Background: an optimization exercise with open tools, aiming at small area and few clock cycles per item. Do not read the settings as production practice.
At most, simulation tests tie the RTL to the original design; equivalence was not proved.
Some runs may be left out. An edit can pass the tests and still lose a function that they never use.
For runs 2 to 15, only the layout was checked, not whether the RTL still works.

Run 1, pin map:
Bar = 200 um. Pins as bars across the die edge, other pins in gray.
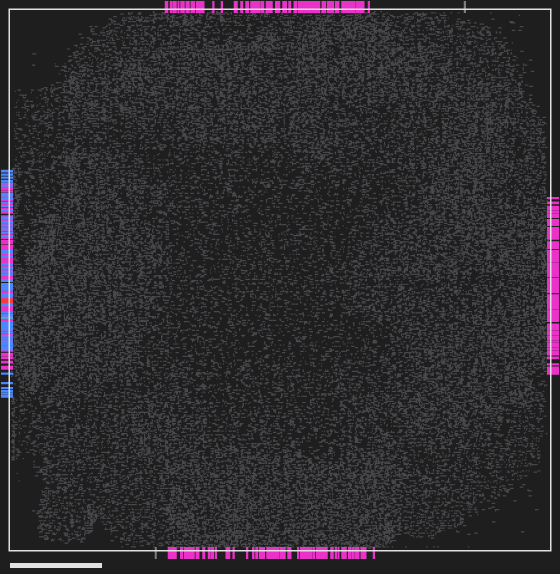
Run 1, hierarchy map of the flops:
Bar = 200 um.
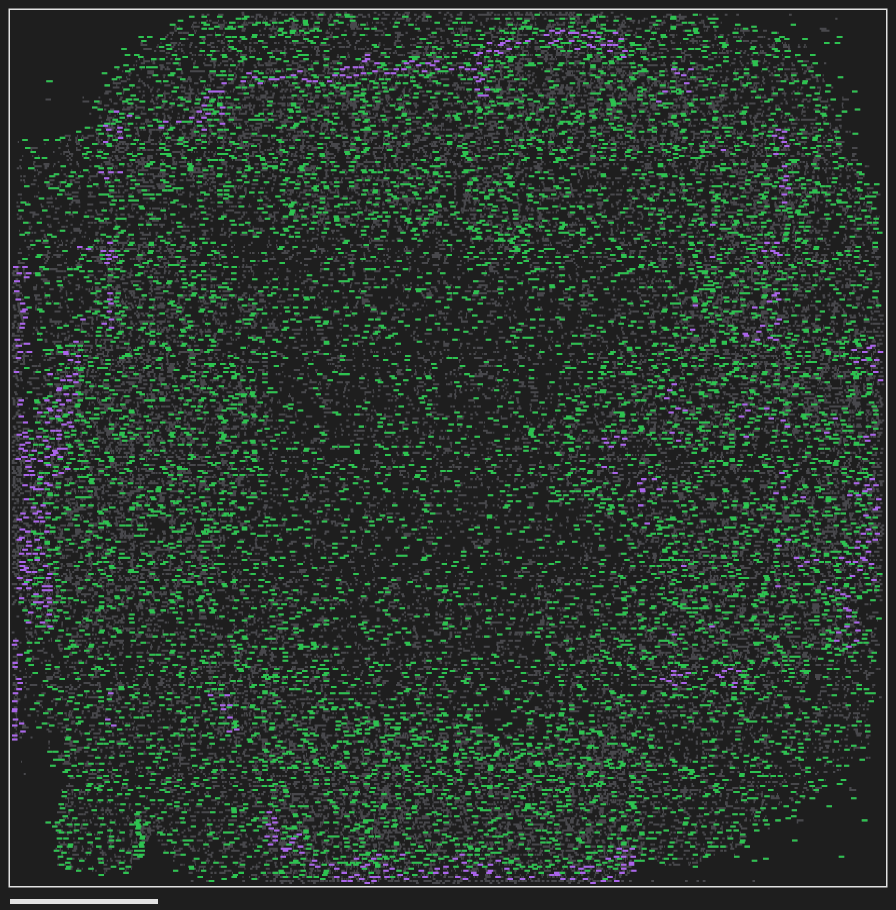
Run 1, clock tree after CTS:
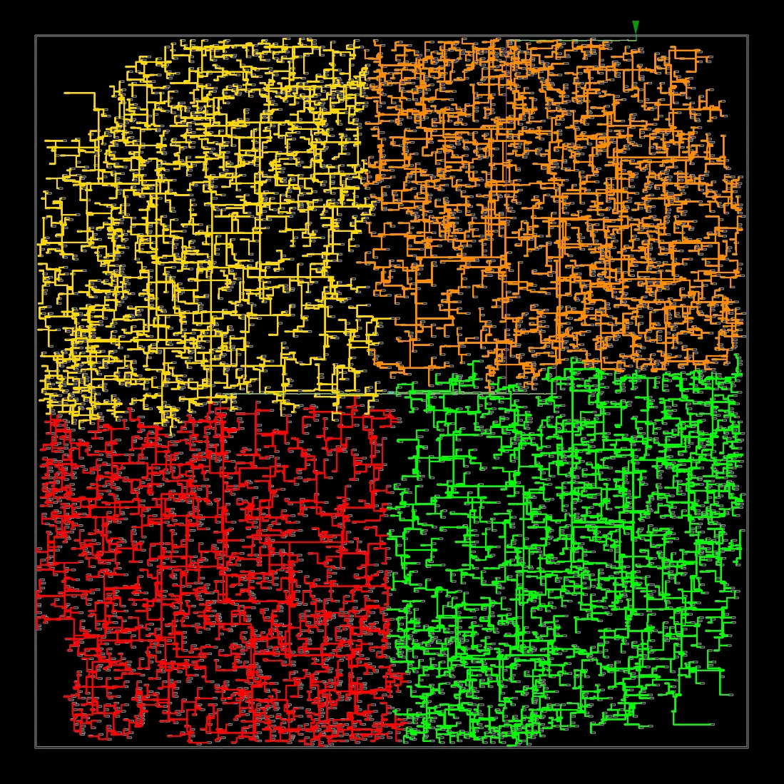
--- run.sh ---
#!/bin/bash
# synth_recipe.tcl (not shown) runs the flow's synth.tcl, then flattens the netlist and writes it again
# the make line also repeats each setting of config.mk as NAME=value (left out here)
make -C /OpenROAD-flow-scripts/flow DESIGN_CONFIG=/design/flow/config.mk WORK_HOME=/design/flow/orfs CLKGATE_MAP_FILE= SYNTH_SCRIPT=/design/flow/synth_recipe.tcl finish
--- config.mk ---
export PLATFORM = sky130hd
export DESIGN_NAME = keccak
export DESIGN_NICKNAME = keccak
export VERILOG_FILES = /design/flow/design.v
export SDC_FILE = /design/flow/constraint.sdc
export NUM_CORES = 8
export LEC_CHECK = 0
export CAP_MARGIN = 35
export CORE_MARGIN = 2
export CORE_UTILIZATION = 25
export SLEW_MARGIN = 35
--- constraint.sdc ---
create_clock -name core_clock -period 5.0 [get_ports {clk}]
set_input_delay 1.0000 -clock core_clock [delete_from_list [all_inputs] [get_ports {clk}]]
set_output_delay 1.0000 -clock core_clock [all_outputs]
set_load 0.01 [all_outputs]
--- design.v ---
module padder1(in, byte_num, out);
    input      [63:0] in;
    input      [2:0]  byte_num;
    output reg [63:0] out;
    always @ (*)
      case (byte_num)
        0: out =             64'h0100000000000000;
        1: out = {in[63:56], 56'h01000000000000};
        2: out = {in[63:48], 48'h010000000000};
        3: out = {in[63:40], 40'h0100000000};
        4: out = {in[63:32], 32'h01000000};
        5: out = {in[63:24], 24'h010000};
        6: out = {in[63:16], 16'h0100};
        7: out = {in[63:8],   8'h01};
      endcase
endmodule
module padder(clk, reset, in, in_ready, is_last, byte_num, buffer_full, out, out_ready, f_ack);
    input              clk, reset;
    input      [63:0]  in;
    input              in_ready, is_last;
    input      [2:0]   byte_num;
    output             buffer_full;  
    output reg [575:0] out;          
    output             out_ready;    
    input              f_ack;        
    reg                state;       
    reg                done;         
    reg        [8:0]   i;            
    wire       [63:0]  v0;           
    reg        [63:0]  v1;           
    wire               accept,       
                       update;
    wire reset_r;
    assign buffer_full = i[8] | state;
    assign out_ready = i[8];
    assign accept = (~ state) & in_ready & (~ buffer_full);  
    assign update = (accept | (state & (~ out_ready))) & (~ done);  
    assign reset_r = reset | f_ack;
    always @ (posedge clk)
      if (reset_r)
        out <= 0;
      else if (update)
        out <= {out[575-64:0], v1};
    always @ (posedge clk)
      if (reset_r)
        i <= 0;
      else if (f_ack | update)
        i <= {i[7:0], 1'b1} & {9{~ f_ack}};
    always @ (posedge clk)
      if (reset_r)
        state <= 0;
      else if (accept & is_last)
        state <= 1;
    always @ (posedge clk)
      if (reset_r)
        done <= 0;
      else if (state & out_ready)
        done <= 1;
    padder1 p0 (in, byte_num, v0);
    always @ (*)
      begin
        if (state)
          begin
            v1 = 0;
            v1[7] = v1[7] | i[7];  
          end
        else if (is_last == 0)
          v1 = in;
        else
          begin
            v1 = v0;
            v1[7] = v1[7] | i[7];
          end
      end
endmodule
module rconst2in1 (
    i1,
    i2,
    rc1,
    rc2
);
    input [11:0] i1, i2;
    output [63:0] rc1, rc2;
    reg [63:0] rc1, rc2;
    always @(i1) begin
        rc1     = 0;
        rc1[0]  = i1[0] | i1[2] | i1[3] | i1[5] | i1[6] | i1[7] | i1[10] | i1[11];
        rc1[1]  = i1[1] | i1[2] | i1[4] | i1[6] | i1[8] | i1[9];
        rc1[3]  = i1[1] | i1[2] | i1[4] | i1[5] | i1[6] | i1[7] | i1[9];
        rc1[7]  = i1[1] | i1[2] | i1[3] | i1[4] | i1[6] | i1[7] | i1[10];
        rc1[15] = i1[1] | i1[2] | i1[3] | i1[5] | i1[6] | i1[7] | i1[8] | i1[9] | i1[10];
        rc1[31] = i1[3] | i1[5] | i1[6] | i1[10] | i1[11];
        rc1[63] = i1[1] | i1[3] | i1[7] | i1[8] | i1[10];
    end
    always @(i2) begin
        rc2     = 0;
        rc2[0]  = i2[2] | i2[3] | i2[6] | i2[7];
        rc2[1]  = i2[0] | i2[5] | i2[6] | i2[7] | i2[9];
        rc2[3]  = i2[3] | i2[4] | i2[5] | i2[6] | i2[9] | i2[11];
        rc2[7]  = i2[0] | i2[4] | i2[6] | i2[8] | i2[10];
        rc2[15] = i2[0] | i2[1] | i2[3] | i2[7] | i2[10] | i2[11];
        rc2[31] = i2[1] | i2[2] | i2[5] | i2[9] | i2[11];
        rc2[63] = i2[1] | i2[3] | i2[6] | i2[7] | i2[8] | i2[9] | i2[10] | i2[11];
    end
endmodule
module round2in1 (
    clk,
    reset,
    in,
    round_const_1,
    round_const_2,
    out
);
    input clk;
    input reset;
    input [1599:0] in;
    input [63:0] round_const_1, round_const_2;
    output [1599:0] out;
    wire [63:0] a[4:0] [4:0];
    wire [63:0] b[4:0];
    wire [63:0] c[4:0][4:0], d[4:0][4:0], e[4:0][4:0], f[4:0][4:0], g[4:0][4:0];
    reg  [63:0] e_r[4:0] [4:0];
    reg  [63:0] g_r[4:0] [4:0];
    wire [63:0] bb [4:0];
    wire [63:0] cc[4:0][4:0], dd[4:0][4:0], ee[4:0][4:0], ff[4:0][4:0], gg[4:0][4:0];
    reg [63:0] cc_r [4:0][4:0];
    genvar x, y;
    generate
        for (y = 0; y < 5; y = y + 1) begin : L0
            for (x = 0; x < 5; x = x + 1) begin : L1
                assign a[x][y] = in[1599 - 64*(5*y+x) : 1599 - 64*(5*y+x) - 63];
            end
        end
    endgenerate
    generate
        for (x = 0; x < 5; x = x + 1) begin : L2
            assign b[x] = a[x][0] ^ a[x][1] ^ a[x][2] ^ a[x][3] ^ a[x][4];
        end
    endgenerate
    generate
        for (y = 0; y < 5; y = y + 1) begin : L3
            for (x = 0; x < 5; x = x + 1) begin : L4
                assign c[x][y] = a[x][y] ^ b[(x == 0 ? 4 : x - 1)] ^ {b[(x == 4 ? 0 : x + 1)][62:0], b[(x == 4 ? 0 : x + 1)][63]};
            end
        end
    endgenerate
     assign d[0][0] = c[0][0];
     assign d[1][0] = {c[1][0][62:0], c[1][0][63]};
     assign d[2][0] = {c[2][0][63-62:0], c[2][0][63:63-62+1]};
     assign d[3][0] = {c[3][0][63-28:0], c[3][0][63:63-28+1]};
     assign d[4][0] = {c[4][0][63-27:0], c[4][0][63:63-27+1]};
     assign d[0][1] = {c[0][1][63-36:0], c[0][1][63:63-36+1]};
     assign d[1][1] = {c[1][1][63-44:0], c[1][1][63:63-44+1]};
     assign d[2][1] = {c[2][1][63-6:0], c[2][1][63:63-6+1]};
     assign d[3][1] = {c[3][1][63-55:0], c[3][1][63:63-55+1]};
     assign d[4][1] = {c[4][1][63-20:0], c[4][1][63:63-20+1]};
     assign d[0][2] = {c[0][2][63-3:0], c[0][2][63:63-3+1]};
     assign d[1][2] = {c[1][2][63-10:0], c[1][2][63:63-10+1]};
     assign d[2][2] = {c[2][2][63-43:0], c[2][2][63:63-43+1]};
     assign d[3][2] = {c[3][2][63-25:0], c[3][2][63:63-25+1]};
     assign d[4][2] = {c[4][2][63-39:0], c[4][2][63:63-39+1]};
     assign d[0][3] = {c[0][3][63-41:0], c[0][3][63:63-41+1]};
     assign d[1][3] = {c[1][3][63-45:0], c[1][3][63:63-45+1]};
     assign d[2][3] = {c[2][3][63-15:0], c[2][3][63:63-15+1]};
     assign d[3][3] = {c[3][3][63-21:0], c[3][3][63:63-21+1]};
     assign d[4][3] = {c[4][3][63-8:0], c[4][3][63:63-8+1]};
     assign d[0][4] = {c[0][4][63-18:0], c[0][4][63:63-18+1]};
     assign d[1][4] = {c[1][4][63-2:0], c[1][4][63:63-2+1]};
     assign d[2][4] = {c[2][4][63-61:0], c[2][4][63:63-61+1]};
     assign d[3][4] = {c[3][4][63-56:0], c[3][4][63:63-56+1]};
     assign d[4][4] = {c[4][4][63-14:0], c[4][4][63:63-14+1]};
    assign e[0][0] = d[0][0];
    assign e[0][2] = d[1][0];
    assign e[0][4] = d[2][0];
    assign e[0][1] = d[3][0];
    assign e[0][3] = d[4][0];
    assign e[1][3] = d[0][1];
    assign e[1][0] = d[1][1];
    assign e[1][2] = d[2][1];
    assign e[1][4] = d[3][1];
    assign e[1][1] = d[4][1];
    assign e[2][1] = d[0][2];
    assign e[2][3] = d[1][2];
    assign e[2][0] = d[2][2];
    assign e[2][2] = d[3][2];
    assign e[2][4] = d[4][2];
    assign e[3][4] = d[0][3];
    assign e[3][1] = d[1][3];
    assign e[3][3] = d[2][3];
    assign e[3][0] = d[3][3];
    assign e[3][2] = d[4][3];
    assign e[4][2] = d[0][4];
    assign e[4][4] = d[1][4];
    assign e[4][1] = d[2][4];
    assign e[4][3] = d[3][4];
    assign e[4][0] = d[4][4];
    integer yy, xx;
    always @(posedge clk) begin
        if (reset) begin
            for (yy = 0; yy < 5; yy = yy + 1) begin
                for (xx = 0; xx < 5; xx = xx + 1) begin
                    e_r[xx][yy] <= 0;
                end
            end
        end else begin
            for (yy = 0; yy < 5; yy = yy + 1) begin
                for (xx = 0; xx < 5; xx = xx + 1) begin
                    e_r[xx][yy] <= e[xx][yy];
                end
            end
        end
    end
    generate
        for (y = 0; y < 5; y = y + 1) begin : L5
            for (x = 0; x < 5; x = x + 1) begin : L6
                assign f[x][y] = e_r[x][y] ^ ((~e_r[(x == 4 ? 0 : x + 1)][y]) & e_r[(x == 3 ? 0 : x == 4 ? 1 : x + 2)][y]);
            end
        end
    endgenerate
    generate
        for (x = 0; x < 64; x = x + 1) begin : L60
            if (x == 0 || x == 1 || x == 3 || x == 7 || x == 15 || x == 31 || x == 63)
                assign g[0][0][x] = f[0][0][x] ^ round_const_1[x];
            else assign g[0][0][x] = f[0][0][x];
        end
    endgenerate
    generate
        for (y = 0; y < 5; y = y + 1) begin : L7
            for (x = 0; x < 5; x = x + 1) begin : L8
                if (x != 0 || y != 0) assign g[x][y] = f[x][y];
            end
        end
    endgenerate
    always @(posedge clk) begin
        if (reset) begin
            for (yy = 0; yy < 5; yy = yy + 1) begin
                for (xx = 0; xx < 5; xx = xx + 1) begin
                    g_r[xx][yy] <= 0;
                end
            end
        end else begin
            for (yy = 0; yy < 5; yy = yy + 1) begin
                for (xx = 0; xx < 5; xx = xx + 1) begin
                    g_r[xx][yy] <= g[xx][yy];
                end
            end
        end
    end
    generate
        for (x = 0; x < 5; x = x + 1) begin : L12
            assign bb[x] = g_r[x][0] ^ g_r[x][1] ^ g_r[x][2] ^ g_r[x][3] ^ g_r[x][4];
        end
    endgenerate
    generate
        for (y = 0; y < 5; y = y + 1) begin : L13
            for (x = 0; x < 5; x = x + 1) begin : L14
                assign cc[x][y] = g_r[x][y] ^ bb[(x == 0 ? 4 : x - 1)] ^ {bb[(x == 4 ? 0 : x + 1)][62:0], bb[(x == 4 ? 0 : x + 1)][63]};
            end
        end
    endgenerate
    always @(posedge clk) begin
        if (reset) begin
            for (yy = 0; yy < 5; yy = yy + 1) begin
                for (xx = 0; xx < 5; xx = xx + 1) begin
                    cc_r[xx][yy] <= 0;
                end
            end
        end else begin
            for (yy = 0; yy < 5; yy = yy + 1) begin
                for (xx = 0; xx < 5; xx = xx + 1) begin
                    cc_r[xx][yy] <= cc[xx][yy];
                end
            end
        end
    end
    assign dd[0][0] = cc_r[0][0];
    assign dd[1][0] = {cc_r[1][0][62:0], cc_r[1][0][63]};
    assign dd[2][0] = {cc_r[2][0][63-62:0], cc_r[2][0][63:63-62+1]};
    assign dd[3][0] = {cc_r[3][0][63-28:0], cc_r[3][0][63:63-28+1]};
    assign dd[4][0] = {cc_r[4][0][63-27:0], cc_r[4][0][63:63-27+1]};
    assign dd[0][1] = {cc_r[0][1][63-36:0], cc_r[0][1][63:63-36+1]};
    assign dd[1][1] = {cc_r[1][1][63-44:0], cc_r[1][1][63:63-44+1]};
    assign dd[2][1] = {cc_r[2][1][63-6:0], cc_r[2][1][63:63-6+1]};
    assign dd[3][1] = {cc_r[3][1][63-55:0], cc_r[3][1][63:63-55+1]};
    assign dd[4][1] = {cc_r[4][1][63-20:0], cc_r[4][1][63:63-20+1]};
    assign dd[0][2] = {cc_r[0][2][63-3:0], cc_r[0][2][63:63-3+1]};
    assign dd[1][2] = {cc_r[1][2][63-10:0], cc_r[1][2][63:63-10+1]};
    assign dd[2][2] = {cc_r[2][2][63-43:0], cc_r[2][2][63:63-43+1]};
    assign dd[3][2] = {cc_r[3][2][63-25:0], cc_r[3][2][63:63-25+1]};
    assign dd[4][2] = {cc_r[4][2][63-39:0], cc_r[4][2][63:63-39+1]};
    assign dd[0][3] = {cc_r[0][3][63-41:0], cc_r[0][3][63:63-41+1]};
    assign dd[1][3] = {cc_r[1][3][63-45:0], cc_r[1][3][63:63-45+1]};
    assign dd[2][3] = {cc_r[2][3][63-15:0], cc_r[2][3][63:63-15+1]};
    assign dd[3][3] = {cc_r[3][3][63-21:0], cc_r[3][3][63:63-21+1]};
    assign dd[4][3] = {cc_r[4][3][63-8:0], cc_r[4][3][63:63-8+1]};
    assign dd[0][4] = {cc_r[0][4][63-18:0], cc_r[0][4][63:63-18+1]};
    assign dd[1][4] = {cc_r[1][4][63-2:0], cc_r[1][4][63:63-2+1]};
    assign dd[2][4] = {cc_r[2][4][63-61:0], cc_r[2][4][63:63-61+1]};
    assign dd[3][4] = {cc_r[3][4][63-56:0], cc_r[3][4][63:63-56+1]};
    assign dd[4][4] = {cc_r[4][4][63-14:0], cc_r[4][4][63:63-14+1]};
    assign ee[0][0] = dd[0][0];
    assign ee[0][2] = dd[1][0];
    assign ee[0][4] = dd[2][0];
    assign ee[0][1] = dd[3][0];
    assign ee[0][3] = dd[4][0];
    assign ee[1][3] = dd[0][1];
    assign ee[1][0] = dd[1][1];
    assign ee[1][2] = dd[2][1];
    assign ee[1][4] = dd[3][1];
    assign ee[1][1] = dd[4][1];
    assign ee[2][1] = dd[0][2];
    assign ee[2][3] = dd[1][2];
    assign ee[2][0] = dd[2][2];
    assign ee[2][2] = dd[3][2];
    assign ee[2][4] = dd[4][2];
    assign ee[3][4] = dd[0][3];
    assign ee[3][1] = dd[1][3];
    assign ee[3][3] = dd[2][3];
    assign ee[3][0] = dd[3][3];
    assign ee[3][2] = dd[4][3];
    assign ee[4][2] = dd[0][4];
    assign ee[4][4] = dd[1][4];
    assign ee[4][1] = dd[2][4];
    assign ee[4][3] = dd[3][4];
    assign ee[4][0] = dd[4][4];
    generate
        for (y = 0; y < 5; y = y + 1) begin : L15
            for (x = 0; x < 5; x = x + 1) begin : L16
                assign ff[x][y] = ee[x][y] ^ ((~ee[(x == 4 ? 0 : x + 1)][y]) & ee[(x == 3 ? 0 : x == 4 ? 1 : x + 2)][y]);
            end
        end
    endgenerate
    generate
        for (x = 0; x < 64; x = x + 1) begin : L160
            if (x == 0 || x == 1 || x == 3 || x == 7 || x == 15 || x == 31 || x == 63)
                assign gg[0][0][x] = ff[0][0][x] ^ round_const_2[x];
            else assign gg[0][0][x] = ff[0][0][x];
        end
    endgenerate
    generate
        for (y = 0; y < 5; y = y + 1) begin : L17
            for (x = 0; x < 5; x = x + 1) begin : L18
                if (x != 0 || y != 0) assign gg[x][y] = ff[x][y];
            end
        end
    endgenerate
    generate
        for (y = 0; y < 5; y = y + 1) begin : L99
            for (x = 0; x < 5; x = x + 1) begin : L100
                assign out[1599 - 64*(5*y+x) : 1599 - 64*(5*y+x) - 63] = gg[x][y];
            end
        end
    endgenerate
endmodule
module f_permutation (
    clk,
    reset,
    in,
    in_ready,
    ack,
    out,
    out_ready
);
    input clk, reset;
    input [575:0] in;
    input in_ready;
    output ack;
    output reg [1599:0] out;
    output out_ready;
    reg [10:0] i;   
    reg [10:0] i1_r, i2_r, i3_r, i4_r;
    reg [10:0]
        i1_d_r, i2_d_r, i3_d_r, i4_d_r;  
    reg [10:0] i1_d_r1, i2_d_r1, i3_d_r1, i4_d_r1;  
    reg [10:0] i1_d_r2, i2_d_r2, i3_d_r2, i4_d_r2;
    reg [10:0] i1_d_r3, i2_d_r3, i3_d_r3, i4_d_r3;
    reg [10:0] i1_d_r4, i2_d_r4, i3_d_r4, i4_d_r4;
    reg i1_next_exce, i2_next_exce, i3_next_exce, i4_next_exce;
    reg [3:0] i1_h_rr, i2_h_rr, i3_h_rr, i4_h_rr;
    wire i1_h_fall, i2_h_fall, i3_h_fall, i4_h_fall;
    reg [ 3:0] pp_state_r; 
    reg [ 3:0] pp_state_r1;
    reg [10:0] i_d_r1;
    reg [ 3:0] clk_shift;
    wire [1599:0] round_in, round_out;
    wire [63:0] rc1, rc2;
    reg [11:0] rconst_i1, rconst_i2;
    reg  [575:0] in_buf; 
    wire         update;
    reg update_r1, update_r2, update_r3, update_r4;
    wire accept;
    reg accept_r1, accept_r2;
    reg        calc;   
    wire       in_ready_rise;
    reg  [1:0] in_ready_rr;
    reg input_change_r1, input_change_r2;
    wire input_hold;
    assign update        = calc | accept;
    assign accept        = in_ready & (|(clk_shift & ~pp_state_r));
    assign in_ready_rise = in_ready_rr == 2'b01 ? 1'b1 : 1'b0;
    assign ack           = accept;
    always @(posedge clk) begin
        if (reset) begin
            in_buf <= 0;
        end else if (accept) begin
            in_buf <= in;
        end
    end
    always @(posedge clk) begin
        if (reset) begin
            in_ready_rr <= 0;
        end else begin
            in_ready_rr <= {in_ready_rr[0], in_ready};
        end
    end
    always @(posedge clk)
        if (reset) begin
            calc <= 0;
        end else begin
            calc <= (pp_state_r != 4'b0000) | accept;
        end
    always @(posedge clk) begin
        if (reset) begin
            accept_r1 <= 0;
        end else begin
            accept_r1 <= accept;
        end
    end
    always @(posedge clk) begin
        if (reset) begin
            update_r1 <= 0;
            update_r2 <= 0;
            update_r3 <= 0;
            update_r4 <= 0;
        end else begin
            update_r1 <= update;
            update_r2 <= update_r1;
            update_r3 <= update_r2;
            update_r4 <= update_r3;
        end
    end
    always @(posedge clk) begin
        if (reset) begin
            clk_shift <= 2'b01;
        end else begin
            clk_shift <= {clk_shift[2:0], clk_shift[3]};
        end
    end
    always @(posedge clk)
        if (reset) begin
            i <= 0;
        end else if (accept) begin
            i <= {i[9:0], 1'b1};
        end else if (clk_shift == 2'd1) begin
            i <= {i[9:0], 1'b0};
        end
    always @(posedge clk) begin
        if (reset) begin
            i_d_r1 <= 0;
        end else begin
            i_d_r1 <= i;
        end
    end
    always @(posedge clk) begin
        if (reset) begin
            input_change_r1 <= 0;
            pp_state_r      <= 0;
            i1_r <= 0;
            i2_r <= 0;
            i3_r <= 0;
            i4_r <= 0;
            i1_d_r       <= 0;
            i2_d_r       <= 0;
            i3_d_r       <= 0;
            i4_d_r       <= 0;
            pp_state_r   <= 0;
            i1_next_exce <= 0;
            i2_next_exce <= 0;
            i3_next_exce <= 0;
            i4_next_exce <= 0;
        end else begin
            input_change_r1 <= 0;
            if (i1_h_fall) pp_state_r[0] <= 0;
            else if (i2_h_fall) pp_state_r[1] <= 0;
            else if (i3_h_fall) pp_state_r[2] <= 0;
            else if (i4_h_fall) pp_state_r[3] <= 0;
            case (clk_shift)
                'b0001: begin
                    i1_r        <= {i1_r[9:0], 1'b0};
                    i1_d_r      <= i1_r;
                    if (accept & ~pp_state_r[0]) begin
                        input_change_r1 <= 1;
                        pp_state_r[0]   <= 1;
                        i1_next_exce    <= 1;
                        i1_r            <= {10'b0, 1'b1};
                    end else if (i1_next_exce) begin
                        i1_next_exce <= 0;
                    end
                end
                'b0010: begin
                    i2_r   <= {i2_r[9:0], 1'b0};
                    i2_d_r <= i2_r;
                    if (accept & ~pp_state_r[1]) begin
                        input_change_r1 <= 1;
                        pp_state_r[1]   <= 1;
                        i2_next_exce    <= 1;
                        i2_r            <= {10'b0, 1'b1};
                    end else if (i2_next_exce) begin
                        i2_next_exce <= 0;
                    end
                end
                'b0100: begin
                    i3_r   <= {i3_r[9:0], 1'b0};
                    i3_d_r <= i3_r;
                    if (accept & ~pp_state_r[2]) begin
                        input_change_r1 <= 1;
                        pp_state_r[2]   <= 1;
                        i3_next_exce    <= 1;
                        i3_r            <= {10'b0, 1'b1};
                    end else if (i3_next_exce) begin
                        i3_next_exce <= 0;
                    end
                end
                'b1000: begin
                    i4_r   <= {i4_r[9:0], 1'b0};
                    i4_d_r <= i4_r;
                    if (accept & ~pp_state_r[3]) begin
                        input_change_r1 <= 1;
                        pp_state_r[3]   <= 1;
                        i4_next_exce    <= 1;
                        i4_r            <= {10'b0, 1'b1};
                    end else if (i4_next_exce) begin
                        i4_next_exce <= 0;
                    end
                end
            endcase
        end
    end
    always @(posedge clk) begin
        if (reset) begin
            i1_d_r1 <= 0;
            i2_d_r1 <= 0;
            i3_d_r1 <= 0;
            i4_d_r1 <= 0;
            i1_d_r2 <= 0;
            i2_d_r2 <= 0;
            i3_d_r2 <= 0;
            i4_d_r2 <= 0;
            i1_d_r3 <= 0;
            i2_d_r3 <= 0;
            i3_d_r3 <= 0;
            i4_d_r3 <= 0;
            i1_d_r4 <= 0;
            i2_d_r4 <= 0;
            i3_d_r4 <= 0;
            i4_d_r4 <= 0;
        end else begin
            i1_d_r1 <= i1_r;
            i1_d_r2 <= i1_d_r1;
            i1_d_r3 <= i1_d_r2;
            i1_d_r4 <= i1_d_r3;
            i2_d_r1 <= i2_r;
            i2_d_r2 <= i2_d_r1;
            i2_d_r3 <= i2_d_r2;
            i2_d_r4 <= i2_d_r3;
            i3_d_r1 <= i3_r;
            i3_d_r2 <= i3_d_r1;
            i3_d_r3 <= i3_d_r2;
            i3_d_r4 <= i3_d_r3;
            i4_d_r1 <= i4_r;
            i4_d_r2 <= i4_d_r1;
            i4_d_r3 <= i4_d_r2;
            i4_d_r4 <= i4_d_r3;
        end
    end
    always @(posedge clk) begin
        if (reset) input_change_r2 <= 0;
        else input_change_r2 <= input_change_r1;
    end
    assign i1_h_fall = i1_h_rr[3:0] == 4'b1111 ? 1'b1 : 1'b0;
    assign i2_h_fall = i2_h_rr[3:0] == 4'b1111 ? 1'b1 : 1'b0;
    assign i3_h_fall = i3_h_rr[3:0] == 4'b1111 ? 1'b1 : 1'b0;
    assign i4_h_fall = i4_h_rr[3:0] == 4'b1111 ? 1'b1 : 1'b0;
    always @(posedge clk) begin
        if (reset) begin
            i1_h_rr <= 0;
            i2_h_rr <= 0;
            i3_h_rr <= 0;
            i4_h_rr <= 0;
        end else begin
            i1_h_rr <= {i1_h_rr[2:0], i1_d_r[10]};
            i2_h_rr <= {i2_h_rr[2:0], i2_d_r[10]};
            i3_h_rr <= {i3_h_rr[2:0], i3_d_r[10]};
            i4_h_rr <= {i4_h_rr[2:0], i4_d_r[10]};
        end
    end
    assign out_ready  = i1_h_fall | i2_h_fall | i3_h_fall | i4_h_fall;
    assign input_hold = input_change_r1 | input_change_r2;
    assign round_in   = input_change_r1 ? {in_buf ^ 576'b0, 1024'b0} : out;
    always @(posedge clk) begin
        if (reset) begin
            rconst_i1 <= 0;
            rconst_i2 <= 0;
        end else begin
            case (clk_shift)
                'b0001: begin 
                    rconst_i1 <= {i4_d_r[10], i4_r};
                    rconst_i2 <= {i2_d_r[10], i2_r};
                end
                'b0010: begin 
                    rconst_i1 <= {i1_d_r[10], i1_r};
                    rconst_i2 <= {i3_d_r[10], i3_r};
                end
                'b0100: begin 
                    rconst_i1 <= {i2_d_r[10], i2_r};
                    rconst_i2 <= {i4_d_r[10], i4_r};
                end
                'b1000: begin 
                    rconst_i1 <= {i3_d_r[10], i3_r};
                    rconst_i2 <= {i1_d_r[10], i1_r};
                end
                default: begin
                    rconst_i1 <= 0;
                    rconst_i2 <= 0;
                end
            endcase
        end
    end
    rconst2in1 rconst_ (
        rconst_i1,
        rconst_i2,
        rc1,
        rc2
    );
    round2in1 round_ (
        clk,
        reset,
        round_in,
        rc1,
        rc2,
        round_out
    );
    always @(posedge clk)
        if (reset) begin
            out <= 0;
        end else if (update_r3) begin
            out <= round_out;
        end else begin
            out <= 0;
        end
endmodule
module keccak(clk, reset, in, in_ready, is_last, byte_num, buffer_full, out, out_ready);
    input              clk, reset;
    input      [63:0]  in;
    input              in_ready, is_last;
    input      [2:0]   byte_num;
    output             buffer_full;  
    output     [511:0] out;
    output out_ready;
    reg                state;     
    wire       [575:0] padder_out,
                       padder_out_1;  
    wire               padder_out_ready;
    wire               f_ack;
    wire      [1599:0] f_out;
    wire               f_out_ready;
    wire       [511:0] out1;       
    reg        [10:0]  i;          
    genvar w, b;
    assign out1 = f_out[1599:1599-511];
    always @ (posedge clk)
      if (reset)
        i <= 0;
      else
        i <= {i[9:0], state & f_ack};
    always @ (posedge clk)
      if (reset)
        state <= 0;
      else if (is_last)
        state <= 1;
    generate
      for(w=0; w<8; w=w+1)
        begin : L0
          for(b=0; b<8; b=b+1)
            begin : L1
              assign out[(((w)*64 + (b)*8) + 7):((w)*64 + (b)*8)] = out1[(((w)*64 + (7-b)*8) + 7):((w)*64 + (7-b)*8)];
            end
        end
    endgenerate
    generate
      for(w=0; w<9; w=w+1)
        begin : L2
          for(b=0; b<8; b=b+1)
            begin : L3
              assign padder_out[(((w)*64 + (b)*8) + 7):((w)*64 + (b)*8)] = padder_out_1[(((w)*64 + (7-b)*8) + 7):((w)*64 + (7-b)*8)];
            end
        end
    endgenerate
    padder
      padder_ (clk, reset, in, in_ready, is_last, byte_num, buffer_full, padder_out_1, padder_out_ready, f_ack);
    f_permutation
      f_permutation_ (clk, reset, padder_out, padder_out_ready, f_ack, f_out, f_out_ready);
    assign out_ready = f_out_ready;
endmodule
==> run_results.csv, run 1 <==
group,metric,value,unit
timing,finalCriticalPeriod,4.32,ns
finish,clockNetworkAreaShare,0.0765,
yosys,synth_area,346000,um^2
worst_hold_path,hold_start,"reset",
detailed_routing,dr_wl_met3,361000,um
finish,syn_to_final_growth,26.5,%
cts,ctsResizeCount,0,
critical_path,critical_path_buf_inv_count,6,
finish,drive_above_1_share,0.201,
detailed_routing,routedWlPerCell,53.0,um
detailed_routing,drc,0,
die,ioPinCount,585,
yosys,synth-simple-area-share,0.218,
yosys,synth.most_common_cell,"dfxtp_1",
yosys,syn_inst,36956,
critical_path,cp-start-kind,"flip-flop",
critical_path,crit_top_cell,"buf_4",
die,core_area,1380000,um^2
place,place.gp.congestion,1.12,
finish,multi_input_gates,26955,
global_routing,grt_max_degree,137,
critical_path,rr_worst_depth,9,
place,dp_slack,0.915,ns
yosys,synth-adder-area-share,0,
critical_path,reg2reg_to,"f_permutation_.round_.e_r[16][63]$_SDFF_PP0_",
critical_path,worstSetupPathType,"reg -> reg",
outcome,status,"timing/DRC/antenna clean",
yosys,syn_avg_cell_area,9.36,um^2
finish,fin_nets,38537,
yosys,synth_edf_count,0,
yosys,yosys.area.top_type,"dfxtp_1",
finish,largest_class,"multi-input gates",
finish,nClkBuffers,1432,
detailed_routing,vias_per_cell,5.01,
timing,setup_viol,0,
finish,seq_area,155000,um^2
yosys,syn-num-nets,37027,
critical_path,worst-endpoint-arrival,5.52,ns
global_routing,grt_pass1_wl,3870000,um
cts,cts_hold_repair.buffers,0,
finish,fin_area,437000,um^2
cts,post_cts_buffers,0,
global_routing,grt_pass1_vias,260858,
Testbench counts for the RTL of run 1, summed over its fixed seeds: cycles 21,104, items 1,600.
About 'pin map':
legend:
  byte_num:
    color: red
    pins: 3
    direction: input
    edge: west
  buffer_full:
    color: cyan
    pins: 1
    direction: output
    edge: west
  in:
    color: blue
    pins: 64
    direction: input
    edge: west
  out:
    color: magenta
    pins: 512
    direction: output
    edge: 142 east, 135 north, 125 south, 110 west
chip width: 1180 um
IO buf count: 584
die height: 1180 um

About 'hierarchy map of the flops':
legend:
  f_permutation_:
    color: green
    flops: 7077
    where: all over the die
  padder_:
    color: purple
    flops: 587
    where: all over the die
die area: 1390000 um^2
Core Util, Final: 0.317
fin cells: 62430

About 'clock tree after CTS':
Sink Count: 7664
seq_cells: 7664
clock root buffer: clkbuf_16
Inserted Clock Buffers: 962
H-tree levels: 6

==> run 2: a larger rewrite; changed files in full <==
==> design.v <==
module padder1(in, byte_num, out);
    input      [63:0] in;
    input      [2:0]  byte_num;
    output     [63:0] out;
    genvar j;
    generate
      for (j = 0; j < 8; j = j + 1) begin : B
        assign out[8*j+7:8*j] = (j < byte_num) ? in[8*j+7:8*j] :
                                (j == byte_num) ? 8'h01 : 8'h00;
      end
    endgenerate
endmodule
module padder(clk, reset, in, in_ready, is_last, byte_num, buffer_full, out, out_ready, out_ready_next, f_ack);
    input              clk, reset;
    input      [63:0]  in;
    input              in_ready, is_last;
    input      [2:0]   byte_num;
    output             buffer_full;
    output     [575:0] out;          
    output             out_ready;    
    output             out_ready_next;  
    input              f_ack;        
    reg        [63:0]  lane [0:8];
    reg        [8:0]   wp;           
    reg        [8:0]   vmask;        
    reg                full;
    wire       [63:0]  w, wpad, wd;
    wire               accept;
    assign buffer_full = full & ~f_ack;
    assign out_ready   = full;
    assign accept      = in_ready & ~buffer_full;
    assign out_ready_next = ~reset & ((full & ~f_ack) | (accept & is_last));
    genvar j;
    generate
      for (j = 0; j < 8; j = j + 1) begin : SW
        assign w[8*j+7:8*j] = in[63-8*j:56-8*j];
      end
    endgenerate
    padder1 p0 (w, byte_num, wpad);
    assign wd = is_last ? wpad : w;
    always @ (posedge clk)
      if (reset) begin
        wp    <= 9'b1;
        full  <= 1'b0;
        vmask <= 9'b0;
      end else begin
        if (f_ack)
          full <= 1'b0;
        if (accept) begin
          if (is_last) begin
            wp    <= 9'b1;
            full  <= 1'b1;
            vmask <= {wp[8], |wp[8:7], |wp[8:6], |wp[8:5], |wp[8:4],
                      |wp[8:3], |wp[8:2], |wp[8:1], 1'b1};
          end else
            wp <= {wp[7:0], 1'b0};
        end
      end
    generate
      for (j = 0; j < 9; j = j + 1) begin : L
        always @ (posedge clk)
          if (accept & wp[j])
            lane[j] <= wd;
        if (j == 8)
          assign out[64*j+63:64*j] = (lane[j] & {64{vmask[j]}}) | 64'h8000000000000000;
        else
          assign out[64*j+63:64*j] = lane[j] & {64{vmask[j]}};
      end
    endgenerate
endmodule
module rconst2in1(i, rc);
    input      [4:0]  i;
    output reg [63:0] rc;
    always @ (*)
      case (i)
        5'd0:  rc = 64'h0000000000000001;
        5'd1:  rc = 64'h0000000000008082;
        5'd2:  rc = 64'h800000000000808A;
        5'd3:  rc = 64'h8000000080008000;
        5'd4:  rc = 64'h000000000000808B;
        5'd5:  rc = 64'h0000000080000001;
        5'd6:  rc = 64'h8000000080008081;
        5'd7:  rc = 64'h8000000000008009;
        5'd8:  rc = 64'h000000000000008A;
        5'd9:  rc = 64'h0000000000000088;
        5'd10: rc = 64'h0000000080008009;
        5'd11: rc = 64'h000000008000000A;
        5'd12: rc = 64'h000000008000808B;
        5'd13: rc = 64'h800000000000008B;
        5'd14: rc = 64'h8000000000008089;
        5'd15: rc = 64'h8000000000008003;
        5'd16: rc = 64'h8000000000008002;
        5'd17: rc = 64'h8000000000000080;
        5'd18: rc = 64'h000000000000800A;
        5'd19: rc = 64'h800000008000000A;
        5'd20: rc = 64'h8000000080008081;
        5'd21: rc = 64'h8000000000008080;
        5'd22: rc = 64'h0000000080000001;
        5'd23: rc = 64'h8000000080008008;
        default: rc = 64'h0;
      endcase
endmodule
module round2in1(in, rc, out);
    input  [1599:0] in;
    input  [63:0]   rc;
    output [1599:0] out;
    wire [63:0] a [0:24];
    wire [63:0] c [0:4];
    wire [63:0] d [0:4];
    wire [63:0] b [0:24];
    wire [63:0] e [0:24];
    genvar x, y;
    generate
      for (x = 0; x < 25; x = x + 1) begin : A
        assign a[x] = in[64*x+63:64*x];
      end
      for (x = 0; x < 5; x = x + 1) begin : C
        assign c[x] = a[x] ^ a[x+5] ^ a[x+10] ^ a[x+15] ^ a[x+20];
      end
      for (x = 0; x < 5; x = x + 1) begin : D
        assign d[x] = c[(x+4)%5] ^ {c[(x+1)%5][62:0], c[(x+1)%5][63]};
      end
      for (x = 0; x < 5; x = x + 1) begin : RP
        for (y = 0; y < 5; y = y + 1) begin : RPY
          localparam integer N = (x == 0 && y == 0) ? 0 :
                                 (x == 1 && y == 0) ? 1 :
                                 (x == 2 && y == 0) ? 62 :
                                 (x == 3 && y == 0) ? 28 :
                                 (x == 4 && y == 0) ? 27 :
                                 (x == 0 && y == 1) ? 36 :
                                 (x == 1 && y == 1) ? 44 :
                                 (x == 2 && y == 1) ? 6 :
                                 (x == 3 && y == 1) ? 55 :
                                 (x == 4 && y == 1) ? 20 :
                                 (x == 0 && y == 2) ? 3 :
                                 (x == 1 && y == 2) ? 10 :
                                 (x == 2 && y == 2) ? 43 :
                                 (x == 3 && y == 2) ? 25 :
                                 (x == 4 && y == 2) ? 39 :
                                 (x == 0 && y == 3) ? 41 :
                                 (x == 1 && y == 3) ? 45 :
                                 (x == 2 && y == 3) ? 15 :
                                 (x == 3 && y == 3) ? 21 :
                                 (x == 4 && y == 3) ? 8 :
                                 (x == 0 && y == 4) ? 18 :
                                 (x == 1 && y == 4) ? 2 :
                                 (x == 2 && y == 4) ? 61 :
                                 (x == 3 && y == 4) ? 56 : 14;
          wire [63:0] t = a[x+5*y] ^ d[x];
          if (N == 0)
            assign b[y + 5*((2*x+3*y)%5)] = t;
          else
            assign b[y + 5*((2*x+3*y)%5)] = {t[63-N:0], t[63:64-N]};
        end
      end
      for (x = 0; x < 5; x = x + 1) begin : CHI
        for (y = 0; y < 5; y = y + 1) begin : CHIY
          assign e[x+5*y] = b[x+5*y] ^ (~b[(x+1)%5+5*y] & b[(x+2)%5+5*y]);
        end
      end
      for (x = 0; x < 25; x = x + 1) begin : O
        if (x == 0)
          assign out[63:0] = e[0] ^ rc;
        else
          assign out[64*x+63:64*x] = e[x];
      end
    endgenerate
endmodule
module f_permutation(clk, reset, in, in_ready, in_ready_next, ack, out, out_ready);
    parameter NR = 2;
    localparam NC = 24 / NR;
    input              clk, reset;
    input      [575:0] in;
    input              in_ready;
    input              in_ready_next;
    output reg         ack;           
    output     [1599:0] out;
    output reg         out_ready;
    reg        [1599:0] s;
    reg                 act;          
    reg         [4:0]   cnt;          
    wire                last = (cnt == NC - 1);
    wire                act_next = ack | (act & ~last);
    wire       [1599:0] r [0:NR];
    assign out = s;
    always @ (posedge clk)
      if (reset) begin
        act       <= 1'b0;
        ack       <= 1'b0;
        out_ready <= 1'b0;
      end else begin
        act       <= act_next;
        ack       <= in_ready_next & ~act_next;
        out_ready <= act & last;
      end
    always @ (posedge clk)
      if (reset | (in_ready_next & ~act_next))
        cnt <= 5'd0;
      else
        cnt <= cnt + 5'd1;
    assign r[0] = ack ? {1024'b0, in} : s;
    genvar k;
    generate
      for (k = 0; k < NR; k = k + 1) begin : R
        wire [63:0] rc;
        wire [4:0]  ri = cnt * NR + k;
        rconst2in1 rc_ (ri, rc);
        round2in1 round_ (r[k], rc, r[k+1]);
      end
    endgenerate
    always @ (posedge clk)
      s <= r[NR];
endmodule
module keccak(clk, reset, in, in_ready, is_last, byte_num, buffer_full, out, out_ready);
    input              clk, reset;
    input      [63:0]  in;
    input              in_ready, is_last;
    input      [2:0]   byte_num;
    output             buffer_full;
    output     [511:0] out;
    output             out_ready;
    wire       [575:0] block;
    wire               block_ready, block_ready_next;
    wire               f_ack;
    wire      [1599:0] f_out;
    padder
      padder_ (clk, reset, in, in_ready, is_last, byte_num, buffer_full, block, block_ready, block_ready_next, f_ack);
    f_permutation
      f_permutation_ (clk, reset, block, block_ready, block_ready_next, f_ack, f_out, out_ready);
    genvar j;
    generate
      for (j = 0; j < 64; j = j + 1) begin : O
        assign out[511-8*j:504-8*j] = f_out[64*(j/8)+8*(j%8)+7:64*(j/8)+8*(j%8)];
      end
    endgenerate
endmodule
==> config.mk <==
export PLATFORM = sky130hd
export DESIGN_NAME = keccak
export DESIGN_NICKNAME = keccak
export VERILOG_FILES = /design/flow/design.v
export SDC_FILE = /design/flow/constraint.sdc
export NUM_CORES = 8
export LEC_CHECK = 0
export CAP_MARGIN = 35
export CORE_MARGIN = 2
export CORE_UTILIZATION = 40
export SLEW_MARGIN = 35
==> run_results.csv, run 2 <==
group,metric,value,unit
yosys,synth_top_family_by_area,"XOR/XNOR gates",
yosys,syn_inst,26501,
outcome,tool.error,"[ERROR GRT-0116] Global routing finished with congestion. Check the congestion regions in the DRC Viewer.",
outcome,status,"aborted with a tool error",
cts,numCtsBuffers,290,
global_routing,grt-busiest-layer,"met2",
cts,post_cts_buffers,124,
yosys,yosysTopAreaCellShare,0.234,
yosys,synth_edf_count,575,
cts,cts_hold_repair.buffers,0,
yosys,ys_top_cells_by_count,"6112 x xnor2_1, 2276 x nor2_1, 2200 x xor2_1",
yosys,synth-adder-area-share,0.000438,
yosys,synth.most_common_cell,"xnor2_1",
global_routing,grt.met1_usage,0.888,
global_routing,use_met2,1.10,
yosys,synth-seq-area-share,0.219,
yosys,synth_area,229000,um^2
yosys,synth-simple-area-share,0.158,
yosys,yosys.area_share.xor_xnor,0.430,
global_routing,grtUsageTotal,0.933,
global_routing,overflow,35982,
place,dp_cells,44464,
die,die-width,760,um
yosys,syn-num-nets,26580,
cts,htree_levels,5,
cts,numClockSinks,2209,
die,fp-row-count,277,
yosys,syn_avg_cell_area,8.63,um^2
die,initial_utilization,0.402,
yosys,yosys-mux-area-fraction,0.0106,
place,portBuffers,584,
cts,root_buffer,"clkbuf_16",
yosys,synth_ff_type,"dfxtp_1",
place,dp_slack,-2.08,ns
place,placed_cell_area,345000,um^2
outcome,stop_stage,"global routing (5_1_grt)",
cts,cts_buffer_depth,4,
cts,ctsResizeCount,1007,
die,die_height,760,um
global_routing,grt_pass1_vias,334126,
global_routing,grt_max_degree,63,
yosys,yosys.area.top_type,"xnor2_1",
yosys,yosysUniqueCellTypes,108,
die,ioPinCount,585,
yosys,synthArstFlopShare,0,
yosys,synth_area_leaders,"xnor2_1 23%, dfxtp_1 14%, xor2_1 8.4%",
yosys,yosys_warnings,5,
place,place.gp.congestion,1.75,
yosys,synth-compound-area-share,0.122,
global_routing,met3_usage,0.841,
global_routing,grt_pass1_wl,3700000,um
place,dp_hpwl,2100000,um
yosys,ys_seq_elements,2209,
==> run 3, diff against run 2 <==
==> flow/run.sh (new file) <==
#!/bin/bash
# Layout flow: the standard ORFS flow, except that ABC maps the logic for
# area (map -a) instead of the speed script. Registers are mapped before ABC
# runs, so they are the standard synthesis's, with the same names and cells.
set -euo pipefail
W=$PWD
rm -rf scripts_mod
mkdir -p scripts_mod
cp -r "$FLOW_HOME"/scripts/. scripts_mod/
cp flow/abc_area.script scripts_mod/abc_area.script
make -C "$FLOW_HOME" DESIGN_CONFIG="$W/config.mk" WORK_HOME="$W/orfs" CLKGATE_MAP_FILE= \
  SYNTH_SCRIPT="$W/synth_recipe.tcl" SCRIPTS_DIR="$W/scripts_mod" ABC_AREA=1 synth > synth.log 2>&1
bash standard.sh > standard.log 2>&1
==> flow/abc_area.script (new file) <==
strash
dch
map -a
topo
==> standard.sh (new file) <==
#!/bin/bash
# synth_recipe.tcl (not shown) runs the flow's synth.tcl, then flattens the netlist and writes it again
# the make line also repeats each setting of config.mk as NAME=value (left out here)
make -C /OpenROAD-flow-scripts/flow DESIGN_CONFIG=/design/flow/config.mk WORK_HOME=/design/flow/orfs CLKGATE_MAP_FILE= SYNTH_SCRIPT=/design/flow/synth_recipe.tcl "${@:-finish}"
removed: run.sh
==> run_results.csv, run 3 <==
group,metric,value,unit
outcome,status,"aborted with a tool error",
outcome,stop_stage,"global routing (5_1_grt)",
outcome,tool.error,"[ERROR GRT-0116] Global routing finished with congestion. Check the congestion regions in the DRC Viewer.",
cts,post_cts_buffers,70,
yosys,ys_seq_elements,2209,
yosys,yosys_warnings,5,
yosys,yosys.area_share.xor_xnor,0.449,
global_routing,grt.met1_usage,0.814,
yosys,synth_ff_type,"dfxtp_1",
yosys,yosysTopAreaCellShare,0.281,
yosys,ys_top_cells_by_count,"5546 x xor2_1, 3912 x nand2_1, 3310 x xnor2_1",
cts,numCtsBuffers,270,
yosys,yosys-mux-area-fraction,0,
yosys,syn_inst,21476,
place,dp_cells,38437,
yosys,synth_area_leaders,"xor2_1 28%, dfxtp_1 19%, xnor2_1 17%",
global_routing,met3_usage,0.745,
yosys,synthArstFlopShare,0,
die,fp-row-count,241,
die,die_height,661,um
global_routing,overflow,13616,
yosys,syn_avg_cell_area,8.04,um^2
place,placed_cell_area,280000,um^2
yosys,synth.most_common_cell,"xor2_1",
global_routing,grt_max_degree,46,
yosys,yosys.area.top_type,"xor2_1",
yosys,synth-simple-area-share,0.144,
yosys,synth-adder-area-share,0.000579,
place,place.gp.congestion,1.75,
yosys,synth-seq-area-share,0.289,
global_routing,grt_pass1_wl,2540000,um
die,initial_utilization,0.401,
cts,numClockSinks,2209,
yosys,synth_top_family_by_area,"XOR/XNOR gates",
cts,cts_hold_repair.buffers,0,
cts,cts_buffer_depth,4,
cts,root_buffer,"clkbuf_16",
global_routing,grt-busiest-layer,"met2",
cts,ctsResizeCount,698,
global_routing,use_met2,0.981,
die,ioPinCount,585,
place,dp_slack,-2.18,ns
die,die-width,661,um
yosys,syn-num-nets,21555,
cts,htree_levels,5,
place,portBuffers,584,
yosys,synth_area,173000,um^2
yosys,synth_edf_count,575,
place,dp_hpwl,1380000,um
yosys,yosysUniqueCellTypes,26,
global_routing,grtUsageTotal,0.832,
global_routing,grt_pass1_vias,249123,
yosys,synth-compound-area-share,0.0365,
==> run 4, diff against run 3 <==
--- a/design.v
+++ b/design.v
@@ -101,13 +101,10 @@
       endcase
 endmodule
-module round2in1(in, rc, out);
+module keccak_theta(in, out);
     input  [1599:0] in;
-    input  [63:0]   rc;
     output [1599:0] out;
     wire [63:0] a [0:24];
     wire [63:0] c [0:4];
     wire [63:0] d [0:4];
-    wire [63:0] b [0:24];
-    wire [63:0] e [0:24];
     genvar x, y;
     generate
@@ -147,27 +144,36 @@
                                  (x == 2 && y == 4) ? 61 :
                                  (x == 3 && y == 4) ? 56 : 14;
+          localparam integer T = y + 5*((2*x+3*y)%5);
           wire [63:0] t = a[x+5*y] ^ d[x];
           if (N == 0)
-            assign b[y + 5*((2*x+3*y)%5)] = t;
+            assign out[64*T+63:64*T] = t;
           else
-            assign b[y + 5*((2*x+3*y)%5)] = {t[63-N:0], t[63:64-N]};
+            assign out[64*T+63:64*T] = {t[63-N:0], t[63:64-N]};
         end
+      end
+    endgenerate
+endmodule
+module keccak_chi(in, rc, out);
+    input  [1599:0] in;
+    input  [63:0]   rc;
+    output [1599:0] out;
+    wire [63:0] b [0:24];
+    genvar x, y;
+    generate
+      for (x = 0; x < 25; x = x + 1) begin : B
+        assign b[x] = in[64*x+63:64*x];
       end
       for (x = 0; x < 5; x = x + 1) begin : CHI
         for (y = 0; y < 5; y = y + 1) begin : CHIY
-          assign e[x+5*y] = b[x+5*y] ^ (~b[(x+1)%5+5*y] & b[(x+2)%5+5*y]);
+          if (x == 0 && y == 0)
+            assign out[63:0] = b[0] ^ (~b[1] & b[2]) ^ rc;
+          else
+            assign out[64*(x+5*y)+63:64*(x+5*y)] =
+              b[x+5*y] ^ (~b[(x+1)%5+5*y] & b[(x+2)%5+5*y]);
         end
       end
-      for (x = 0; x < 25; x = x + 1) begin : O
-        if (x == 0)
-          assign out[63:0] = e[0] ^ rc;
-        else
-          assign out[64*x+63:64*x] = e[x];
-      end
     endgenerate
 endmodule
 module f_permutation(clk, reset, in, in_ready, in_ready_next, ack, out, out_ready);
-    parameter NR = 2;
-    localparam NC = 24 / NR;
     input              clk, reset;
     input      [575:0] in;
@@ -176,39 +182,47 @@
     output reg         ack;           
     output     [1599:0] out;
-    output reg         out_ready;
-    reg        [1599:0] s;
-    reg                 act;          
-    reg         [4:0]   cnt;          
-    wire                last = (cnt == NC - 1);
-    wire                act_next = ack | (act & ~last);
-    wire       [1599:0] r [0:NR];
-    assign out = s;
+    output             out_ready;
+    reg        [1599:0] ra, rb;       
+    reg                 va, vb;       
+    reg         [2:0]   pa, pb;       
+    wire                b_busy  = vb & (pb != 3'd7);   
+    wire                va_in   = ack | b_busy;
+    wire        [2:0]   pa_in   = ack ? 3'd0 : pb + 3'd1;
+    wire                b_busy_next = va & (pa != 3'd7);
+    assign out       = rb;
+    assign out_ready = vb & (pb == 3'd7);
     always @ (posedge clk)
       if (reset) begin
-        act       <= 1'b0;
-        ack       <= 1'b0;
-        out_ready <= 1'b0;
+        va  <= 1'b0;
+        vb  <= 1'b0;
+        ack <= 1'b0;
       end else begin
-        act       <= act_next;
-        ack       <= in_ready_next & ~act_next;
-        out_ready <= act & last;
-      end
-    always @ (posedge clk)
-      if (reset | (in_ready_next & ~act_next))
-        cnt <= 5'd0;
-      else
-        cnt <= cnt + 5'd1;
-    assign r[0] = ack ? {1024'b0, in} : s;
-    genvar k;
-    generate
-      for (k = 0; k < NR; k = k + 1) begin : R
-        wire [63:0] rc;
-        wire [4:0]  ri = cnt * NR + k;
-        rconst2in1 rc_ (ri, rc);
-        round2in1 round_ (r[k], rc, r[k+1]);
-      end
-    endgenerate
-    always @ (posedge clk)
-      s <= r[NR];
+        va  <= va_in;
+        vb  <= va;
+        ack <= in_ready_next & ~b_busy_next;
+      end
+    always @ (posedge clk) begin
+      pa <= pa_in;
+      pb <= pa;
+    end
+    wire [4:0]    ia  = {pa_in, 1'b0} + pa_in;    
+    wire [4:0]    ib1 = {pa, 1'b0} + pa + 5'd1;
+    wire [4:0]    ib2 = {pa, 1'b0} + pa + 5'd2;
+    wire [63:0]   rca, rcb1, rcb2;
+    rconst2in1 rca_  (ia,  rca);
+    rconst2in1 rcb1_ (ib1, rcb1);
+    rconst2in1 rcb2_ (ib2, rcb2);
+    wire [1599:0] a0 = ack ? {1024'b0, in} : rb;
+    wire [1599:0] a1, a2, a3, b1, b2, b3;
+    keccak_theta ta1 (a0, a1);
+    keccak_chi   ca2 (a1, rca, a2);
+    keccak_theta ta3 (a2, a3);
+    keccak_chi   cb1 (ra, rcb1, b1);
+    keccak_theta tb2 (b1, b2);
+    keccak_chi   cb3 (b2, rcb2, b3);
+    always @ (posedge clk) begin
+      ra <= a3;
+      rb <= b3;
+    end
 endmodule
 module keccak(clk, reset, in, in_ready, is_last, byte_num, buffer_full, out, out_ready);
==> run_results.csv, run 4 <==
group,metric,value,unit
cts,post_cts_buffers,56,
place,placed_cell_area,367000,um^2
yosys,synth-seq-area-share,0.316,
yosys,synth_area_leaders,"xor2_1 32%, dfxtp_1 25%, xnor2_1 14%",
place,dp_cells,50010,
yosys,synth-simple-area-share,0.128,
yosys,synthArstFlopShare,0,
die,ioPinCount,585,
yosys,syn-num-nets,31093,
yosys,synth_ff_type,"dfxtp_1",
yosys,ys_top_cells_by_count,"9324 x xor2_1, 5270 x nand2_1, 4215 x xnor2_1",
outcome,stop_stage,"global routing (5_1_grt)",
cts,htree_levels,5,
yosys,synth_edf_count,575,
cts,root_buffer,"clkbuf_16",
global_routing,grt-busiest-layer,"met2",
outcome,status,"aborted with a tool error",
die,die_height,808,um
global_routing,grt_pass1_wl,4020000,um
yosys,yosys-mux-area-fraction,0.0000387,
yosys,yosysTopAreaCellShare,0.316,
yosys,yosysUniqueCellTypes,30,
global_routing,grtUsageTotal,0.893,
cts,cts_hold_repair.buffers,0,
yosys,ys_seq_elements,3803,
global_routing,use_met2,1.06,
yosys,synth-adder-area-share,0.00131,
yosys,synth_top_family_by_area,"XOR/XNOR gates",
die,die-width,808,um
die,fp-row-count,295,
global_routing,grt_max_degree,66,
yosys,synth.most_common_cell,"xor2_1",
cts,cts_buffer_depth,4,
place,place.gp.congestion,1.90,
global_routing,grt_pass1_vias,343701,
yosys,yosys.area_share.xor_xnor,0.458,
cts,numCtsBuffers,437,
yosys,syn_avg_cell_area,8.35,um^2
yosys,syn_inst,30996,
yosys,synth-compound-area-share,0.0261,
place,portBuffers,584,
place,dp_hpwl,2250000,um
global_routing,grt.met1_usage,0.859,
yosys,yosys_warnings,6,
outcome,tool.error,"[ERROR GRT-0116] Global routing finished with congestion. Check the congestion regions in the DRC Viewer.",
global_routing,overflow,32417,
cts,numClockSinks,3803,
global_routing,met3_usage,0.802,
yosys,synth_area,259000,um^2
yosys,yosys.area.top_type,"xor2_1",
cts,ctsResizeCount,554,
die,initial_utilization,0.401,
place,dp_slack,-1.69,ns
==> run 5, diff against run 4 <==
==> run.sh (new file) <==
#!/bin/bash
# synth_recipe.tcl (not shown) runs the flow's synth.tcl, then flattens the netlist and writes it again
# the make line also repeats each setting of config.mk as NAME=value (left out here)
make -C /OpenROAD-flow-scripts/flow DESIGN_CONFIG=/design/flow/config.mk WORK_HOME=/design/flow/orfs CLKGATE_MAP_FILE= SYNTH_SCRIPT=/design/flow/synth_recipe.tcl finish
removed: flow/run.sh
removed: flow/abc_area.script
removed: standard.sh
==> run_results.csv, run 5 <==
group,metric,value,unit
outcome,status,"aborted with a tool error",
outcome,stop_stage,"global routing (5_1_grt)",
outcome,tool.error,"[ERROR GRT-0116] Global routing finished with congestion. Check the congestion regions in the DRC Viewer.",
yosys,yosys.area_share.xor_xnor,0.458,
global_routing,grtUsageTotal,0.954,
yosys,syn_avg_cell_area,9.26,um^2
place,dp_hpwl,2880000,um
global_routing,overflow,56695,
die,die_height,883,um
die,fp-row-count,322,
global_routing,grt_pass1_wl,5020000,um
cts,cts_buffer_depth,4,
yosys,synth_area_leaders,"xnor2_1 27%, dfxtp_1 21%, xor2_1 9.6%",
yosys,synth-simple-area-share,0.141,
cts,numCtsBuffers,447,
cts,cts_hold_repair.buffers,0,
yosys,syn_inst,33369,
global_routing,use_met2,1.14,
place,portBuffers,584,
yosys,ys_seq_elements,3803,
die,ioPinCount,585,
yosys,yosysUniqueCellTypes,123,
yosys,ys_top_cells_by_count,"9370 x xnor2_1, 3383 x xor2_1, 3228 x dfxtp_1",
place,placed_cell_area,411000,um^2
global_routing,grt.met1_usage,0.905,
yosys,synth-compound-area-share,0.0839,
yosys,synth.most_common_cell,"xnor2_1",
yosys,yosys_warnings,6,
die,initial_utilization,0.402,
yosys,synth_area,309000,um^2
yosys,synth_edf_count,575,
global_routing,met3_usage,0.852,
cts,ctsResizeCount,822,
die,die-width,883,um
yosys,yosys-mux-area-fraction,0.00820,
cts,root_buffer,"clkbuf_16",
global_routing,grt_pass1_vias,404067,
yosys,synthArstFlopShare,0,
cts,post_cts_buffers,241,
cts,numClockSinks,3803,
yosys,synth_ff_type,"dfxtp_1",
yosys,synth-seq-area-share,0.265,
yosys,yosys.area.top_type,"xnor2_1",
yosys,synth_top_family_by_area,"XOR/XNOR gates",
place,place.gp.congestion,1.95,
global_routing,grt_max_degree,51,
cts,htree_levels,5,
global_routing,grt-busiest-layer,"met2",
yosys,yosysTopAreaCellShare,0.266,
place,dp_slack,-1.43,ns
yosys,syn-num-nets,33466,
place,dp_cells,51825,
yosys,synth-adder-area-share,0.00110,
==> run 6, diff against run 5 <==
--- a/design.v
+++ b/design.v
@@ -11,5 +11,5 @@
     endgenerate
 endmodule
-module padder(clk, reset, in, in_ready, is_last, byte_num, buffer_full, out, out_ready, out_ready_next, f_ack);
+module padder(clk, reset, in, in_ready, is_last, byte_num, buffer_full, out, out_ready, f_ack);
     input              clk, reset;
     input      [63:0]  in;
@@ -19,5 +19,4 @@
     output     [575:0] out;          
     output             out_ready;    
-    output             out_ready_next;  
     input              f_ack;        
     reg        [63:0]  lane [0:8];
@@ -30,5 +29,4 @@
     assign out_ready   = full;
     assign accept      = in_ready & ~buffer_full;
-    assign out_ready_next = ~reset & ((full & ~f_ack) | (accept & is_last));
     genvar j;
     generate
@@ -175,36 +173,31 @@
     endgenerate
 endmodule
-module f_permutation(clk, reset, in, in_ready, in_ready_next, ack, out, out_ready);
+module f_permutation(clk, reset, in, in_ready, ack, out, out_ready);
     input              clk, reset;
     input      [575:0] in;
     input              in_ready;
-    input              in_ready_next;
-    output reg         ack;           
-    output     [1599:0] out;
-    output             out_ready;
+    output             ack;           
+    output reg [511:0] out;           
+    output reg         out_ready;
     reg        [1599:0] ra, rb;       
     reg                 va, vb;       
     reg         [2:0]   pa, pb;       
-    wire                b_busy  = vb & (pb != 3'd7);   
-    wire                va_in   = ack | b_busy;
-    wire        [2:0]   pa_in   = ack ? 3'd0 : pb + 3'd1;
-    wire                b_busy_next = va & (pa != 3'd7);
-    assign out       = rb;
-    assign out_ready = vb & (pb == 3'd7);
+    wire                fin = va & (pa == 3'd7);   
+    assign ack = in_ready & (~va | fin);
     always @ (posedge clk)
       if (reset) begin
-        va  <= 1'b0;
-        vb  <= 1'b0;
-        ack <= 1'b0;
+        va        <= 1'b0;
+        vb        <= 1'b0;
+        out_ready <= 1'b0;
       end else begin
-        va  <= va_in;
-        vb  <= va;
-        ack <= in_ready_next & ~b_busy_next;
+        va        <= vb;
+        vb        <= ack | (va & ~fin);
+        out_ready <= fin;
       end
     always @ (posedge clk) begin
-      pa <= pa_in;
-      pb <= pa;
+      pa <= pb;
+      pb <= ack ? 3'd0 : pa + 3'd1;
     end
-    wire [4:0]    ia  = {pa_in, 1'b0} + pa_in;    
+    wire [4:0]    ia  = {pb, 1'b0} + pb;          
     wire [4:0]    ib1 = {pa, 1'b0} + pa + 5'd1;
     wire [4:0]    ib2 = {pa, 1'b0} + pa + 5'd2;
@@ -213,7 +206,6 @@
     rconst2in1 rcb1_ (ib1, rcb1);
     rconst2in1 rcb2_ (ib2, rcb2);
-    wire [1599:0] a0 = ack ? {1024'b0, in} : rb;
     wire [1599:0] a1, a2, a3, b1, b2, b3;
-    keccak_theta ta1 (a0, a1);
+    keccak_theta ta1 (rb, a1);
     keccak_chi   ca2 (a1, rca, a2);
     keccak_theta ta3 (a2, a3);
@@ -222,6 +214,7 @@
     keccak_chi   cb3 (b2, rcb2, b3);
     always @ (posedge clk) begin
-      ra <= a3;
-      rb <= b3;
+      ra  <= a3;
+      rb  <= ack ? {1024'b0, in} : b3;
+      out <= b3[511:0];
     end
 endmodule
@@ -235,11 +228,11 @@
     output             out_ready;
     wire       [575:0] block;
-    wire               block_ready, block_ready_next;
+    wire               block_ready;
     wire               f_ack;
-    wire      [1599:0] f_out;
+    wire       [511:0] f_out;
     padder
-      padder_ (clk, reset, in, in_ready, is_last, byte_num, buffer_full, block, block_ready, block_ready_next, f_ack);
+      padder_ (clk, reset, in, in_ready, is_last, byte_num, buffer_full, block, block_ready, f_ack);
     f_permutation
-      f_permutation_ (clk, reset, block, block_ready, block_ready_next, f_ack, f_out, out_ready);
+      f_permutation_ (clk, reset, block, block_ready, f_ack, f_out, out_ready);
     genvar j;
     generate
==> flow/run.sh (new file) <==
#!/bin/bash
# Layout flow: the standard ORFS flow, except that ABC maps the logic for
# area (map -a) instead of the speed script. Registers are mapped before ABC
# runs, so they are the standard synthesis's, with the same names and cells.
set -euo pipefail
W=$PWD
rm -rf scripts_mod
mkdir -p scripts_mod
cp -r "$FLOW_HOME"/scripts/. scripts_mod/
cp flow/abc_area.script scripts_mod/abc_area.script
make -C "$FLOW_HOME" DESIGN_CONFIG="$W/config.mk" WORK_HOME="$W/orfs" CLKGATE_MAP_FILE= \
  SYNTH_SCRIPT="$W/synth_recipe.tcl" SCRIPTS_DIR="$W/scripts_mod" ABC_AREA=1 synth > synth.log 2>&1
bash standard.sh > standard.log 2>&1
==> flow/abc_area.script (new file) <==
strash
dch
map -a
topo
==> standard.sh (new file) <==
#!/bin/bash
# synth_recipe.tcl (not shown) runs the flow's synth.tcl, then flattens the netlist and writes it again
# the make line also repeats each setting of config.mk as NAME=value (left out here)
make -C /OpenROAD-flow-scripts/flow DESIGN_CONFIG=/design/flow/config.mk WORK_HOME=/design/flow/orfs CLKGATE_MAP_FILE= SYNTH_SCRIPT=/design/flow/synth_recipe.tcl "${@:-finish}"
--- a/config.mk
+++ b/config.mk
@@ -8,4 +8,4 @@
 export CAP_MARGIN = 35
 export CORE_MARGIN = 2
-export CORE_UTILIZATION = 40
+export CORE_UTILIZATION = 25
 export SLEW_MARGIN = 35
removed: run.sh
==> run_results.csv, run 6 <==
group,metric,value,unit
yosys,syn_avg_cell_area,8.45,um^2
yosys,ys_top_cells_by_count,"8253 x xor2_1, 4657 x nand2_1, 4608 x xnor2_1",
global_routing,grt.met1_usage,0.796,
cts,root_buffer,"clkbuf_16",
place,dp_slack,-1.07,ns
yosys,yosys.area.top_type,"dfxtp_1",
yosys,yosys_warnings,6,
die,ioPinCount,585,
cts,cts_hold_repair.buffers,0,
cts,ctsResizeCount,52,
yosys,yosysUniqueCellTypes,26,
global_routing,met3_usage,0.646,
yosys,synth-simple-area-share,0.127,
global_routing,grt_pass1_wl,5320000,um
yosys,syn-num-nets,31104,
yosys,synthArstFlopShare,0,
yosys,yosysTopAreaCellShare,0.286,
die,die-width,1030,um
global_routing,grt-busiest-layer,"met2",
place,dp_hpwl,3390000,um
yosys,synth_top_family_by_area,"XOR/XNOR gates",
yosys,synth_edf_count,575,
yosys,synth-seq-area-share,0.352,
yosys,synth_area_leaders,"dfxtp_1 29%, xor2_1 28%, xnor2_1 15%",
cts,numCtsBuffers,608,
outcome,tool.error,"[ERROR GRT-0116] Global routing finished with congestion. Check the congestion regions in the DRC Viewer.",
die,fp-row-count,376,
die,initial_utilization,0.250,
die,die_height,1030,um
yosys,synth-adder-area-share,0.00130,
yosys,synth.most_common_cell,"xor2_1",
yosys,synth-compound-area-share,0.0421,
global_routing,use_met2,0.884,
global_routing,grt_pass1_vias,361443,
yosys,yosys.area_share.xor_xnor,0.430,
outcome,status,"aborted with a tool error",
global_routing,grtUsageTotal,0.761,
cts,post_cts_buffers,1,
yosys,ys_seq_elements,4315,
outcome,stop_stage,"global routing (5_1_grt)",
place,placed_cell_area,419000,um^2
yosys,yosys-mux-area-fraction,0,
yosys,synth_ff_type,"dfxtp_1",
cts,htree_levels,6,
==> run 7, diff against run 6 <==
--- a/config.mk
+++ b/config.mk
@@ -8,4 +8,4 @@
 export CAP_MARGIN = 35
 export CORE_MARGIN = 2
-export CORE_UTILIZATION = 25
+export CORE_UTILIZATION = 32
 export SLEW_MARGIN = 35
==> run_results.csv, run 7 <==
group,metric,value,unit
outcome,status,"aborted with a tool error",
outcome,stop_stage,"global routing (5_1_grt)",
outcome,tool.error,"[ERROR GRT-0116] Global routing finished with congestion. Check the congestion regions in the DRC Viewer.",
global_routing,grtUsageTotal,0.783,
yosys,yosys.area_share.xor_xnor,0.430,
die,initial_utilization,0.321,
global_routing,grt_max_degree,147,
yosys,syn_avg_cell_area,8.45,um^2
global_routing,grt-busiest-layer,"met2",
yosys,synthArstFlopShare,0,
global_routing,grt.met1_usage,0.790,
global_routing,overflow,21130,
yosys,synth_area_leaders,"dfxtp_1 29%, xor2_1 28%, xnor2_1 15%",
yosys,yosys-mux-area-fraction,0,
cts,cts_buffer_depth,4,
yosys,synth-adder-area-share,0.00130,
yosys,synth_ff_type,"dfxtp_1",
die,die-width,909,um
yosys,syn_inst,31007,
cts,cts_hold_repair.buffers,0,
cts,post_cts_buffers,4,
place,dp_cells,47832,
place,placed_cell_area,328000,um^2
yosys,synth.most_common_cell,"xor2_1",
yosys,yosysTopAreaCellShare,0.286,
yosys,synth-simple-area-share,0.127,
place,place.gp.congestion,1.89,
die,fp-row-count,332,
cts,ctsResizeCount,158,
global_routing,met3_usage,0.704,
cts,numClockSinks,4315,
cts,root_buffer,"clkbuf_16",
cts,numCtsBuffers,538,
yosys,syn-num-nets,31104,
yosys,synth-compound-area-share,0.0421,
place,dp_hpwl,2230000,um
yosys,synth-seq-area-share,0.352,
yosys,synth_top_family_by_area,"XOR/XNOR gates",
yosys,yosys_warnings,6,
yosys,synth_area,262000,um^2
global_routing,grt_pass1_vias,353544,
yosys,ys_seq_elements,4315,
place,portBuffers,584,
yosys,yosys.area.top_type,"dfxtp_1",
die,die_height,909,um
place,dp_slack,-1.29,ns
global_routing,use_met2,0.901,
cts,htree_levels,6,
die,ioPinCount,585,
yosys,yosysUniqueCellTypes,26,
global_routing,grt_pass1_wl,4420000,um
yosys,ys_top_cells_by_count,"8253 x xor2_1, 4657 x nand2_1, 4608 x xnor2_1",
yosys,synth_edf_count,575,
==> run 8, diff against run 7 <==
--- a/design.v
+++ b/design.v
@@ -69,32 +69,32 @@
 module rconst2in1(i, rc);
     input      [4:0]  i;
-    output reg [63:0] rc;
+    output reg [6:0]  rc;
     always @ (*)
       case (i)
-        5'd0:  rc = 64'h0000000000000001;
-        5'd1:  rc = 64'h0000000000008082;
-        5'd2:  rc = 64'h800000000000808A;
-        5'd3:  rc = 64'h8000000080008000;
-        5'd4:  rc = 64'h000000000000808B;
-        5'd5:  rc = 64'h0000000080000001;
-        5'd6:  rc = 64'h8000000080008081;
-        5'd7:  rc = 64'h8000000000008009;
-        5'd8:  rc = 64'h000000000000008A;
-        5'd9:  rc = 64'h0000000000000088;
-        5'd10: rc = 64'h0000000080008009;
-        5'd11: rc = 64'h000000008000000A;
-        5'd12: rc = 64'h000000008000808B;
-        5'd13: rc = 64'h800000000000008B;
-        5'd14: rc = 64'h8000000000008089;
-        5'd15: rc = 64'h8000000000008003;
-        5'd16: rc = 64'h8000000000008002;
-        5'd17: rc = 64'h8000000000000080;
-        5'd18: rc = 64'h000000000000800A;
-        5'd19: rc = 64'h800000008000000A;
-        5'd20: rc = 64'h8000000080008081;
-        5'd21: rc = 64'h8000000000008080;
-        5'd22: rc = 64'h0000000080000001;
-        5'd23: rc = 64'h8000000080008008;
-        default: rc = 64'h0;
+        5'd0:  rc = 7'b0000001;
+        5'd1:  rc = 7'b0011010;
+        5'd2:  rc = 7'b1011110;
+        5'd3:  rc = 7'b1110000;
+        5'd4:  rc = 7'b0011111;
+        5'd5:  rc = 7'b0100001;
+        5'd6:  rc = 7'b1111001;
+        5'd7:  rc = 7'b1010101;
+        5'd8:  rc = 7'b0001110;
+        5'd9:  rc = 7'b0001100;
+        5'd10: rc = 7'b0110101;
+        5'd11: rc = 7'b0100110;
+        5'd12: rc = 7'b0111111;
+        5'd13: rc = 7'b1001111;
+        5'd14: rc = 7'b1011101;
+        5'd15: rc = 7'b1010011;
+        5'd16: rc = 7'b1010010;
+        5'd17: rc = 7'b1001000;
+        5'd18: rc = 7'b0010110;
+        5'd19: rc = 7'b1100110;
+        5'd20: rc = 7'b1111001;
+        5'd21: rc = 7'b1011000;
+        5'd22: rc = 7'b0100001;
+        5'd23: rc = 7'b1110100;
+        default: rc = 7'b0000000;
       endcase
 endmodule
@@ -154,6 +154,8 @@
 module keccak_chi(in, rc, out);
     input  [1599:0] in;
-    input  [63:0]   rc;
+    input  [6:0]    rc;
     output [1599:0] out;
+    wire [63:0] rc64 = {rc[6], 31'b0, rc[5], 15'b0, rc[4], 7'b0, rc[3],
+                        3'b0, rc[2], 1'b0, rc[1], rc[0]};
     wire [63:0] b [0:24];
     genvar x, y;
@@ -165,5 +167,5 @@
         for (y = 0; y < 5; y = y + 1) begin : CHIY
           if (x == 0 && y == 0)
-            assign out[63:0] = b[0] ^ (~b[1] & b[2]) ^ rc;
+            assign out[63:0] = b[0] ^ (~b[1] & b[2]) ^ rc64;
           else
             assign out[64*(x+5*y)+63:64*(x+5*y)] =
@@ -195,15 +197,22 @@
         out_ready <= fin;
       end
+    wire        [2:0]   pb_next = ack ? 3'd0 : pa + 3'd1;
     always @ (posedge clk) begin
       pa <= pb;
-      pb <= ack ? 3'd0 : pa + 3'd1;
+      pb <= pb_next;
     end
-    wire [4:0]    ia  = {pb, 1'b0} + pb;          
-    wire [4:0]    ib1 = {pa, 1'b0} + pa + 5'd1;
-    wire [4:0]    ib2 = {pa, 1'b0} + pa + 5'd2;
-    wire [63:0]   rca, rcb1, rcb2;
-    rconst2in1 rca_  (ia,  rca);
-    rconst2in1 rcb1_ (ib1, rcb1);
-    rconst2in1 rcb2_ (ib2, rcb2);
+    wire [4:0]    ia  = {pb_next, 1'b0} + pb_next;
+    wire [4:0]    ib1 = {pb, 1'b0} + pb + 5'd1;
+    wire [4:0]    ib2 = {pb, 1'b0} + pb + 5'd2;
+    wire [6:0]    rca_next, rcb1_next, rcb2_next;
+    reg  [6:0]    rca, rcb1, rcb2;
+    rconst2in1 rca_  (ia,  rca_next);
+    rconst2in1 rcb1_ (ib1, rcb1_next);
+    rconst2in1 rcb2_ (ib2, rcb2_next);
+    always @ (posedge clk) begin
+      rca  <= rca_next;
+      rcb1 <= rcb1_next;
+      rcb2 <= rcb2_next;
+    end
     wire [1599:0] a1, a2, a3, b1, b2, b3;
     keccak_theta ta1 (rb, a1);
--- a/config.mk
+++ b/config.mk
@@ -6,6 +6,7 @@
 export NUM_CORES = 8
 export LEC_CHECK = 0
-export CAP_MARGIN = 35
+export CAP_MARGIN = 10
 export CORE_MARGIN = 2
-export CORE_UTILIZATION = 32
-export SLEW_MARGIN = 35
+export CORE_UTILIZATION = 30
+export PLACE_DENSITY = 0.42
+export SLEW_MARGIN = 10
==> run_results.csv, run 8 <==
group,metric,value,unit
outcome,status,"aborted with a tool error",
outcome,stop_stage,"global routing (5_1_grt)",
outcome,tool.error,"[ERROR GRT-0116] Global routing finished with congestion. Check the congestion regions in the DRC Viewer.",
place,placed_cell_area,381000,um^2
yosys,synth-adder-area-share,0.00125,
yosys,yosysUniqueCellTypes,25,
yosys,synthArstFlopShare,0,
cts,cts_hold_repair.buffers,0,
yosys,syn_inst,30735,
place,dp_cells,52221,
yosys,synth_ff_type,"dfxtp_1",
global_routing,overflow,13475,
place,place.gp.congestion,1.52,
die,initial_utilization,0.301,
yosys,syn-num-nets,30831,
yosys,yosys.area_share.xor_xnor,0.432,
global_routing,grt_pass1_wl,4890000,um
cts,ctsResizeCount,175,
yosys,synth.most_common_cell,"xor2_1",
place,portBuffers,584,
cts,numClockSinks,4336,
cts,cts_buffer_depth,4,
cts,htree_levels,6,
yosys,synth-seq-area-share,0.354,
global_routing,grt.met1_usage,0.839,
yosys,synth_area_leaders,"dfxtp_1 29%, xor2_1 28%, xnor2_1 15%",
global_routing,grt_pass1_vias,361952,
yosys,yosys-mux-area-fraction,0,
yosys,yosys_warnings,6,
global_routing,use_met2,0.930,
place,dp_hpwl,2930000,um
yosys,synth_area,261000,um^2
die,fp-row-count,342,
yosys,yosysTopAreaCellShare,0.288,
global_routing,grt-busiest-layer,"met2",
yosys,synth-compound-area-share,0.0412,
yosys,ys_seq_elements,4336,
yosys,synth_top_family_by_area,"XOR/XNOR gates",
die,die_height,937,um
yosys,syn_avg_cell_area,8.50,um^2
die,die-width,937,um
yosys,synth_edf_count,575,
yosys,yosys.area.top_type,"dfxtp_1",
place,dp_slack,-1.10,ns
yosys,ys_top_cells_by_count,"8356 x xor2_1, 4669 x nand2_1, 4531 x xnor2_1",
die,ioPinCount,585,
cts,root_buffer,"clkbuf_16",
cts,numCtsBuffers,578,
cts,post_cts_buffers,8,
global_routing,met3_usage,0.709,
global_routing,grt_max_degree,117,
global_routing,grtUsageTotal,0.811,
yosys,synth-simple-area-share,0.128,
==> run 9, diff against run 8 <==
--- a/config.mk
+++ b/config.mk
@@ -8,5 +8,5 @@
 export CAP_MARGIN = 10
 export CORE_MARGIN = 2
-export CORE_UTILIZATION = 30
-export PLACE_DENSITY = 0.42
+export CORE_UTILIZATION = 24
+export PLACE_DENSITY = 0.5
 export SLEW_MARGIN = 10
==> run_results.csv, run 9 <==
group,metric,value,unit
outcome,status,"aborted with a tool error",
outcome,stop_stage,"global routing (5_1_grt)",
outcome,tool.error,"[ERROR GRT-0116] Global routing finished with congestion. Check the congestion regions in the DRC Viewer.",
cts,cts_buffer_depth,5,
die,ioPinCount,585,
die,die-width,1050,um
yosys,yosys.area.top_type,"dfxtp_1",
yosys,synthArstFlopShare,0,
yosys,ys_seq_elements,4336,
yosys,syn-num-nets,30831,
yosys,synth_area_leaders,"dfxtp_1 29%, xor2_1 28%, xnor2_1 15%",
cts,ctsResizeCount,197,
global_routing,met3_usage,0.529,
yosys,synth-compound-area-share,0.0412,
global_routing,grt_pass1_vias,322548,
place,place.gp.congestion,1.40,
yosys,synth-simple-area-share,0.128,
yosys,synth-seq-area-share,0.354,
global_routing,grt_max_degree,118,
yosys,synth_ff_type,"dfxtp_1",
place,dp_slack,-0.767,ns
yosys,synth.most_common_cell,"xor2_1",
cts,htree_levels,6,
yosys,synth_area,261000,um^2
place,dp_cells,57435,
cts,numCtsBuffers,604,
global_routing,grt-busiest-layer,"met2",
yosys,synth_edf_count,575,
global_routing,grt_pass1_wl,4760000,um
yosys,yosys-mux-area-fraction,0,
global_routing,overflow,943,
yosys,syn_avg_cell_area,8.50,um^2
yosys,syn_inst,30735,
place,portBuffers,584,
yosys,synth_top_family_by_area,"XOR/XNOR gates",
cts,post_cts_buffers,5,
place,placed_cell_area,409000,um^2
cts,cts_hold_repair.buffers,0,
global_routing,use_met2,0.820,
die,initial_utilization,0.241,
yosys,yosysUniqueCellTypes,25,
yosys,ys_top_cells_by_count,"8356 x xor2_1, 4669 x nand2_1, 4531 x xnor2_1",
cts,root_buffer,"clkbuf_16",
place,dp_hpwl,3290000,um
yosys,synth-adder-area-share,0.00125,
yosys,yosysTopAreaCellShare,0.288,
die,die_height,1050,um
global_routing,grt.met1_usage,0.718,
yosys,yosys.area_share.xor_xnor,0.432,
yosys,yosys_warnings,6,
global_routing,grtUsageTotal,0.680,
cts,numClockSinks,4336,
die,fp-row-count,383,
==> run 10, diff against run 9 <==
--- a/config.mk
+++ b/config.mk
@@ -8,5 +8,5 @@
 export CAP_MARGIN = 10
 export CORE_MARGIN = 2
-export CORE_UTILIZATION = 24
-export PLACE_DENSITY = 0.5
+export CORE_UTILIZATION = 28
+export PLACE_DENSITY = 0.55
 export SLEW_MARGIN = 10
==> run_results.csv, run 10 <==
group,metric,value,unit
outcome,status,"aborted with a tool error",
die,die-width,970,um
global_routing,use_met2,0.917,
place,dp_cells,54607,
cts,htree_levels,6,
yosys,synth-compound-area-share,0.0412,
cts,numClockSinks,4336,
place,portBuffers,584,
place,placed_cell_area,399000,um^2
die,die_height,970,um
outcome,tool.error,"[ERROR GRT-0116] Global routing finished with congestion. Check the congestion regions in the DRC Viewer.",
die,fp-row-count,354,
yosys,synth-simple-area-share,0.128,
global_routing,grt_max_degree,125,
yosys,yosys.area_share.xor_xnor,0.432,
yosys,syn-num-nets,30831,
place,dp_slack,-0.829,ns
global_routing,grt_pass1_wl,5070000,um
yosys,synth_top_family_by_area,"XOR/XNOR gates",
yosys,synthArstFlopShare,0,
cts,post_cts_buffers,7,
cts,ctsResizeCount,177,
cts,numCtsBuffers,599,
yosys,synth_edf_count,575,
global_routing,overflow,9028,
outcome,stop_stage,"global routing (5_1_grt)",
global_routing,grt_pass1_vias,361816,
yosys,synth-seq-area-share,0.354,
die,initial_utilization,0.281,
global_routing,grt.met1_usage,0.821,
cts,cts_hold_repair.buffers,0,
yosys,synth_ff_type,"dfxtp_1",
cts,root_buffer,"clkbuf_16",
die,ioPinCount,585,
place,place.gp.congestion,1.47,
yosys,yosys-mux-area-fraction,0,
yosys,synth_area_leaders,"dfxtp_1 29%, xor2_1 28%, xnor2_1 15%",
place,dp_hpwl,3130000,um
yosys,synth-adder-area-share,0.00125,
yosys,synth_area,261000,um^2
yosys,ys_seq_elements,4336,
yosys,syn_inst,30735,
yosys,yosys.area.top_type,"dfxtp_1",
yosys,yosysUniqueCellTypes,25,
yosys,syn_avg_cell_area,8.50,um^2
yosys,synth.most_common_cell,"xor2_1",
yosys,yosysTopAreaCellShare,0.288,
cts,cts_buffer_depth,5,
global_routing,met3_usage,0.689,
yosys,yosys_warnings,6,
==> run 11, diff against run 10 <==
--- a/config.mk
+++ b/config.mk
@@ -8,5 +8,7 @@
 export CAP_MARGIN = 10
 export CORE_MARGIN = 2
-export CORE_UTILIZATION = 28
-export PLACE_DENSITY = 0.55
+export CORE_UTILIZATION = 35
+export CTS_BUF_LIST = sky130_fd_sc_hd__clkbuf_8
+export CTS_CLUSTER_SIZE = 20
+export PLACE_DENSITY = 0.45
 export SLEW_MARGIN = 10
==> run_results.csv, run 11 <==
group,metric,value,unit
yosys,synth_top_family_by_area,"XOR/XNOR gates",
outcome,status,"aborted with a tool error",
global_routing,met3_usage,0.774,
yosys,synth.most_common_cell,"xor2_1",
yosys,syn_avg_cell_area,8.50,um^2
place,dp_hpwl,2720000,um
die,ioPinCount,585,
cts,numCtsBuffers,824,
yosys,synth-simple-area-share,0.128,
yosys,ys_top_cells_by_count,"8356 x xor2_1, 4669 x nand2_1, 4531 x xnor2_1",
cts,cts_hold_repair.buffers,0,
yosys,synth_area_leaders,"dfxtp_1 29%, xor2_1 28%, xnor2_1 15%",
yosys,yosysTopAreaCellShare,0.288,
yosys,synth-adder-area-share,0.00125,
cts,numClockSinks,4336,
place,dp_cells,49707,
global_routing,grt_max_degree,138,
cts,root_buffer,"clkbuf_8",
cts,ctsResizeCount,219,
die,fp-row-count,317,
global_routing,grt-busiest-layer,"met2",
global_routing,overflow,24147,
global_routing,grt.met1_usage,0.874,
yosys,syn-num-nets,30831,
global_routing,grtUsageTotal,0.877,
yosys,synthArstFlopShare,0,
yosys,synth_area,261000,um^2
place,placed_cell_area,365000,um^2
cts,htree_levels,6,
yosys,yosys_warnings,6,
global_routing,use_met2,1.03,
die,die_height,868,um
yosys,ys_seq_elements,4336,
global_routing,grt_pass1_wl,4590000,um
outcome,stop_stage,"global routing (5_1_grt)",
global_routing,grt_pass1_vias,362458,
outcome,tool.error,"[ERROR GRT-0116] Global routing finished with congestion. Check the congestion regions in the DRC Viewer.",
yosys,synth-compound-area-share,0.0412,
yosys,yosys-mux-area-fraction,0,
place,portBuffers,584,
die,die-width,868,um
die,initial_utilization,0.351,
place,dp_slack,-1.02,ns
yosys,yosys.area.top_type,"dfxtp_1",
place,place.gp.congestion,1.63,
yosys,yosysUniqueCellTypes,25,
yosys,synth-seq-area-share,0.354,
yosys,yosys.area_share.xor_xnor,0.432,
yosys,syn_inst,30735,
cts,cts_buffer_depth,4,
yosys,synth_ff_type,"dfxtp_1",
yosys,synth_edf_count,575,
cts,post_cts_buffers,7,
==> run 12, diff against run 11 <==
--- a/design.v
+++ b/design.v
@@ -180,50 +180,53 @@
     input              in_ready;
     output             ack;           
-    output reg [511:0] out;           
-    output reg         out_ready;
-    reg        [1599:0] ra, rb;       
-    reg                 va, vb;       
-    reg         [2:0]   pa, pb;       
-    wire                fin = va & (pa == 3'd7);   
-    assign ack = in_ready & (~va | fin);
+    output     [511:0] out;           
+    output             out_ready;
+    reg        [1599:0] r1, r2, r3;   
+    reg                 v1, v2, v3;   
+    reg         [2:0]   p1, p2, p3;   
+    wire                fin = v3 & (p3 == 3'd7);   
+    wire        [2:0]   p0  = ack ? 3'd0 : p3 + 3'd1;
+    assign ack       = in_ready & (~v3 | fin);
+    assign out       = r3[511:0];
+    assign out_ready = fin;
     always @ (posedge clk)
       if (reset) begin
-        va        <= 1'b0;
-        vb        <= 1'b0;
-        out_ready <= 1'b0;
+        v1 <= 1'b0;
+        v2 <= 1'b0;
+        v3 <= 1'b0;
       end else begin
-        va        <= vb;
-        vb        <= ack | (va & ~fin);
-        out_ready <= fin;
-      end
-    wire        [2:0]   pb_next = ack ? 3'd0 : pa + 3'd1;
+        v1 <= ack | (v3 & ~fin);
+        v2 <= v1;
+        v3 <= v2;
+      end
     always @ (posedge clk) begin
-      pa <= pb;
-      pb <= pb_next;
+      p1 <= p0;
+      p2 <= p1;
+      p3 <= p2;
     end
-    wire [4:0]    ia  = {pb_next, 1'b0} + pb_next;
-    wire [4:0]    ib1 = {pb, 1'b0} + pb + 5'd1;
-    wire [4:0]    ib2 = {pb, 1'b0} + pb + 5'd2;
-    wire [6:0]    rca_next, rcb1_next, rcb2_next;
-    reg  [6:0]    rca, rcb1, rcb2;
-    rconst2in1 rca_  (ia,  rca_next);
-    rconst2in1 rcb1_ (ib1, rcb1_next);
-    rconst2in1 rcb2_ (ib2, rcb2_next);
+    wire [4:0]    i1 = {p0, 1'b0} + p0;
+    wire [4:0]    i2 = {p0, 1'b0} + p0 + 5'd1;
+    wire [4:0]    i3 = {p1, 1'b0} + p1 + 5'd2;
+    wire [6:0]    rc1, rc2_next, rc3_next;
+    reg  [6:0]    rc2, rc3;
+    rconst2in1 rc1_ (i1, rc1);
+    rconst2in1 rc2_ (i2, rc2_next);
+    rconst2in1 rc3_ (i3, rc3_next);
     always @ (posedge clk) begin
-      rca  <= rca_next;
-      rcb1 <= rcb1_next;
-      rcb2 <= rcb2_next;
+      rc2 <= rc2_next;
+      rc3 <= rc3_next;
     end
-    wire [1599:0] a1, a2, a3, b1, b2, b3;
-    keccak_theta ta1 (rb, a1);
-    keccak_chi   ca2 (a1, rca, a2);
-    keccak_theta ta3 (a2, a3);
-    keccak_chi   cb1 (ra, rcb1, b1);
-    keccak_theta tb2 (b1, b2);
-    keccak_chi   cb3 (b2, rcb2, b3);
+    wire [1599:0] s0 = ack ? {1024'b0, in} : r3;
+    wire [1599:0] t1, s1, t2, s2, t3, s3;
+    keccak_theta th1 (s0, t1);
+    keccak_chi   ch1 (t1, rc1, s1);
+    keccak_theta th2 (r1, t2);
+    keccak_chi   ch2 (t2, rc2, s2);
+    keccak_theta th3 (r2, t3);
+    keccak_chi   ch3 (t3, rc3, s3);
     always @ (posedge clk) begin
-      ra  <= a3;
-      rb  <= ack ? {1024'b0, in} : b3;
-      out <= b3[511:0];
+      r1 <= s1;
+      r2 <= s2;
+      r3 <= s3;
     end
 endmodule
--- a/config.mk
+++ b/config.mk
@@ -8,7 +8,5 @@
 export CAP_MARGIN = 10
 export CORE_MARGIN = 2
-export CORE_UTILIZATION = 35
-export CTS_BUF_LIST = sky130_fd_sc_hd__clkbuf_8
-export CTS_CLUSTER_SIZE = 20
+export CORE_UTILIZATION = 28
 export PLACE_DENSITY = 0.45
 export SLEW_MARGIN = 10
==> run_results.csv, run 12 <==
group,metric,value,unit
outcome,status,"aborted with a tool error",
outcome,stop_stage,"global routing (5_1_grt)",
outcome,tool.error,"[ERROR GRT-0116] Global routing finished with congestion. Check the congestion regions in the DRC Viewer.",
global_routing,grt-busiest-layer,"met2",
cts,numClockSinks,5420,
global_routing,use_met2,0.890,
yosys,syn-num-nets,32105,
yosys,synthArstFlopShare,0,
yosys,yosysUniqueCellTypes,28,
yosys,yosys.area_share.xor_xnor,0.428,
place,dp_slack,-1.93,ns
global_routing,grt_pass1_vias,372220,
cts,htree_levels,6,
yosys,synth_area,288000,um^2
place,dp_cells,55454,
cts,root_buffer,"clkbuf_16",
yosys,synth-adder-area-share,0.00111,
yosys,synth_area_leaders,"dfxtp_1 34%, xor2_1 24%, xnor2_1 18%",
yosys,synth-compound-area-share,0.0128,
yosys,synth_top_family_by_area,"XOR/XNOR gates",
die,die-width,1020,um
yosys,syn_inst,32009,
place,place.gp.congestion,1.46,
yosys,yosys-mux-area-fraction,0.0000347,
yosys,synth_edf_count,575,
die,die_height,1020,um
die,ioPinCount,585,
yosys,yosys.area.top_type,"dfxtp_1",
global_routing,grtUsageTotal,0.767,
place,portBuffers,584,
yosys,synth_ff_type,"dfxtp_1",
cts,cts_hold_repair.buffers,0,
cts,ctsResizeCount,2263,
cts,cts_buffer_depth,5,
yosys,syn_avg_cell_area,9.00,um^2
global_routing,grt_pass1_wl,5270000,um
cts,post_cts_buffers,425,
die,fp-row-count,372,
place,placed_cell_area,421000,um^2
global_routing,overflow,6399,
global_routing,grt.met1_usage,0.787,
cts,numCtsBuffers,706,
yosys,synth-seq-area-share,0.397,
yosys,ys_top_cells_by_count,"7995 x xor2_1, 6073 x xnor2_1, 4845 x dfxtp_1",
yosys,yosys_warnings,6,
yosys,synth-simple-area-share,0.105,
yosys,synth.most_common_cell,"xor2_1",
global_routing,grt_max_degree,62,
place,dp_hpwl,3320000,um
yosys,ys_seq_elements,5420,
yosys,yosysTopAreaCellShare,0.337,
global_routing,met3_usage,0.662,
die,initial_utilization,0.281,
==> run 13, diff against run 12 <==
--- a/config.mk
+++ b/config.mk
@@ -9,4 +9,5 @@
 export CORE_MARGIN = 2
 export CORE_UTILIZATION = 28
+export GPL_TIMING_DRIVEN = 0
 export PLACE_DENSITY = 0.45
 export SLEW_MARGIN = 10
==> run_results.csv, run 13 <==
group,metric,value,unit
cts,numCtsBuffers,681,
die,die_height,1020,um
die,fp-row-count,372,
global_routing,grt.met1_usage,0.708,
yosys,yosysUniqueCellTypes,28,
yosys,synthArstFlopShare,0,
yosys,synth-compound-area-share,0.0128,
yosys,synth_top_family_by_area,"XOR/XNOR gates",
cts,root_buffer,"clkbuf_16",
yosys,synth.most_common_cell,"xor2_1",
yosys,synth_ff_type,"dfxtp_1",
yosys,synth-simple-area-share,0.105,
yosys,synth_area_leaders,"dfxtp_1 34%, xor2_1 24%, xnor2_1 18%",
yosys,ys_top_cells_by_count,"7995 x xor2_1, 6073 x xnor2_1, 4845 x dfxtp_1",
global_routing,grt_max_degree,45,
outcome,stop_stage,"global routing (5_1_grt)",
global_routing,grtUsageTotal,0.680,
place,placed_cell_area,375000,um^2
yosys,synth_area,288000,um^2
die,ioPinCount,585,
cts,htree_levels,6,
place,portBuffers,584,
cts,post_cts_buffers,615,
yosys,yosys.area_share.xor_xnor,0.428,
outcome,tool.error,"[ERROR GRT-0116] Global routing finished with congestion. Check the congestion regions in the DRC Viewer.",
global_routing,use_met2,0.781,
yosys,synth_edf_count,575,
global_routing,grt_pass1_wl,4670000,um
yosys,syn_inst,32009,
global_routing,grt_pass1_vias,333921,
global_routing,grt-busiest-layer,"met2",
place,dp_hpwl,2530000,um
cts,numClockSinks,5420,
global_routing,met3_usage,0.604,
yosys,syn-num-nets,32105,
yosys,yosys-mux-area-fraction,0.0000347,
yosys,ys_seq_elements,5420,
yosys,synth-adder-area-share,0.00111,
place,place.gp.congestion,1.68,
cts,cts_buffer_depth,5,
outcome,status,"aborted with a tool error",
cts,ctsResizeCount,2061,
yosys,yosys.area.top_type,"dfxtp_1",
yosys,yosys_warnings,6,
place,dp_slack,-5.40,ns
yosys,syn_avg_cell_area,9.00,um^2
yosys,yosysTopAreaCellShare,0.337,
yosys,synth-seq-area-share,0.397,
global_routing,overflow,5964,
die,die-width,1020,um
cts,cts_hold_repair.buffers,0,
place,dp_cells,48285,
die,initial_utilization,0.281,
==> run 14, diff against run 13 <==
--- a/design.v
+++ b/design.v
@@ -180,44 +180,44 @@
     input              in_ready;
     output             ack;           
-    output     [511:0] out;           
-    output             out_ready;
+    output reg [511:0] out;           
+    output reg         out_ready;
     reg        [1599:0] r1, r2, r3;   
     reg                 v1, v2, v3;   
     reg         [2:0]   p1, p2, p3;   
-    wire                fin = v3 & (p3 == 3'd7);   
-    wire        [2:0]   p0  = ack ? 3'd0 : p3 + 3'd1;
-    assign ack       = in_ready & (~v3 | fin);
-    assign out       = r3[511:0];
-    assign out_ready = fin;
+    wire                fin = v2 & (p2 == 3'd7);   
+    assign ack = in_ready & (~v2 | fin);
     always @ (posedge clk)
       if (reset) begin
-        v1 <= 1'b0;
-        v2 <= 1'b0;
-        v3 <= 1'b0;
+        v1        <= 1'b0;
+        v2        <= 1'b0;
+        v3        <= 1'b0;
+        out_ready <= 1'b0;
       end else begin
-        v1 <= ack | (v3 & ~fin);
-        v2 <= v1;
-        v3 <= v2;
-      end
+        v1        <= v3;
+        v2        <= v1;
+        v3        <= ack | (v2 & ~fin);
+        out_ready <= fin;
+      end
+    wire        [2:0]   p3_next = ack ? 3'd0 : p2 + 3'd1;
     always @ (posedge clk) begin
-      p1 <= p0;
+      p1 <= p3;
       p2 <= p1;
-      p3 <= p2;
+      p3 <= p3_next;
     end
-    wire [4:0]    i1 = {p0, 1'b0} + p0;
-    wire [4:0]    i2 = {p0, 1'b0} + p0 + 5'd1;
+    wire [4:0]    i1 = {p3_next, 1'b0} + p3_next;
+    wire [4:0]    i2 = {p3, 1'b0} + p3 + 5'd1;
     wire [4:0]    i3 = {p1, 1'b0} + p1 + 5'd2;
-    wire [6:0]    rc1, rc2_next, rc3_next;
-    reg  [6:0]    rc2, rc3;
-    rconst2in1 rc1_ (i1, rc1);
+    wire [6:0]    rc1_next, rc2_next, rc3_next;
+    reg  [6:0]    rc1, rc2, rc3;
+    rconst2in1 rc1_ (i1, rc1_next);
     rconst2in1 rc2_ (i2, rc2_next);
     rconst2in1 rc3_ (i3, rc3_next);
     always @ (posedge clk) begin
+      rc1 <= rc1_next;
       rc2 <= rc2_next;
       rc3 <= rc3_next;
     end
-    wire [1599:0] s0 = ack ? {1024'b0, in} : r3;
     wire [1599:0] t1, s1, t2, s2, t3, s3;
-    keccak_theta th1 (s0, t1);
+    keccak_theta th1 (r3, t1);
     keccak_chi   ch1 (t1, rc1, s1);
     keccak_theta th2 (r1, t2);
@@ -226,7 +226,8 @@
     keccak_chi   ch3 (t3, rc3, s3);
     always @ (posedge clk) begin
-      r1 <= s1;
-      r2 <= s2;
-      r3 <= s3;
+      r1  <= s1;
+      r2  <= s2;
+      r3  <= ack ? {1024'b0, in} : s3;
+      out <= s3[511:0];
     end
 endmodule
==> flow/run.sh (replaced) <==
#!/bin/bash
# Layout flow: the standard ORFS flow, except that
#  - ABC maps the logic for area (map -a) instead of the speed script;
#    registers are mapped before ABC runs, so they are the standard
#    synthesis's, with the same names and cells;
#  - clock tree: larger sink clusters and no dummy loads.
set -euo pipefail
W=$PWD
rm -rf scripts_mod
mkdir -p scripts_mod
cp -r "$FLOW_HOME"/scripts/. scripts_mod/
cp flow/abc_area.script scripts_mod/abc_area.script
make -C "$FLOW_HOME" DESIGN_CONFIG="$W/config.mk" WORK_HOME="$W/orfs" CLKGATE_MAP_FILE= \
  SYNTH_SCRIPT="$W/synth_recipe.tcl" SCRIPTS_DIR="$W/scripts_mod" ABC_AREA=1 synth > synth.log 2>&1
export CTS_ARGS="-sink_clustering_enable -repair_clock_nets -sink_clustering_size 25 -sink_clustering_max_diameter 100 -dont_use_dummy_load"
bash standard.sh > standard.log 2>&1
--- a/config.mk
+++ b/config.mk
@@ -8,6 +8,6 @@
 export CAP_MARGIN = 10
 export CORE_MARGIN = 2
-export CORE_UTILIZATION = 28
-export GPL_TIMING_DRIVEN = 0
+export CORE_UTILIZATION = 24
 export PLACE_DENSITY = 0.45
+export SETUP_SLACK_MARGIN = 0.1
 export SLEW_MARGIN = 10
==> run_results.csv, run 14 <==
group,metric,value,unit
place,dp_slack,0.394,ns
place,dp_cells,49467,
global_routing,grt_pass1_vias,290551,
yosys,synth-seq-area-share,0.431,
cts,numClockSinks,5940,
yosys,synth_edf_count,575,
yosys,synth_top_family_by_area,"XOR/XNOR gates",
yosys,yosys_warnings,6,
yosys,yosys.area_share.xor_xnor,0.405,
yosys,syn_inst,30900,
global_routing,met3_usage,0.499,
yosys,yosysTopAreaCellShare,0.371,
place,portBuffers,584,
cts,htree_levels,5,
yosys,synth.most_common_cell,"xor2_1",
outcome,stop_stage,"global routing (5_1_grt)",
global_routing,grt_pass1_wl,4220000,um
die,ioPinCount,585,
global_routing,grt-busiest-layer,"met2",
die,initial_utilization,0.241,
cts,root_buffer,"clkbuf_16",
die,fp-row-count,403,
yosys,ys_top_cells_by_count,"6936 x xor2_1, 6447 x xnor2_1, 5365 x dfxtp_1",
yosys,synth_ff_type,"dfxtp_1",
yosys,synth_area,290000,um^2
global_routing,overflow,333,
place,placed_cell_area,352000,um^2
outcome,tool.error,"[ERROR GRT-0116] Global routing finished with congestion. Check the congestion regions in the DRC Viewer.",
outcome,status,"aborted with a tool error",
cts,ctsResizeCount,0,
yosys,yosys.area.top_type,"dfxtp_1",
yosys,syn-num-nets,31002,
yosys,ys_seq_elements,5940,
yosys,synth-adder-area-share,0.00139,
yosys,synth-compound-area-share,0.0375,
die,die_height,1100,um
place,dp_hpwl,2570000,um
die,die-width,1100,um
yosys,syn_avg_cell_area,9.37,um^2
yosys,yosysUniqueCellTypes,28,
yosys,yosys-mux-area-fraction,0,
cts,numCtsBuffers,369,
global_routing,grt.met1_usage,0.558,
cts,post_cts_buffers,0,
global_routing,grt_max_degree,198,
place,place.gp.congestion,1.68,
cts,cts_hold_repair.buffers,0,
==> run 15, diff against run 14 <==
--- a/config.mk
+++ b/config.mk
@@ -8,6 +8,6 @@
 export CAP_MARGIN = 10
 export CORE_MARGIN = 2
-export CORE_UTILIZATION = 24
-export PLACE_DENSITY = 0.45
+export CORE_UTILIZATION = 27
+export PLACE_DENSITY = 0.5
 export SETUP_SLACK_MARGIN = 0.1
 export SLEW_MARGIN = 10
==> run_results.csv, run 15 <==
group,metric,value,unit
yosys,yosysUniqueCellTypes,28,
yosys,synth-seq-area-share,0.431,
place,dp_hpwl,2440000,um
yosys,syn_avg_cell_area,9.37,um^2
place,dp_slack,0.230,ns
global_routing,grtUsageTotal,0.732,
cts,ctsResizeCount,0,
die,initial_utilization,0.271,
yosys,synth-compound-area-share,0.0375,
place,portBuffers,584,
yosys,synth-adder-area-share,0.00139,
cts,post_cts_buffers,0,
global_routing,met3_usage,0.620,
die,die-width,1040,um
global_routing,use_met2,0.836,
cts,cts_buffer_depth,5,
global_routing,grt_pass1_vias,392674,
yosys,yosys.area_share.xor_xnor,0.405,
cts,numCtsBuffers,355,
place,placed_cell_area,360000,um^2
yosys,synth_area,290000,um^2
global_routing,grt-busiest-layer,"met2",
global_routing,grt.met1_usage,0.780,
yosys,syn_inst,30900,
cts,root_buffer,"clkbuf_16",
yosys,yosysTopAreaCellShare,0.371,
yosys,ys_top_cells_by_count,"6936 x xor2_1, 6447 x xnor2_1, 5365 x dfxtp_1",
yosys,synth_area_leaders,"dfxtp_1 37%, xor2_1 21%, xnor2_1 20%",
cts,numClockSinks,5940,
die,fp-row-count,380,
global_routing,grt_max_degree,192,
global_routing,grt_pass1_wl,5340000,um
global_routing,overflow,21836,
yosys,yosys-mux-area-fraction,0,
yosys,synth_ff_type,"dfxtp_1",
yosys,yosys.area.top_type,"dfxtp_1",
cts,htree_levels,5,
place,dp_cells,47831,
die,ioPinCount,585,
yosys,synth_top_family_by_area,"XOR/XNOR gates",
outcome,status,"aborted with a tool error",
yosys,syn-num-nets,31002,
yosys,yosys_warnings,6,
yosys,synth-simple-area-share,0.0907,
place,place.gp.congestion,1.98,
cts,cts_hold_repair.buffers,0,
yosys,ys_seq_elements,5940,
outcome,tool.error,"[ERROR GRT-0116] Global routing finished with congestion. Check the congestion regions in the DRC Viewer.",
die,die_height,1040,um
yosys,synthArstFlopShare,0,
outcome,stop_stage,"global routing (5_1_grt)",
yosys,synth_edf_count,575,
yosys,synth.most_common_cell,"xor2_1",
==> run 16, diff against run 15 <==
--- a/design.v
+++ b/design.v
@@ -25,8 +25,9 @@
     reg                full;
     wire       [63:0]  w, wpad, wd;
-    wire               accept;
+    wire               accept, pass;
     assign buffer_full = full & ~f_ack;
-    assign out_ready   = full;
     assign accept      = in_ready & ~buffer_full;
+    assign pass        = ~full & in_ready & is_last;   
+    assign out_ready   = full | pass;
     genvar j;
     generate
@@ -48,5 +49,5 @@
           if (is_last) begin
             wp    <= 9'b1;
-            full  <= 1'b1;
+            full  <= ~(pass & f_ack);
             vmask <= {wp[8], |wp[8:7], |wp[8:6], |wp[8:5], |wp[8:4],
                       |wp[8:3], |wp[8:2], |wp[8:1], 1'b1};
@@ -60,8 +61,11 @@
           if (accept & wp[j])
             lane[j] <= wd;
+        wire keep = full ? vmask[j] : |(wp >> (j + 1));
+        wire now  = ~full & wp[j];
+        wire [63:0] v = (lane[j] & {64{keep}}) | (wd & {64{now}});
         if (j == 8)
-          assign out[64*j+63:64*j] = (lane[j] & {64{vmask[j]}}) | 64'h8000000000000000;
+          assign out[64*j+63:64*j] = v | 64'h8000000000000000;
         else
-          assign out[64*j+63:64*j] = lane[j] & {64{vmask[j]}};
+          assign out[64*j+63:64*j] = v;
       end
     endgenerate
--- a/flow/run.sh
+++ b/flow/run.sh
@@ -4,5 +4,7 @@
 #    registers are mapped before ABC runs, so they are the standard
 #    synthesis's, with the same names and cells;
-#  - clock tree: larger sink clusters and no dummy loads.
+#  - clock tree: larger sink clusters and no dummy loads;
+#  - global routing may end with a little congestion, left to the detailed
+#    router, after fewer congestion iterations.
 set -euo pipefail
 W=$PWD
@@ -14,3 +16,4 @@
   SYNTH_SCRIPT="$W/synth_recipe.tcl" SCRIPTS_DIR="$W/scripts_mod" ABC_AREA=1 synth > synth.log 2>&1
 export CTS_ARGS="-sink_clustering_enable -repair_clock_nets -sink_clustering_size 25 -sink_clustering_max_diameter 100 -dont_use_dummy_load"
+export GLOBAL_ROUTE_ARGS="-congestion_iterations 10 -congestion_report_iter_step 5 -verbose -allow_congestion"
 bash standard.sh > standard.log 2>&1
--- a/config.mk
+++ b/config.mk
@@ -8,6 +8,6 @@
 export CAP_MARGIN = 10
 export CORE_MARGIN = 2
-export CORE_UTILIZATION = 27
-export PLACE_DENSITY = 0.5
+export CORE_UTILIZATION = 22
+export PLACE_DENSITY = 0.42
 export SETUP_SLACK_MARGIN = 0.1
 export SLEW_MARGIN = 10
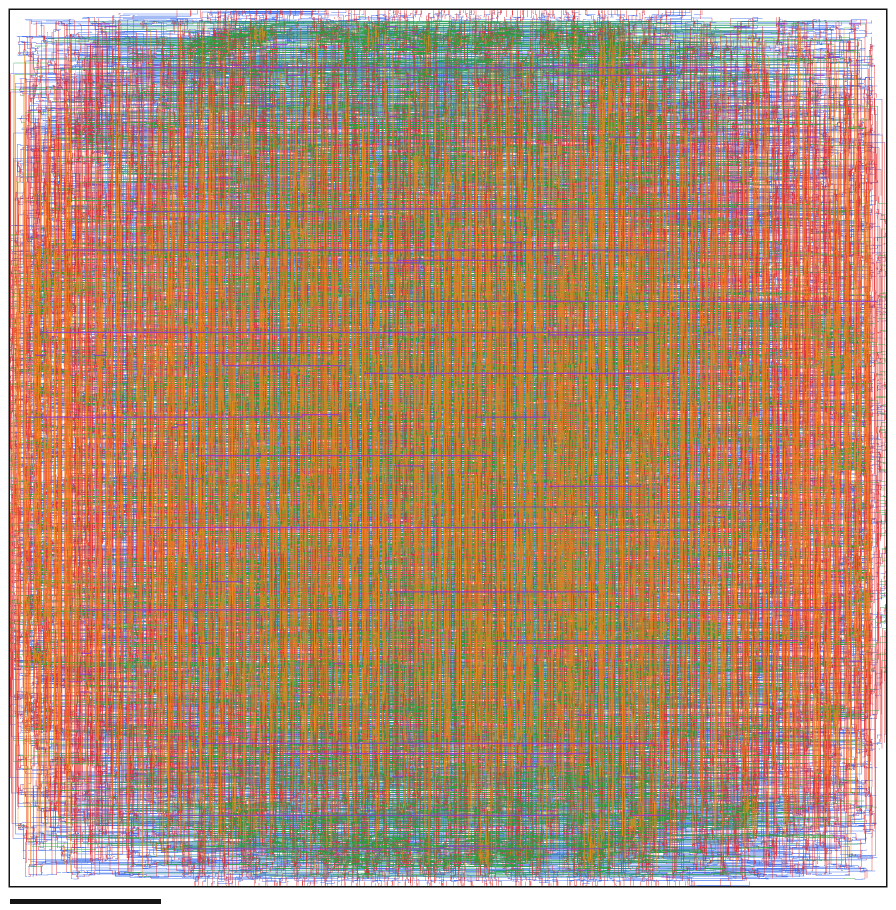
Run 16: signal wires by layer
Bar = 200 um.
legend:
  metal 3:
    color: green
    wire_length: 649 mm
  metal 2:
    color: red
    wire_length: 1490 mm
  metal 4:
    color: orange
    wire_length: 568 mm
  metal 1:
    color: blue
    wire_length: 1420 mm
  metal 5:
    color: purple
    wire_length: 12600 um

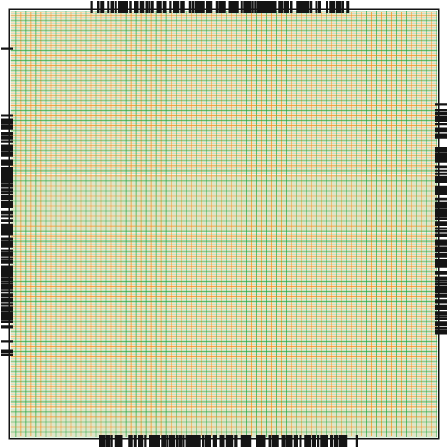
Run 16: supply network
Pins as bars on the die edge.
legend:
  VDD:
    color: orange
  VSS:
    color: green
signal pins: 585
met1 rails: 425
rows: 424
chip width: 1160 um
Core ar.: 1330000 um^2
die height: 1160 um

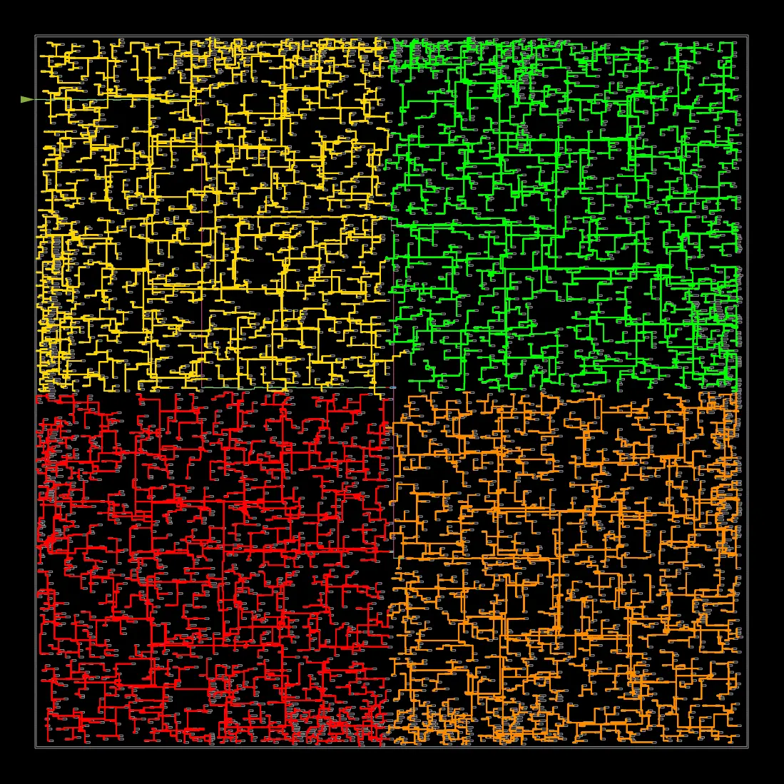
Run 16: clock tree after CTS
Inserted Clock Buffers: 541
seq_cells: 5940

==> run_results.csv, run 16 <==
group,metric,value,unit
global_routing,met3_usage,0.409,
yosys,syn_avg_cell_area,9.24,um^2
place,place.gp.congestion,1.29,
critical_path,cp-start-kind,"flip-flop",
critical_path,crit_top_cell,"xor2_1",
yosys,synth-simple-area-share,0.0850,
place,dp_hpwl,3790000,um
yosys,yosys.area.top_type,"dfxtp_1",
critical_path,rr_worst_depth,10,
yosys,ys_seq_elements,5940,
global_routing,grt_max_degree,153,
global_routing,overflow,0,
critical_path,worstSetupPathType,"reg -> reg",
yosys,ys_top_cells_by_count,"6900 x xor2_1, 6473 x xnor2_1, 5365 x dfxtp_1",
critical_path,critical_path_buf_inv_count,1,
finish,fin_area,408000,um^2
yosys,synth.most_common_cell,"xor2_1",
cts,post_cts_buffers,0,
yosys,yosysUniqueCellTypes,29,
timing,fin_ws,-0.0227,ns
finish,largest_class,"multi-input gates",
yosys,synth-compound-area-share,0.0517,
outcome,so.violations,"capacitance limit, slew limit, setup timing",
timing,slew_viol_final,83,
detailed_routing,dr_wl_met3,649000,um
detailed_routing,drc,0,
finish,nClkBuffers,541,
cts,numClockSinks,5940,
timing,setup_viol,2,
yosys,synth_area_leaders,"dfxtp_1 37%, xor2_1 21%, xnor2_1 19%",
yosys,synth_top_family_by_area,"XOR/XNOR gates",
outcome,status,"finished with violations",
finish,syn_to_final_growth,39.0,%
die,initial_utilization,0.220,
finish,seq_area,125000,um^2
global_routing,grtUsageTotal,0.593,
global_routing,grt_pass1_vias,255441,
detailed_routing,routedWlPerCell,73.1,um
global_routing,grt_pass1_wl,4660000,um
global_routing,use_met2,0.748,
global_routing,grt-busiest-layer,"met2",
cts,htree_levels,6,
cts,ctsResizeCount,0,
place,dp_slack,0.0561,ns
finish,clockNetworkAreaShare,0.0332,
cts,cts_hold_repair.buffers,0,
die,fp-row-count,424,
yosys,yosys_warnings,6,
finish,fin_nets,37892,
critical_path,reg2reg_to,"f_permutation_.r3[415]$_DFF_P_",
global_routing,grt.met1_usage,0.602,
cts,root_buffer,"clkbuf_16",
finish,multi_input_gates,22841,
yosys,synth_ff_type,"dfxtp_1",
finish,drive_above_1_share,0.231,
job,maxCapViolCount,32,
Testbench counts for the RTL of run 16, summed over its fixed seeds: cycles 13,126, items 1,600.
==> run 17, diff against run 16 <==
--- a/config.mk
+++ b/config.mk
@@ -6,8 +6,8 @@
 export NUM_CORES = 8
 export LEC_CHECK = 0
-export CAP_MARGIN = 10
+export CAP_MARGIN = 30
 export CORE_MARGIN = 2
 export CORE_UTILIZATION = 22
 export PLACE_DENSITY = 0.42
-export SETUP_SLACK_MARGIN = 0.1
-export SLEW_MARGIN = 10
+export SETUP_SLACK_MARGIN = 0.3
+export SLEW_MARGIN = 30
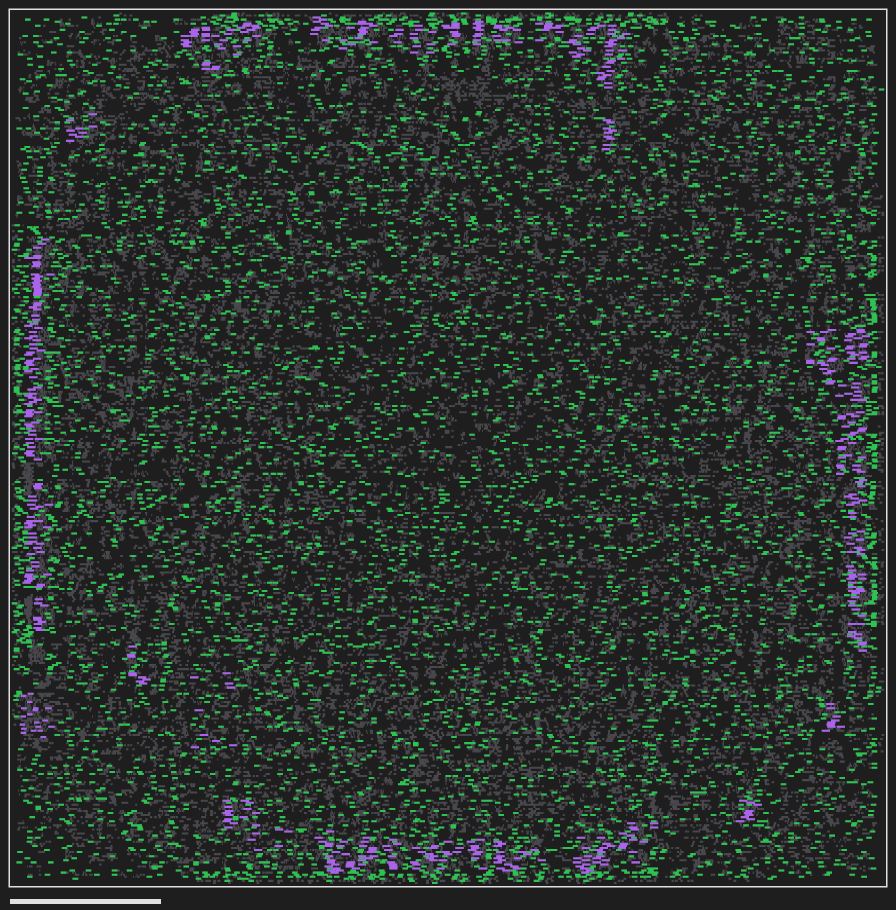
Run 17: hierarchy map of the flops
Bar = 200 um.
Core Util, Final: 0.311
fin cells: 56584

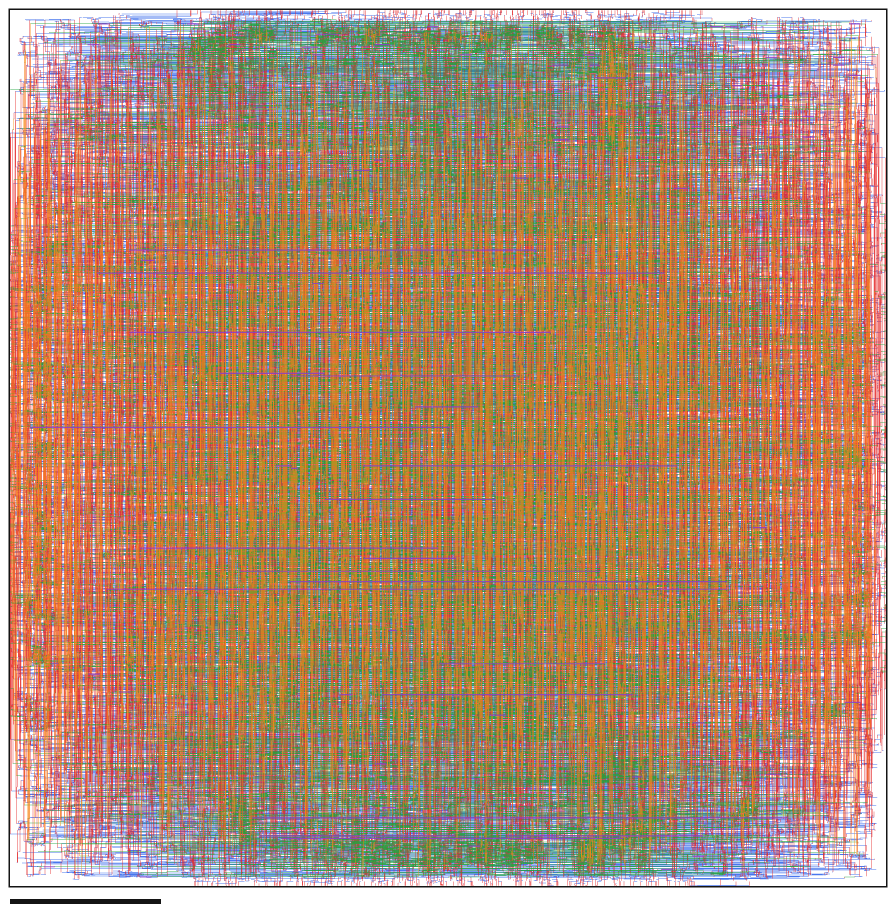
Run 17: signal wires by layer
Bar = 200 um.
wire per inst: 73.1 um
final wirelength: 4140000 um

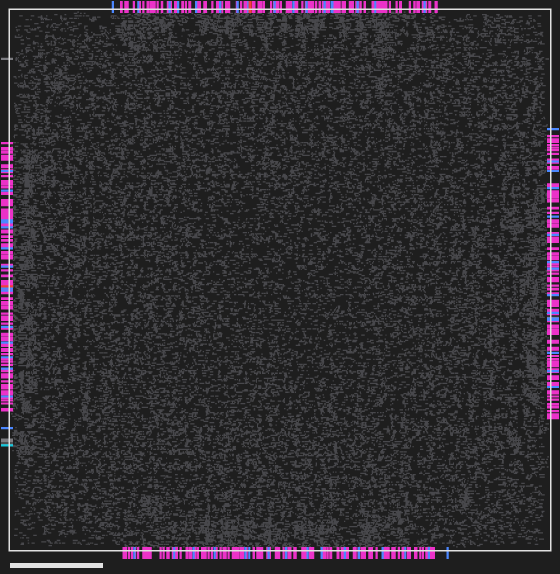
Run 17: pin map
Bar = 200 um. Pins as bars across the die edge, other pins in gray.
legend:
  in:
    color: blue
    pins: 64
    direction: input
    edge: 17 north, 16 west, 16 south, 15 east
  buffer_full:
    color: cyan
    pins: 1
    direction: output
    edge: west
  byte_num:
    color: red
    pins: 3
    direction: input
    edge: 2 north, 1 west
  out:
    color: magenta
    pins: 512
    direction: output
    edge: 137 south, 136 north, 121 east, 118 west
all pins by edge: 155 north, 153 south, 140 west, 137 east

==> run_results.csv, run 17 <==
group,metric,value,unit
worst_hold_path,hold_start,"f_permutation_.v3$_SDFF_PP0_",
yosys,synth-compound-area-share,0.0517,
global_routing,use_met2,0.748,
yosys,synth-simple-area-share,0.0850,
detailed_routing,topRoutingLayerUsed,"met5",
die,initial_utilization,0.220,
yosys,yosys-mux-area-fraction,0,
yosys,yosysUniqueCellTypes,29,
timing,finalCriticalPeriod,4.78,ns
yosys,yosys.area_share.xor_xnor,0.399,
yosys,yosys.area.top_type,"dfxtp_1",
finish,drive_above_1_share,0.241,
global_routing,met3_usage,0.411,
finish,seq_cell_count,5940,
critical_path,worstSetupPathType,"reg -> reg",
outcome,status,"timing/DRC/antenna clean",
finish,seq_area,125000,um^2
finish,fin_area,414000,um^2
die,die_height,1160,um
finish,nClkBuffers,533,
place,portBuffers,584,
place,placed_cell_area,397000,um^2
die,core_area,1330000,um^2
detailed_routing,vias_per_cell,5.65,
cts,numClockSinks,5940,
timing,slew_viol_final,0,
critical_path,critPathCapture,"f_permutation_.r1[667]$_DFF_P_",
critical_path,crit_top_cell,"buf_4",
place,dp_slack,0.0314,ns
critical_path,cp-start-kind,"flip-flop",
die,ioPinCount,585,
critical_path,critical_path_buf_inv_count,5,
critical_path,startpoint,"f_permutation_.r3[1172]$_SDFF_PP0_",
yosys,synth_ff_type,"dfxtp_1",
finish,fin_nets,37947,
die,die-width,1160,um
yosys,syn_avg_cell_area,9.24,um^2
cts,ctsResizeCount,0,
die,die_area,1340000,um^2
critical_path,reg2reg_to,"f_permutation_.r1[667]$_DFF_P_",
global_routing,antenna_found_initial,731,
die,fp-row-count,424,
detailed_routing,dr_wl_met3,649000,um
finish,multi_input_gates,22841,
yosys,synth_edf_count,575,
detailed_routing,drc,0,
yosys,yosysTopAreaCellShare,0.366,
cts,htree_levels,6,
global_routing,grt_pass1_wl,4660000,um
global_routing,grt.met1_usage,0.601,
cts,post_cts_buffers,0,
global_routing,grt_max_degree,153,
yosys,synth.most_common_cell,"xor2_1",
cts,root_buffer,"clkbuf_16",
place,dp_cells,54962,
detailed_routing,wl_met2,1490000,um
place,dp_hpwl,3790000,um
global_routing,grt-busiest-layer,"met2",
global_routing,grtUsageTotal,0.593,
yosys,synth_area,294000,um^2
cts,cts_buffer_depth,5,
finish,syn_to_final_growth,41.0,%
yosys,synthArstFlopShare,0,
cts,cts_hold_repair.buffers,0,
timing,fin_ws,0.220,ns
yosys,syn-num-nets,31876,
yosys,synth-adder-area-share,0.00137,
yosys,synth-seq-area-share,0.425,
yosys,ys_top_cells_by_count,"6900 x xor2_1, 6473 x xnor2_1, 5365 x dfxtp_1",
job,maxCapViolCount,0,
yosys,synth_area_leaders,"dfxtp_1 37%, xor2_1 21%, xnor2_1 19%",
yosys,ys_seq_elements,5940,
yosys,synth_top_family_by_area,"XOR/XNOR gates",
global_routing,grt_pass1_vias,255666,
finish,clockNetworkAreaShare,0.0322,
global_routing,overflow,0,
place,place.gp.congestion,1.29,
critical_path,rr_worst_depth,12,
yosys,syn_inst,31774,
critical_path,worst-endpoint-arrival,5.90,ns
cts,numCtsBuffers,533,
finish,largest_class,"multi-input gates",
yosys,yosys_warnings,6,

==> static timing again, ports no longer ideal <==
How much do the figures lean on ideal ports? The routed layouts below were timed once more, with nothing changed but the port constraints.
Step 1 (the two cells are an assumption about what drives the block):
set clk [get_ports {clk}]
set_driving_cell -lib_cell sky130_fd_sc_hd__clkbuf_16 $clk
set_driving_cell -lib_cell sky130_fd_sc_hd__buf_2 [delete_from_list [all_inputs] $clk]
Step 2 also shifts input and output timing later by t, the mid clock arrival at the registers, as if the neighbouring blocks saw the same clock.
a / b / c = ideal / step 1 / step 2; a / b = the first two.
run	shift t [ns]	setup WS [ns]	hold slack, ns	latest minus earliest clock arrival (ns)
run 1	1.501	0.680 / 0.524 / 0.680	0.142 / 0.005 / 0.406	0.148 / 0.148
run 16	1.425	-0.023 / -0.023 / -0.329	0.408 / 0.359 / 0.408	0.100 / 0.101
run 17	1.417	0.220 / 0.220 / -0.460	0.413 / 0.374 / 0.413	0.122 / 0.121
With both steps, setup timing fails in run 17, where it was met with ideal ports. For run 17, which loses most, drivers alone change the setup slack by 0.000 ns; drivers and shift together by -0.680 ns.
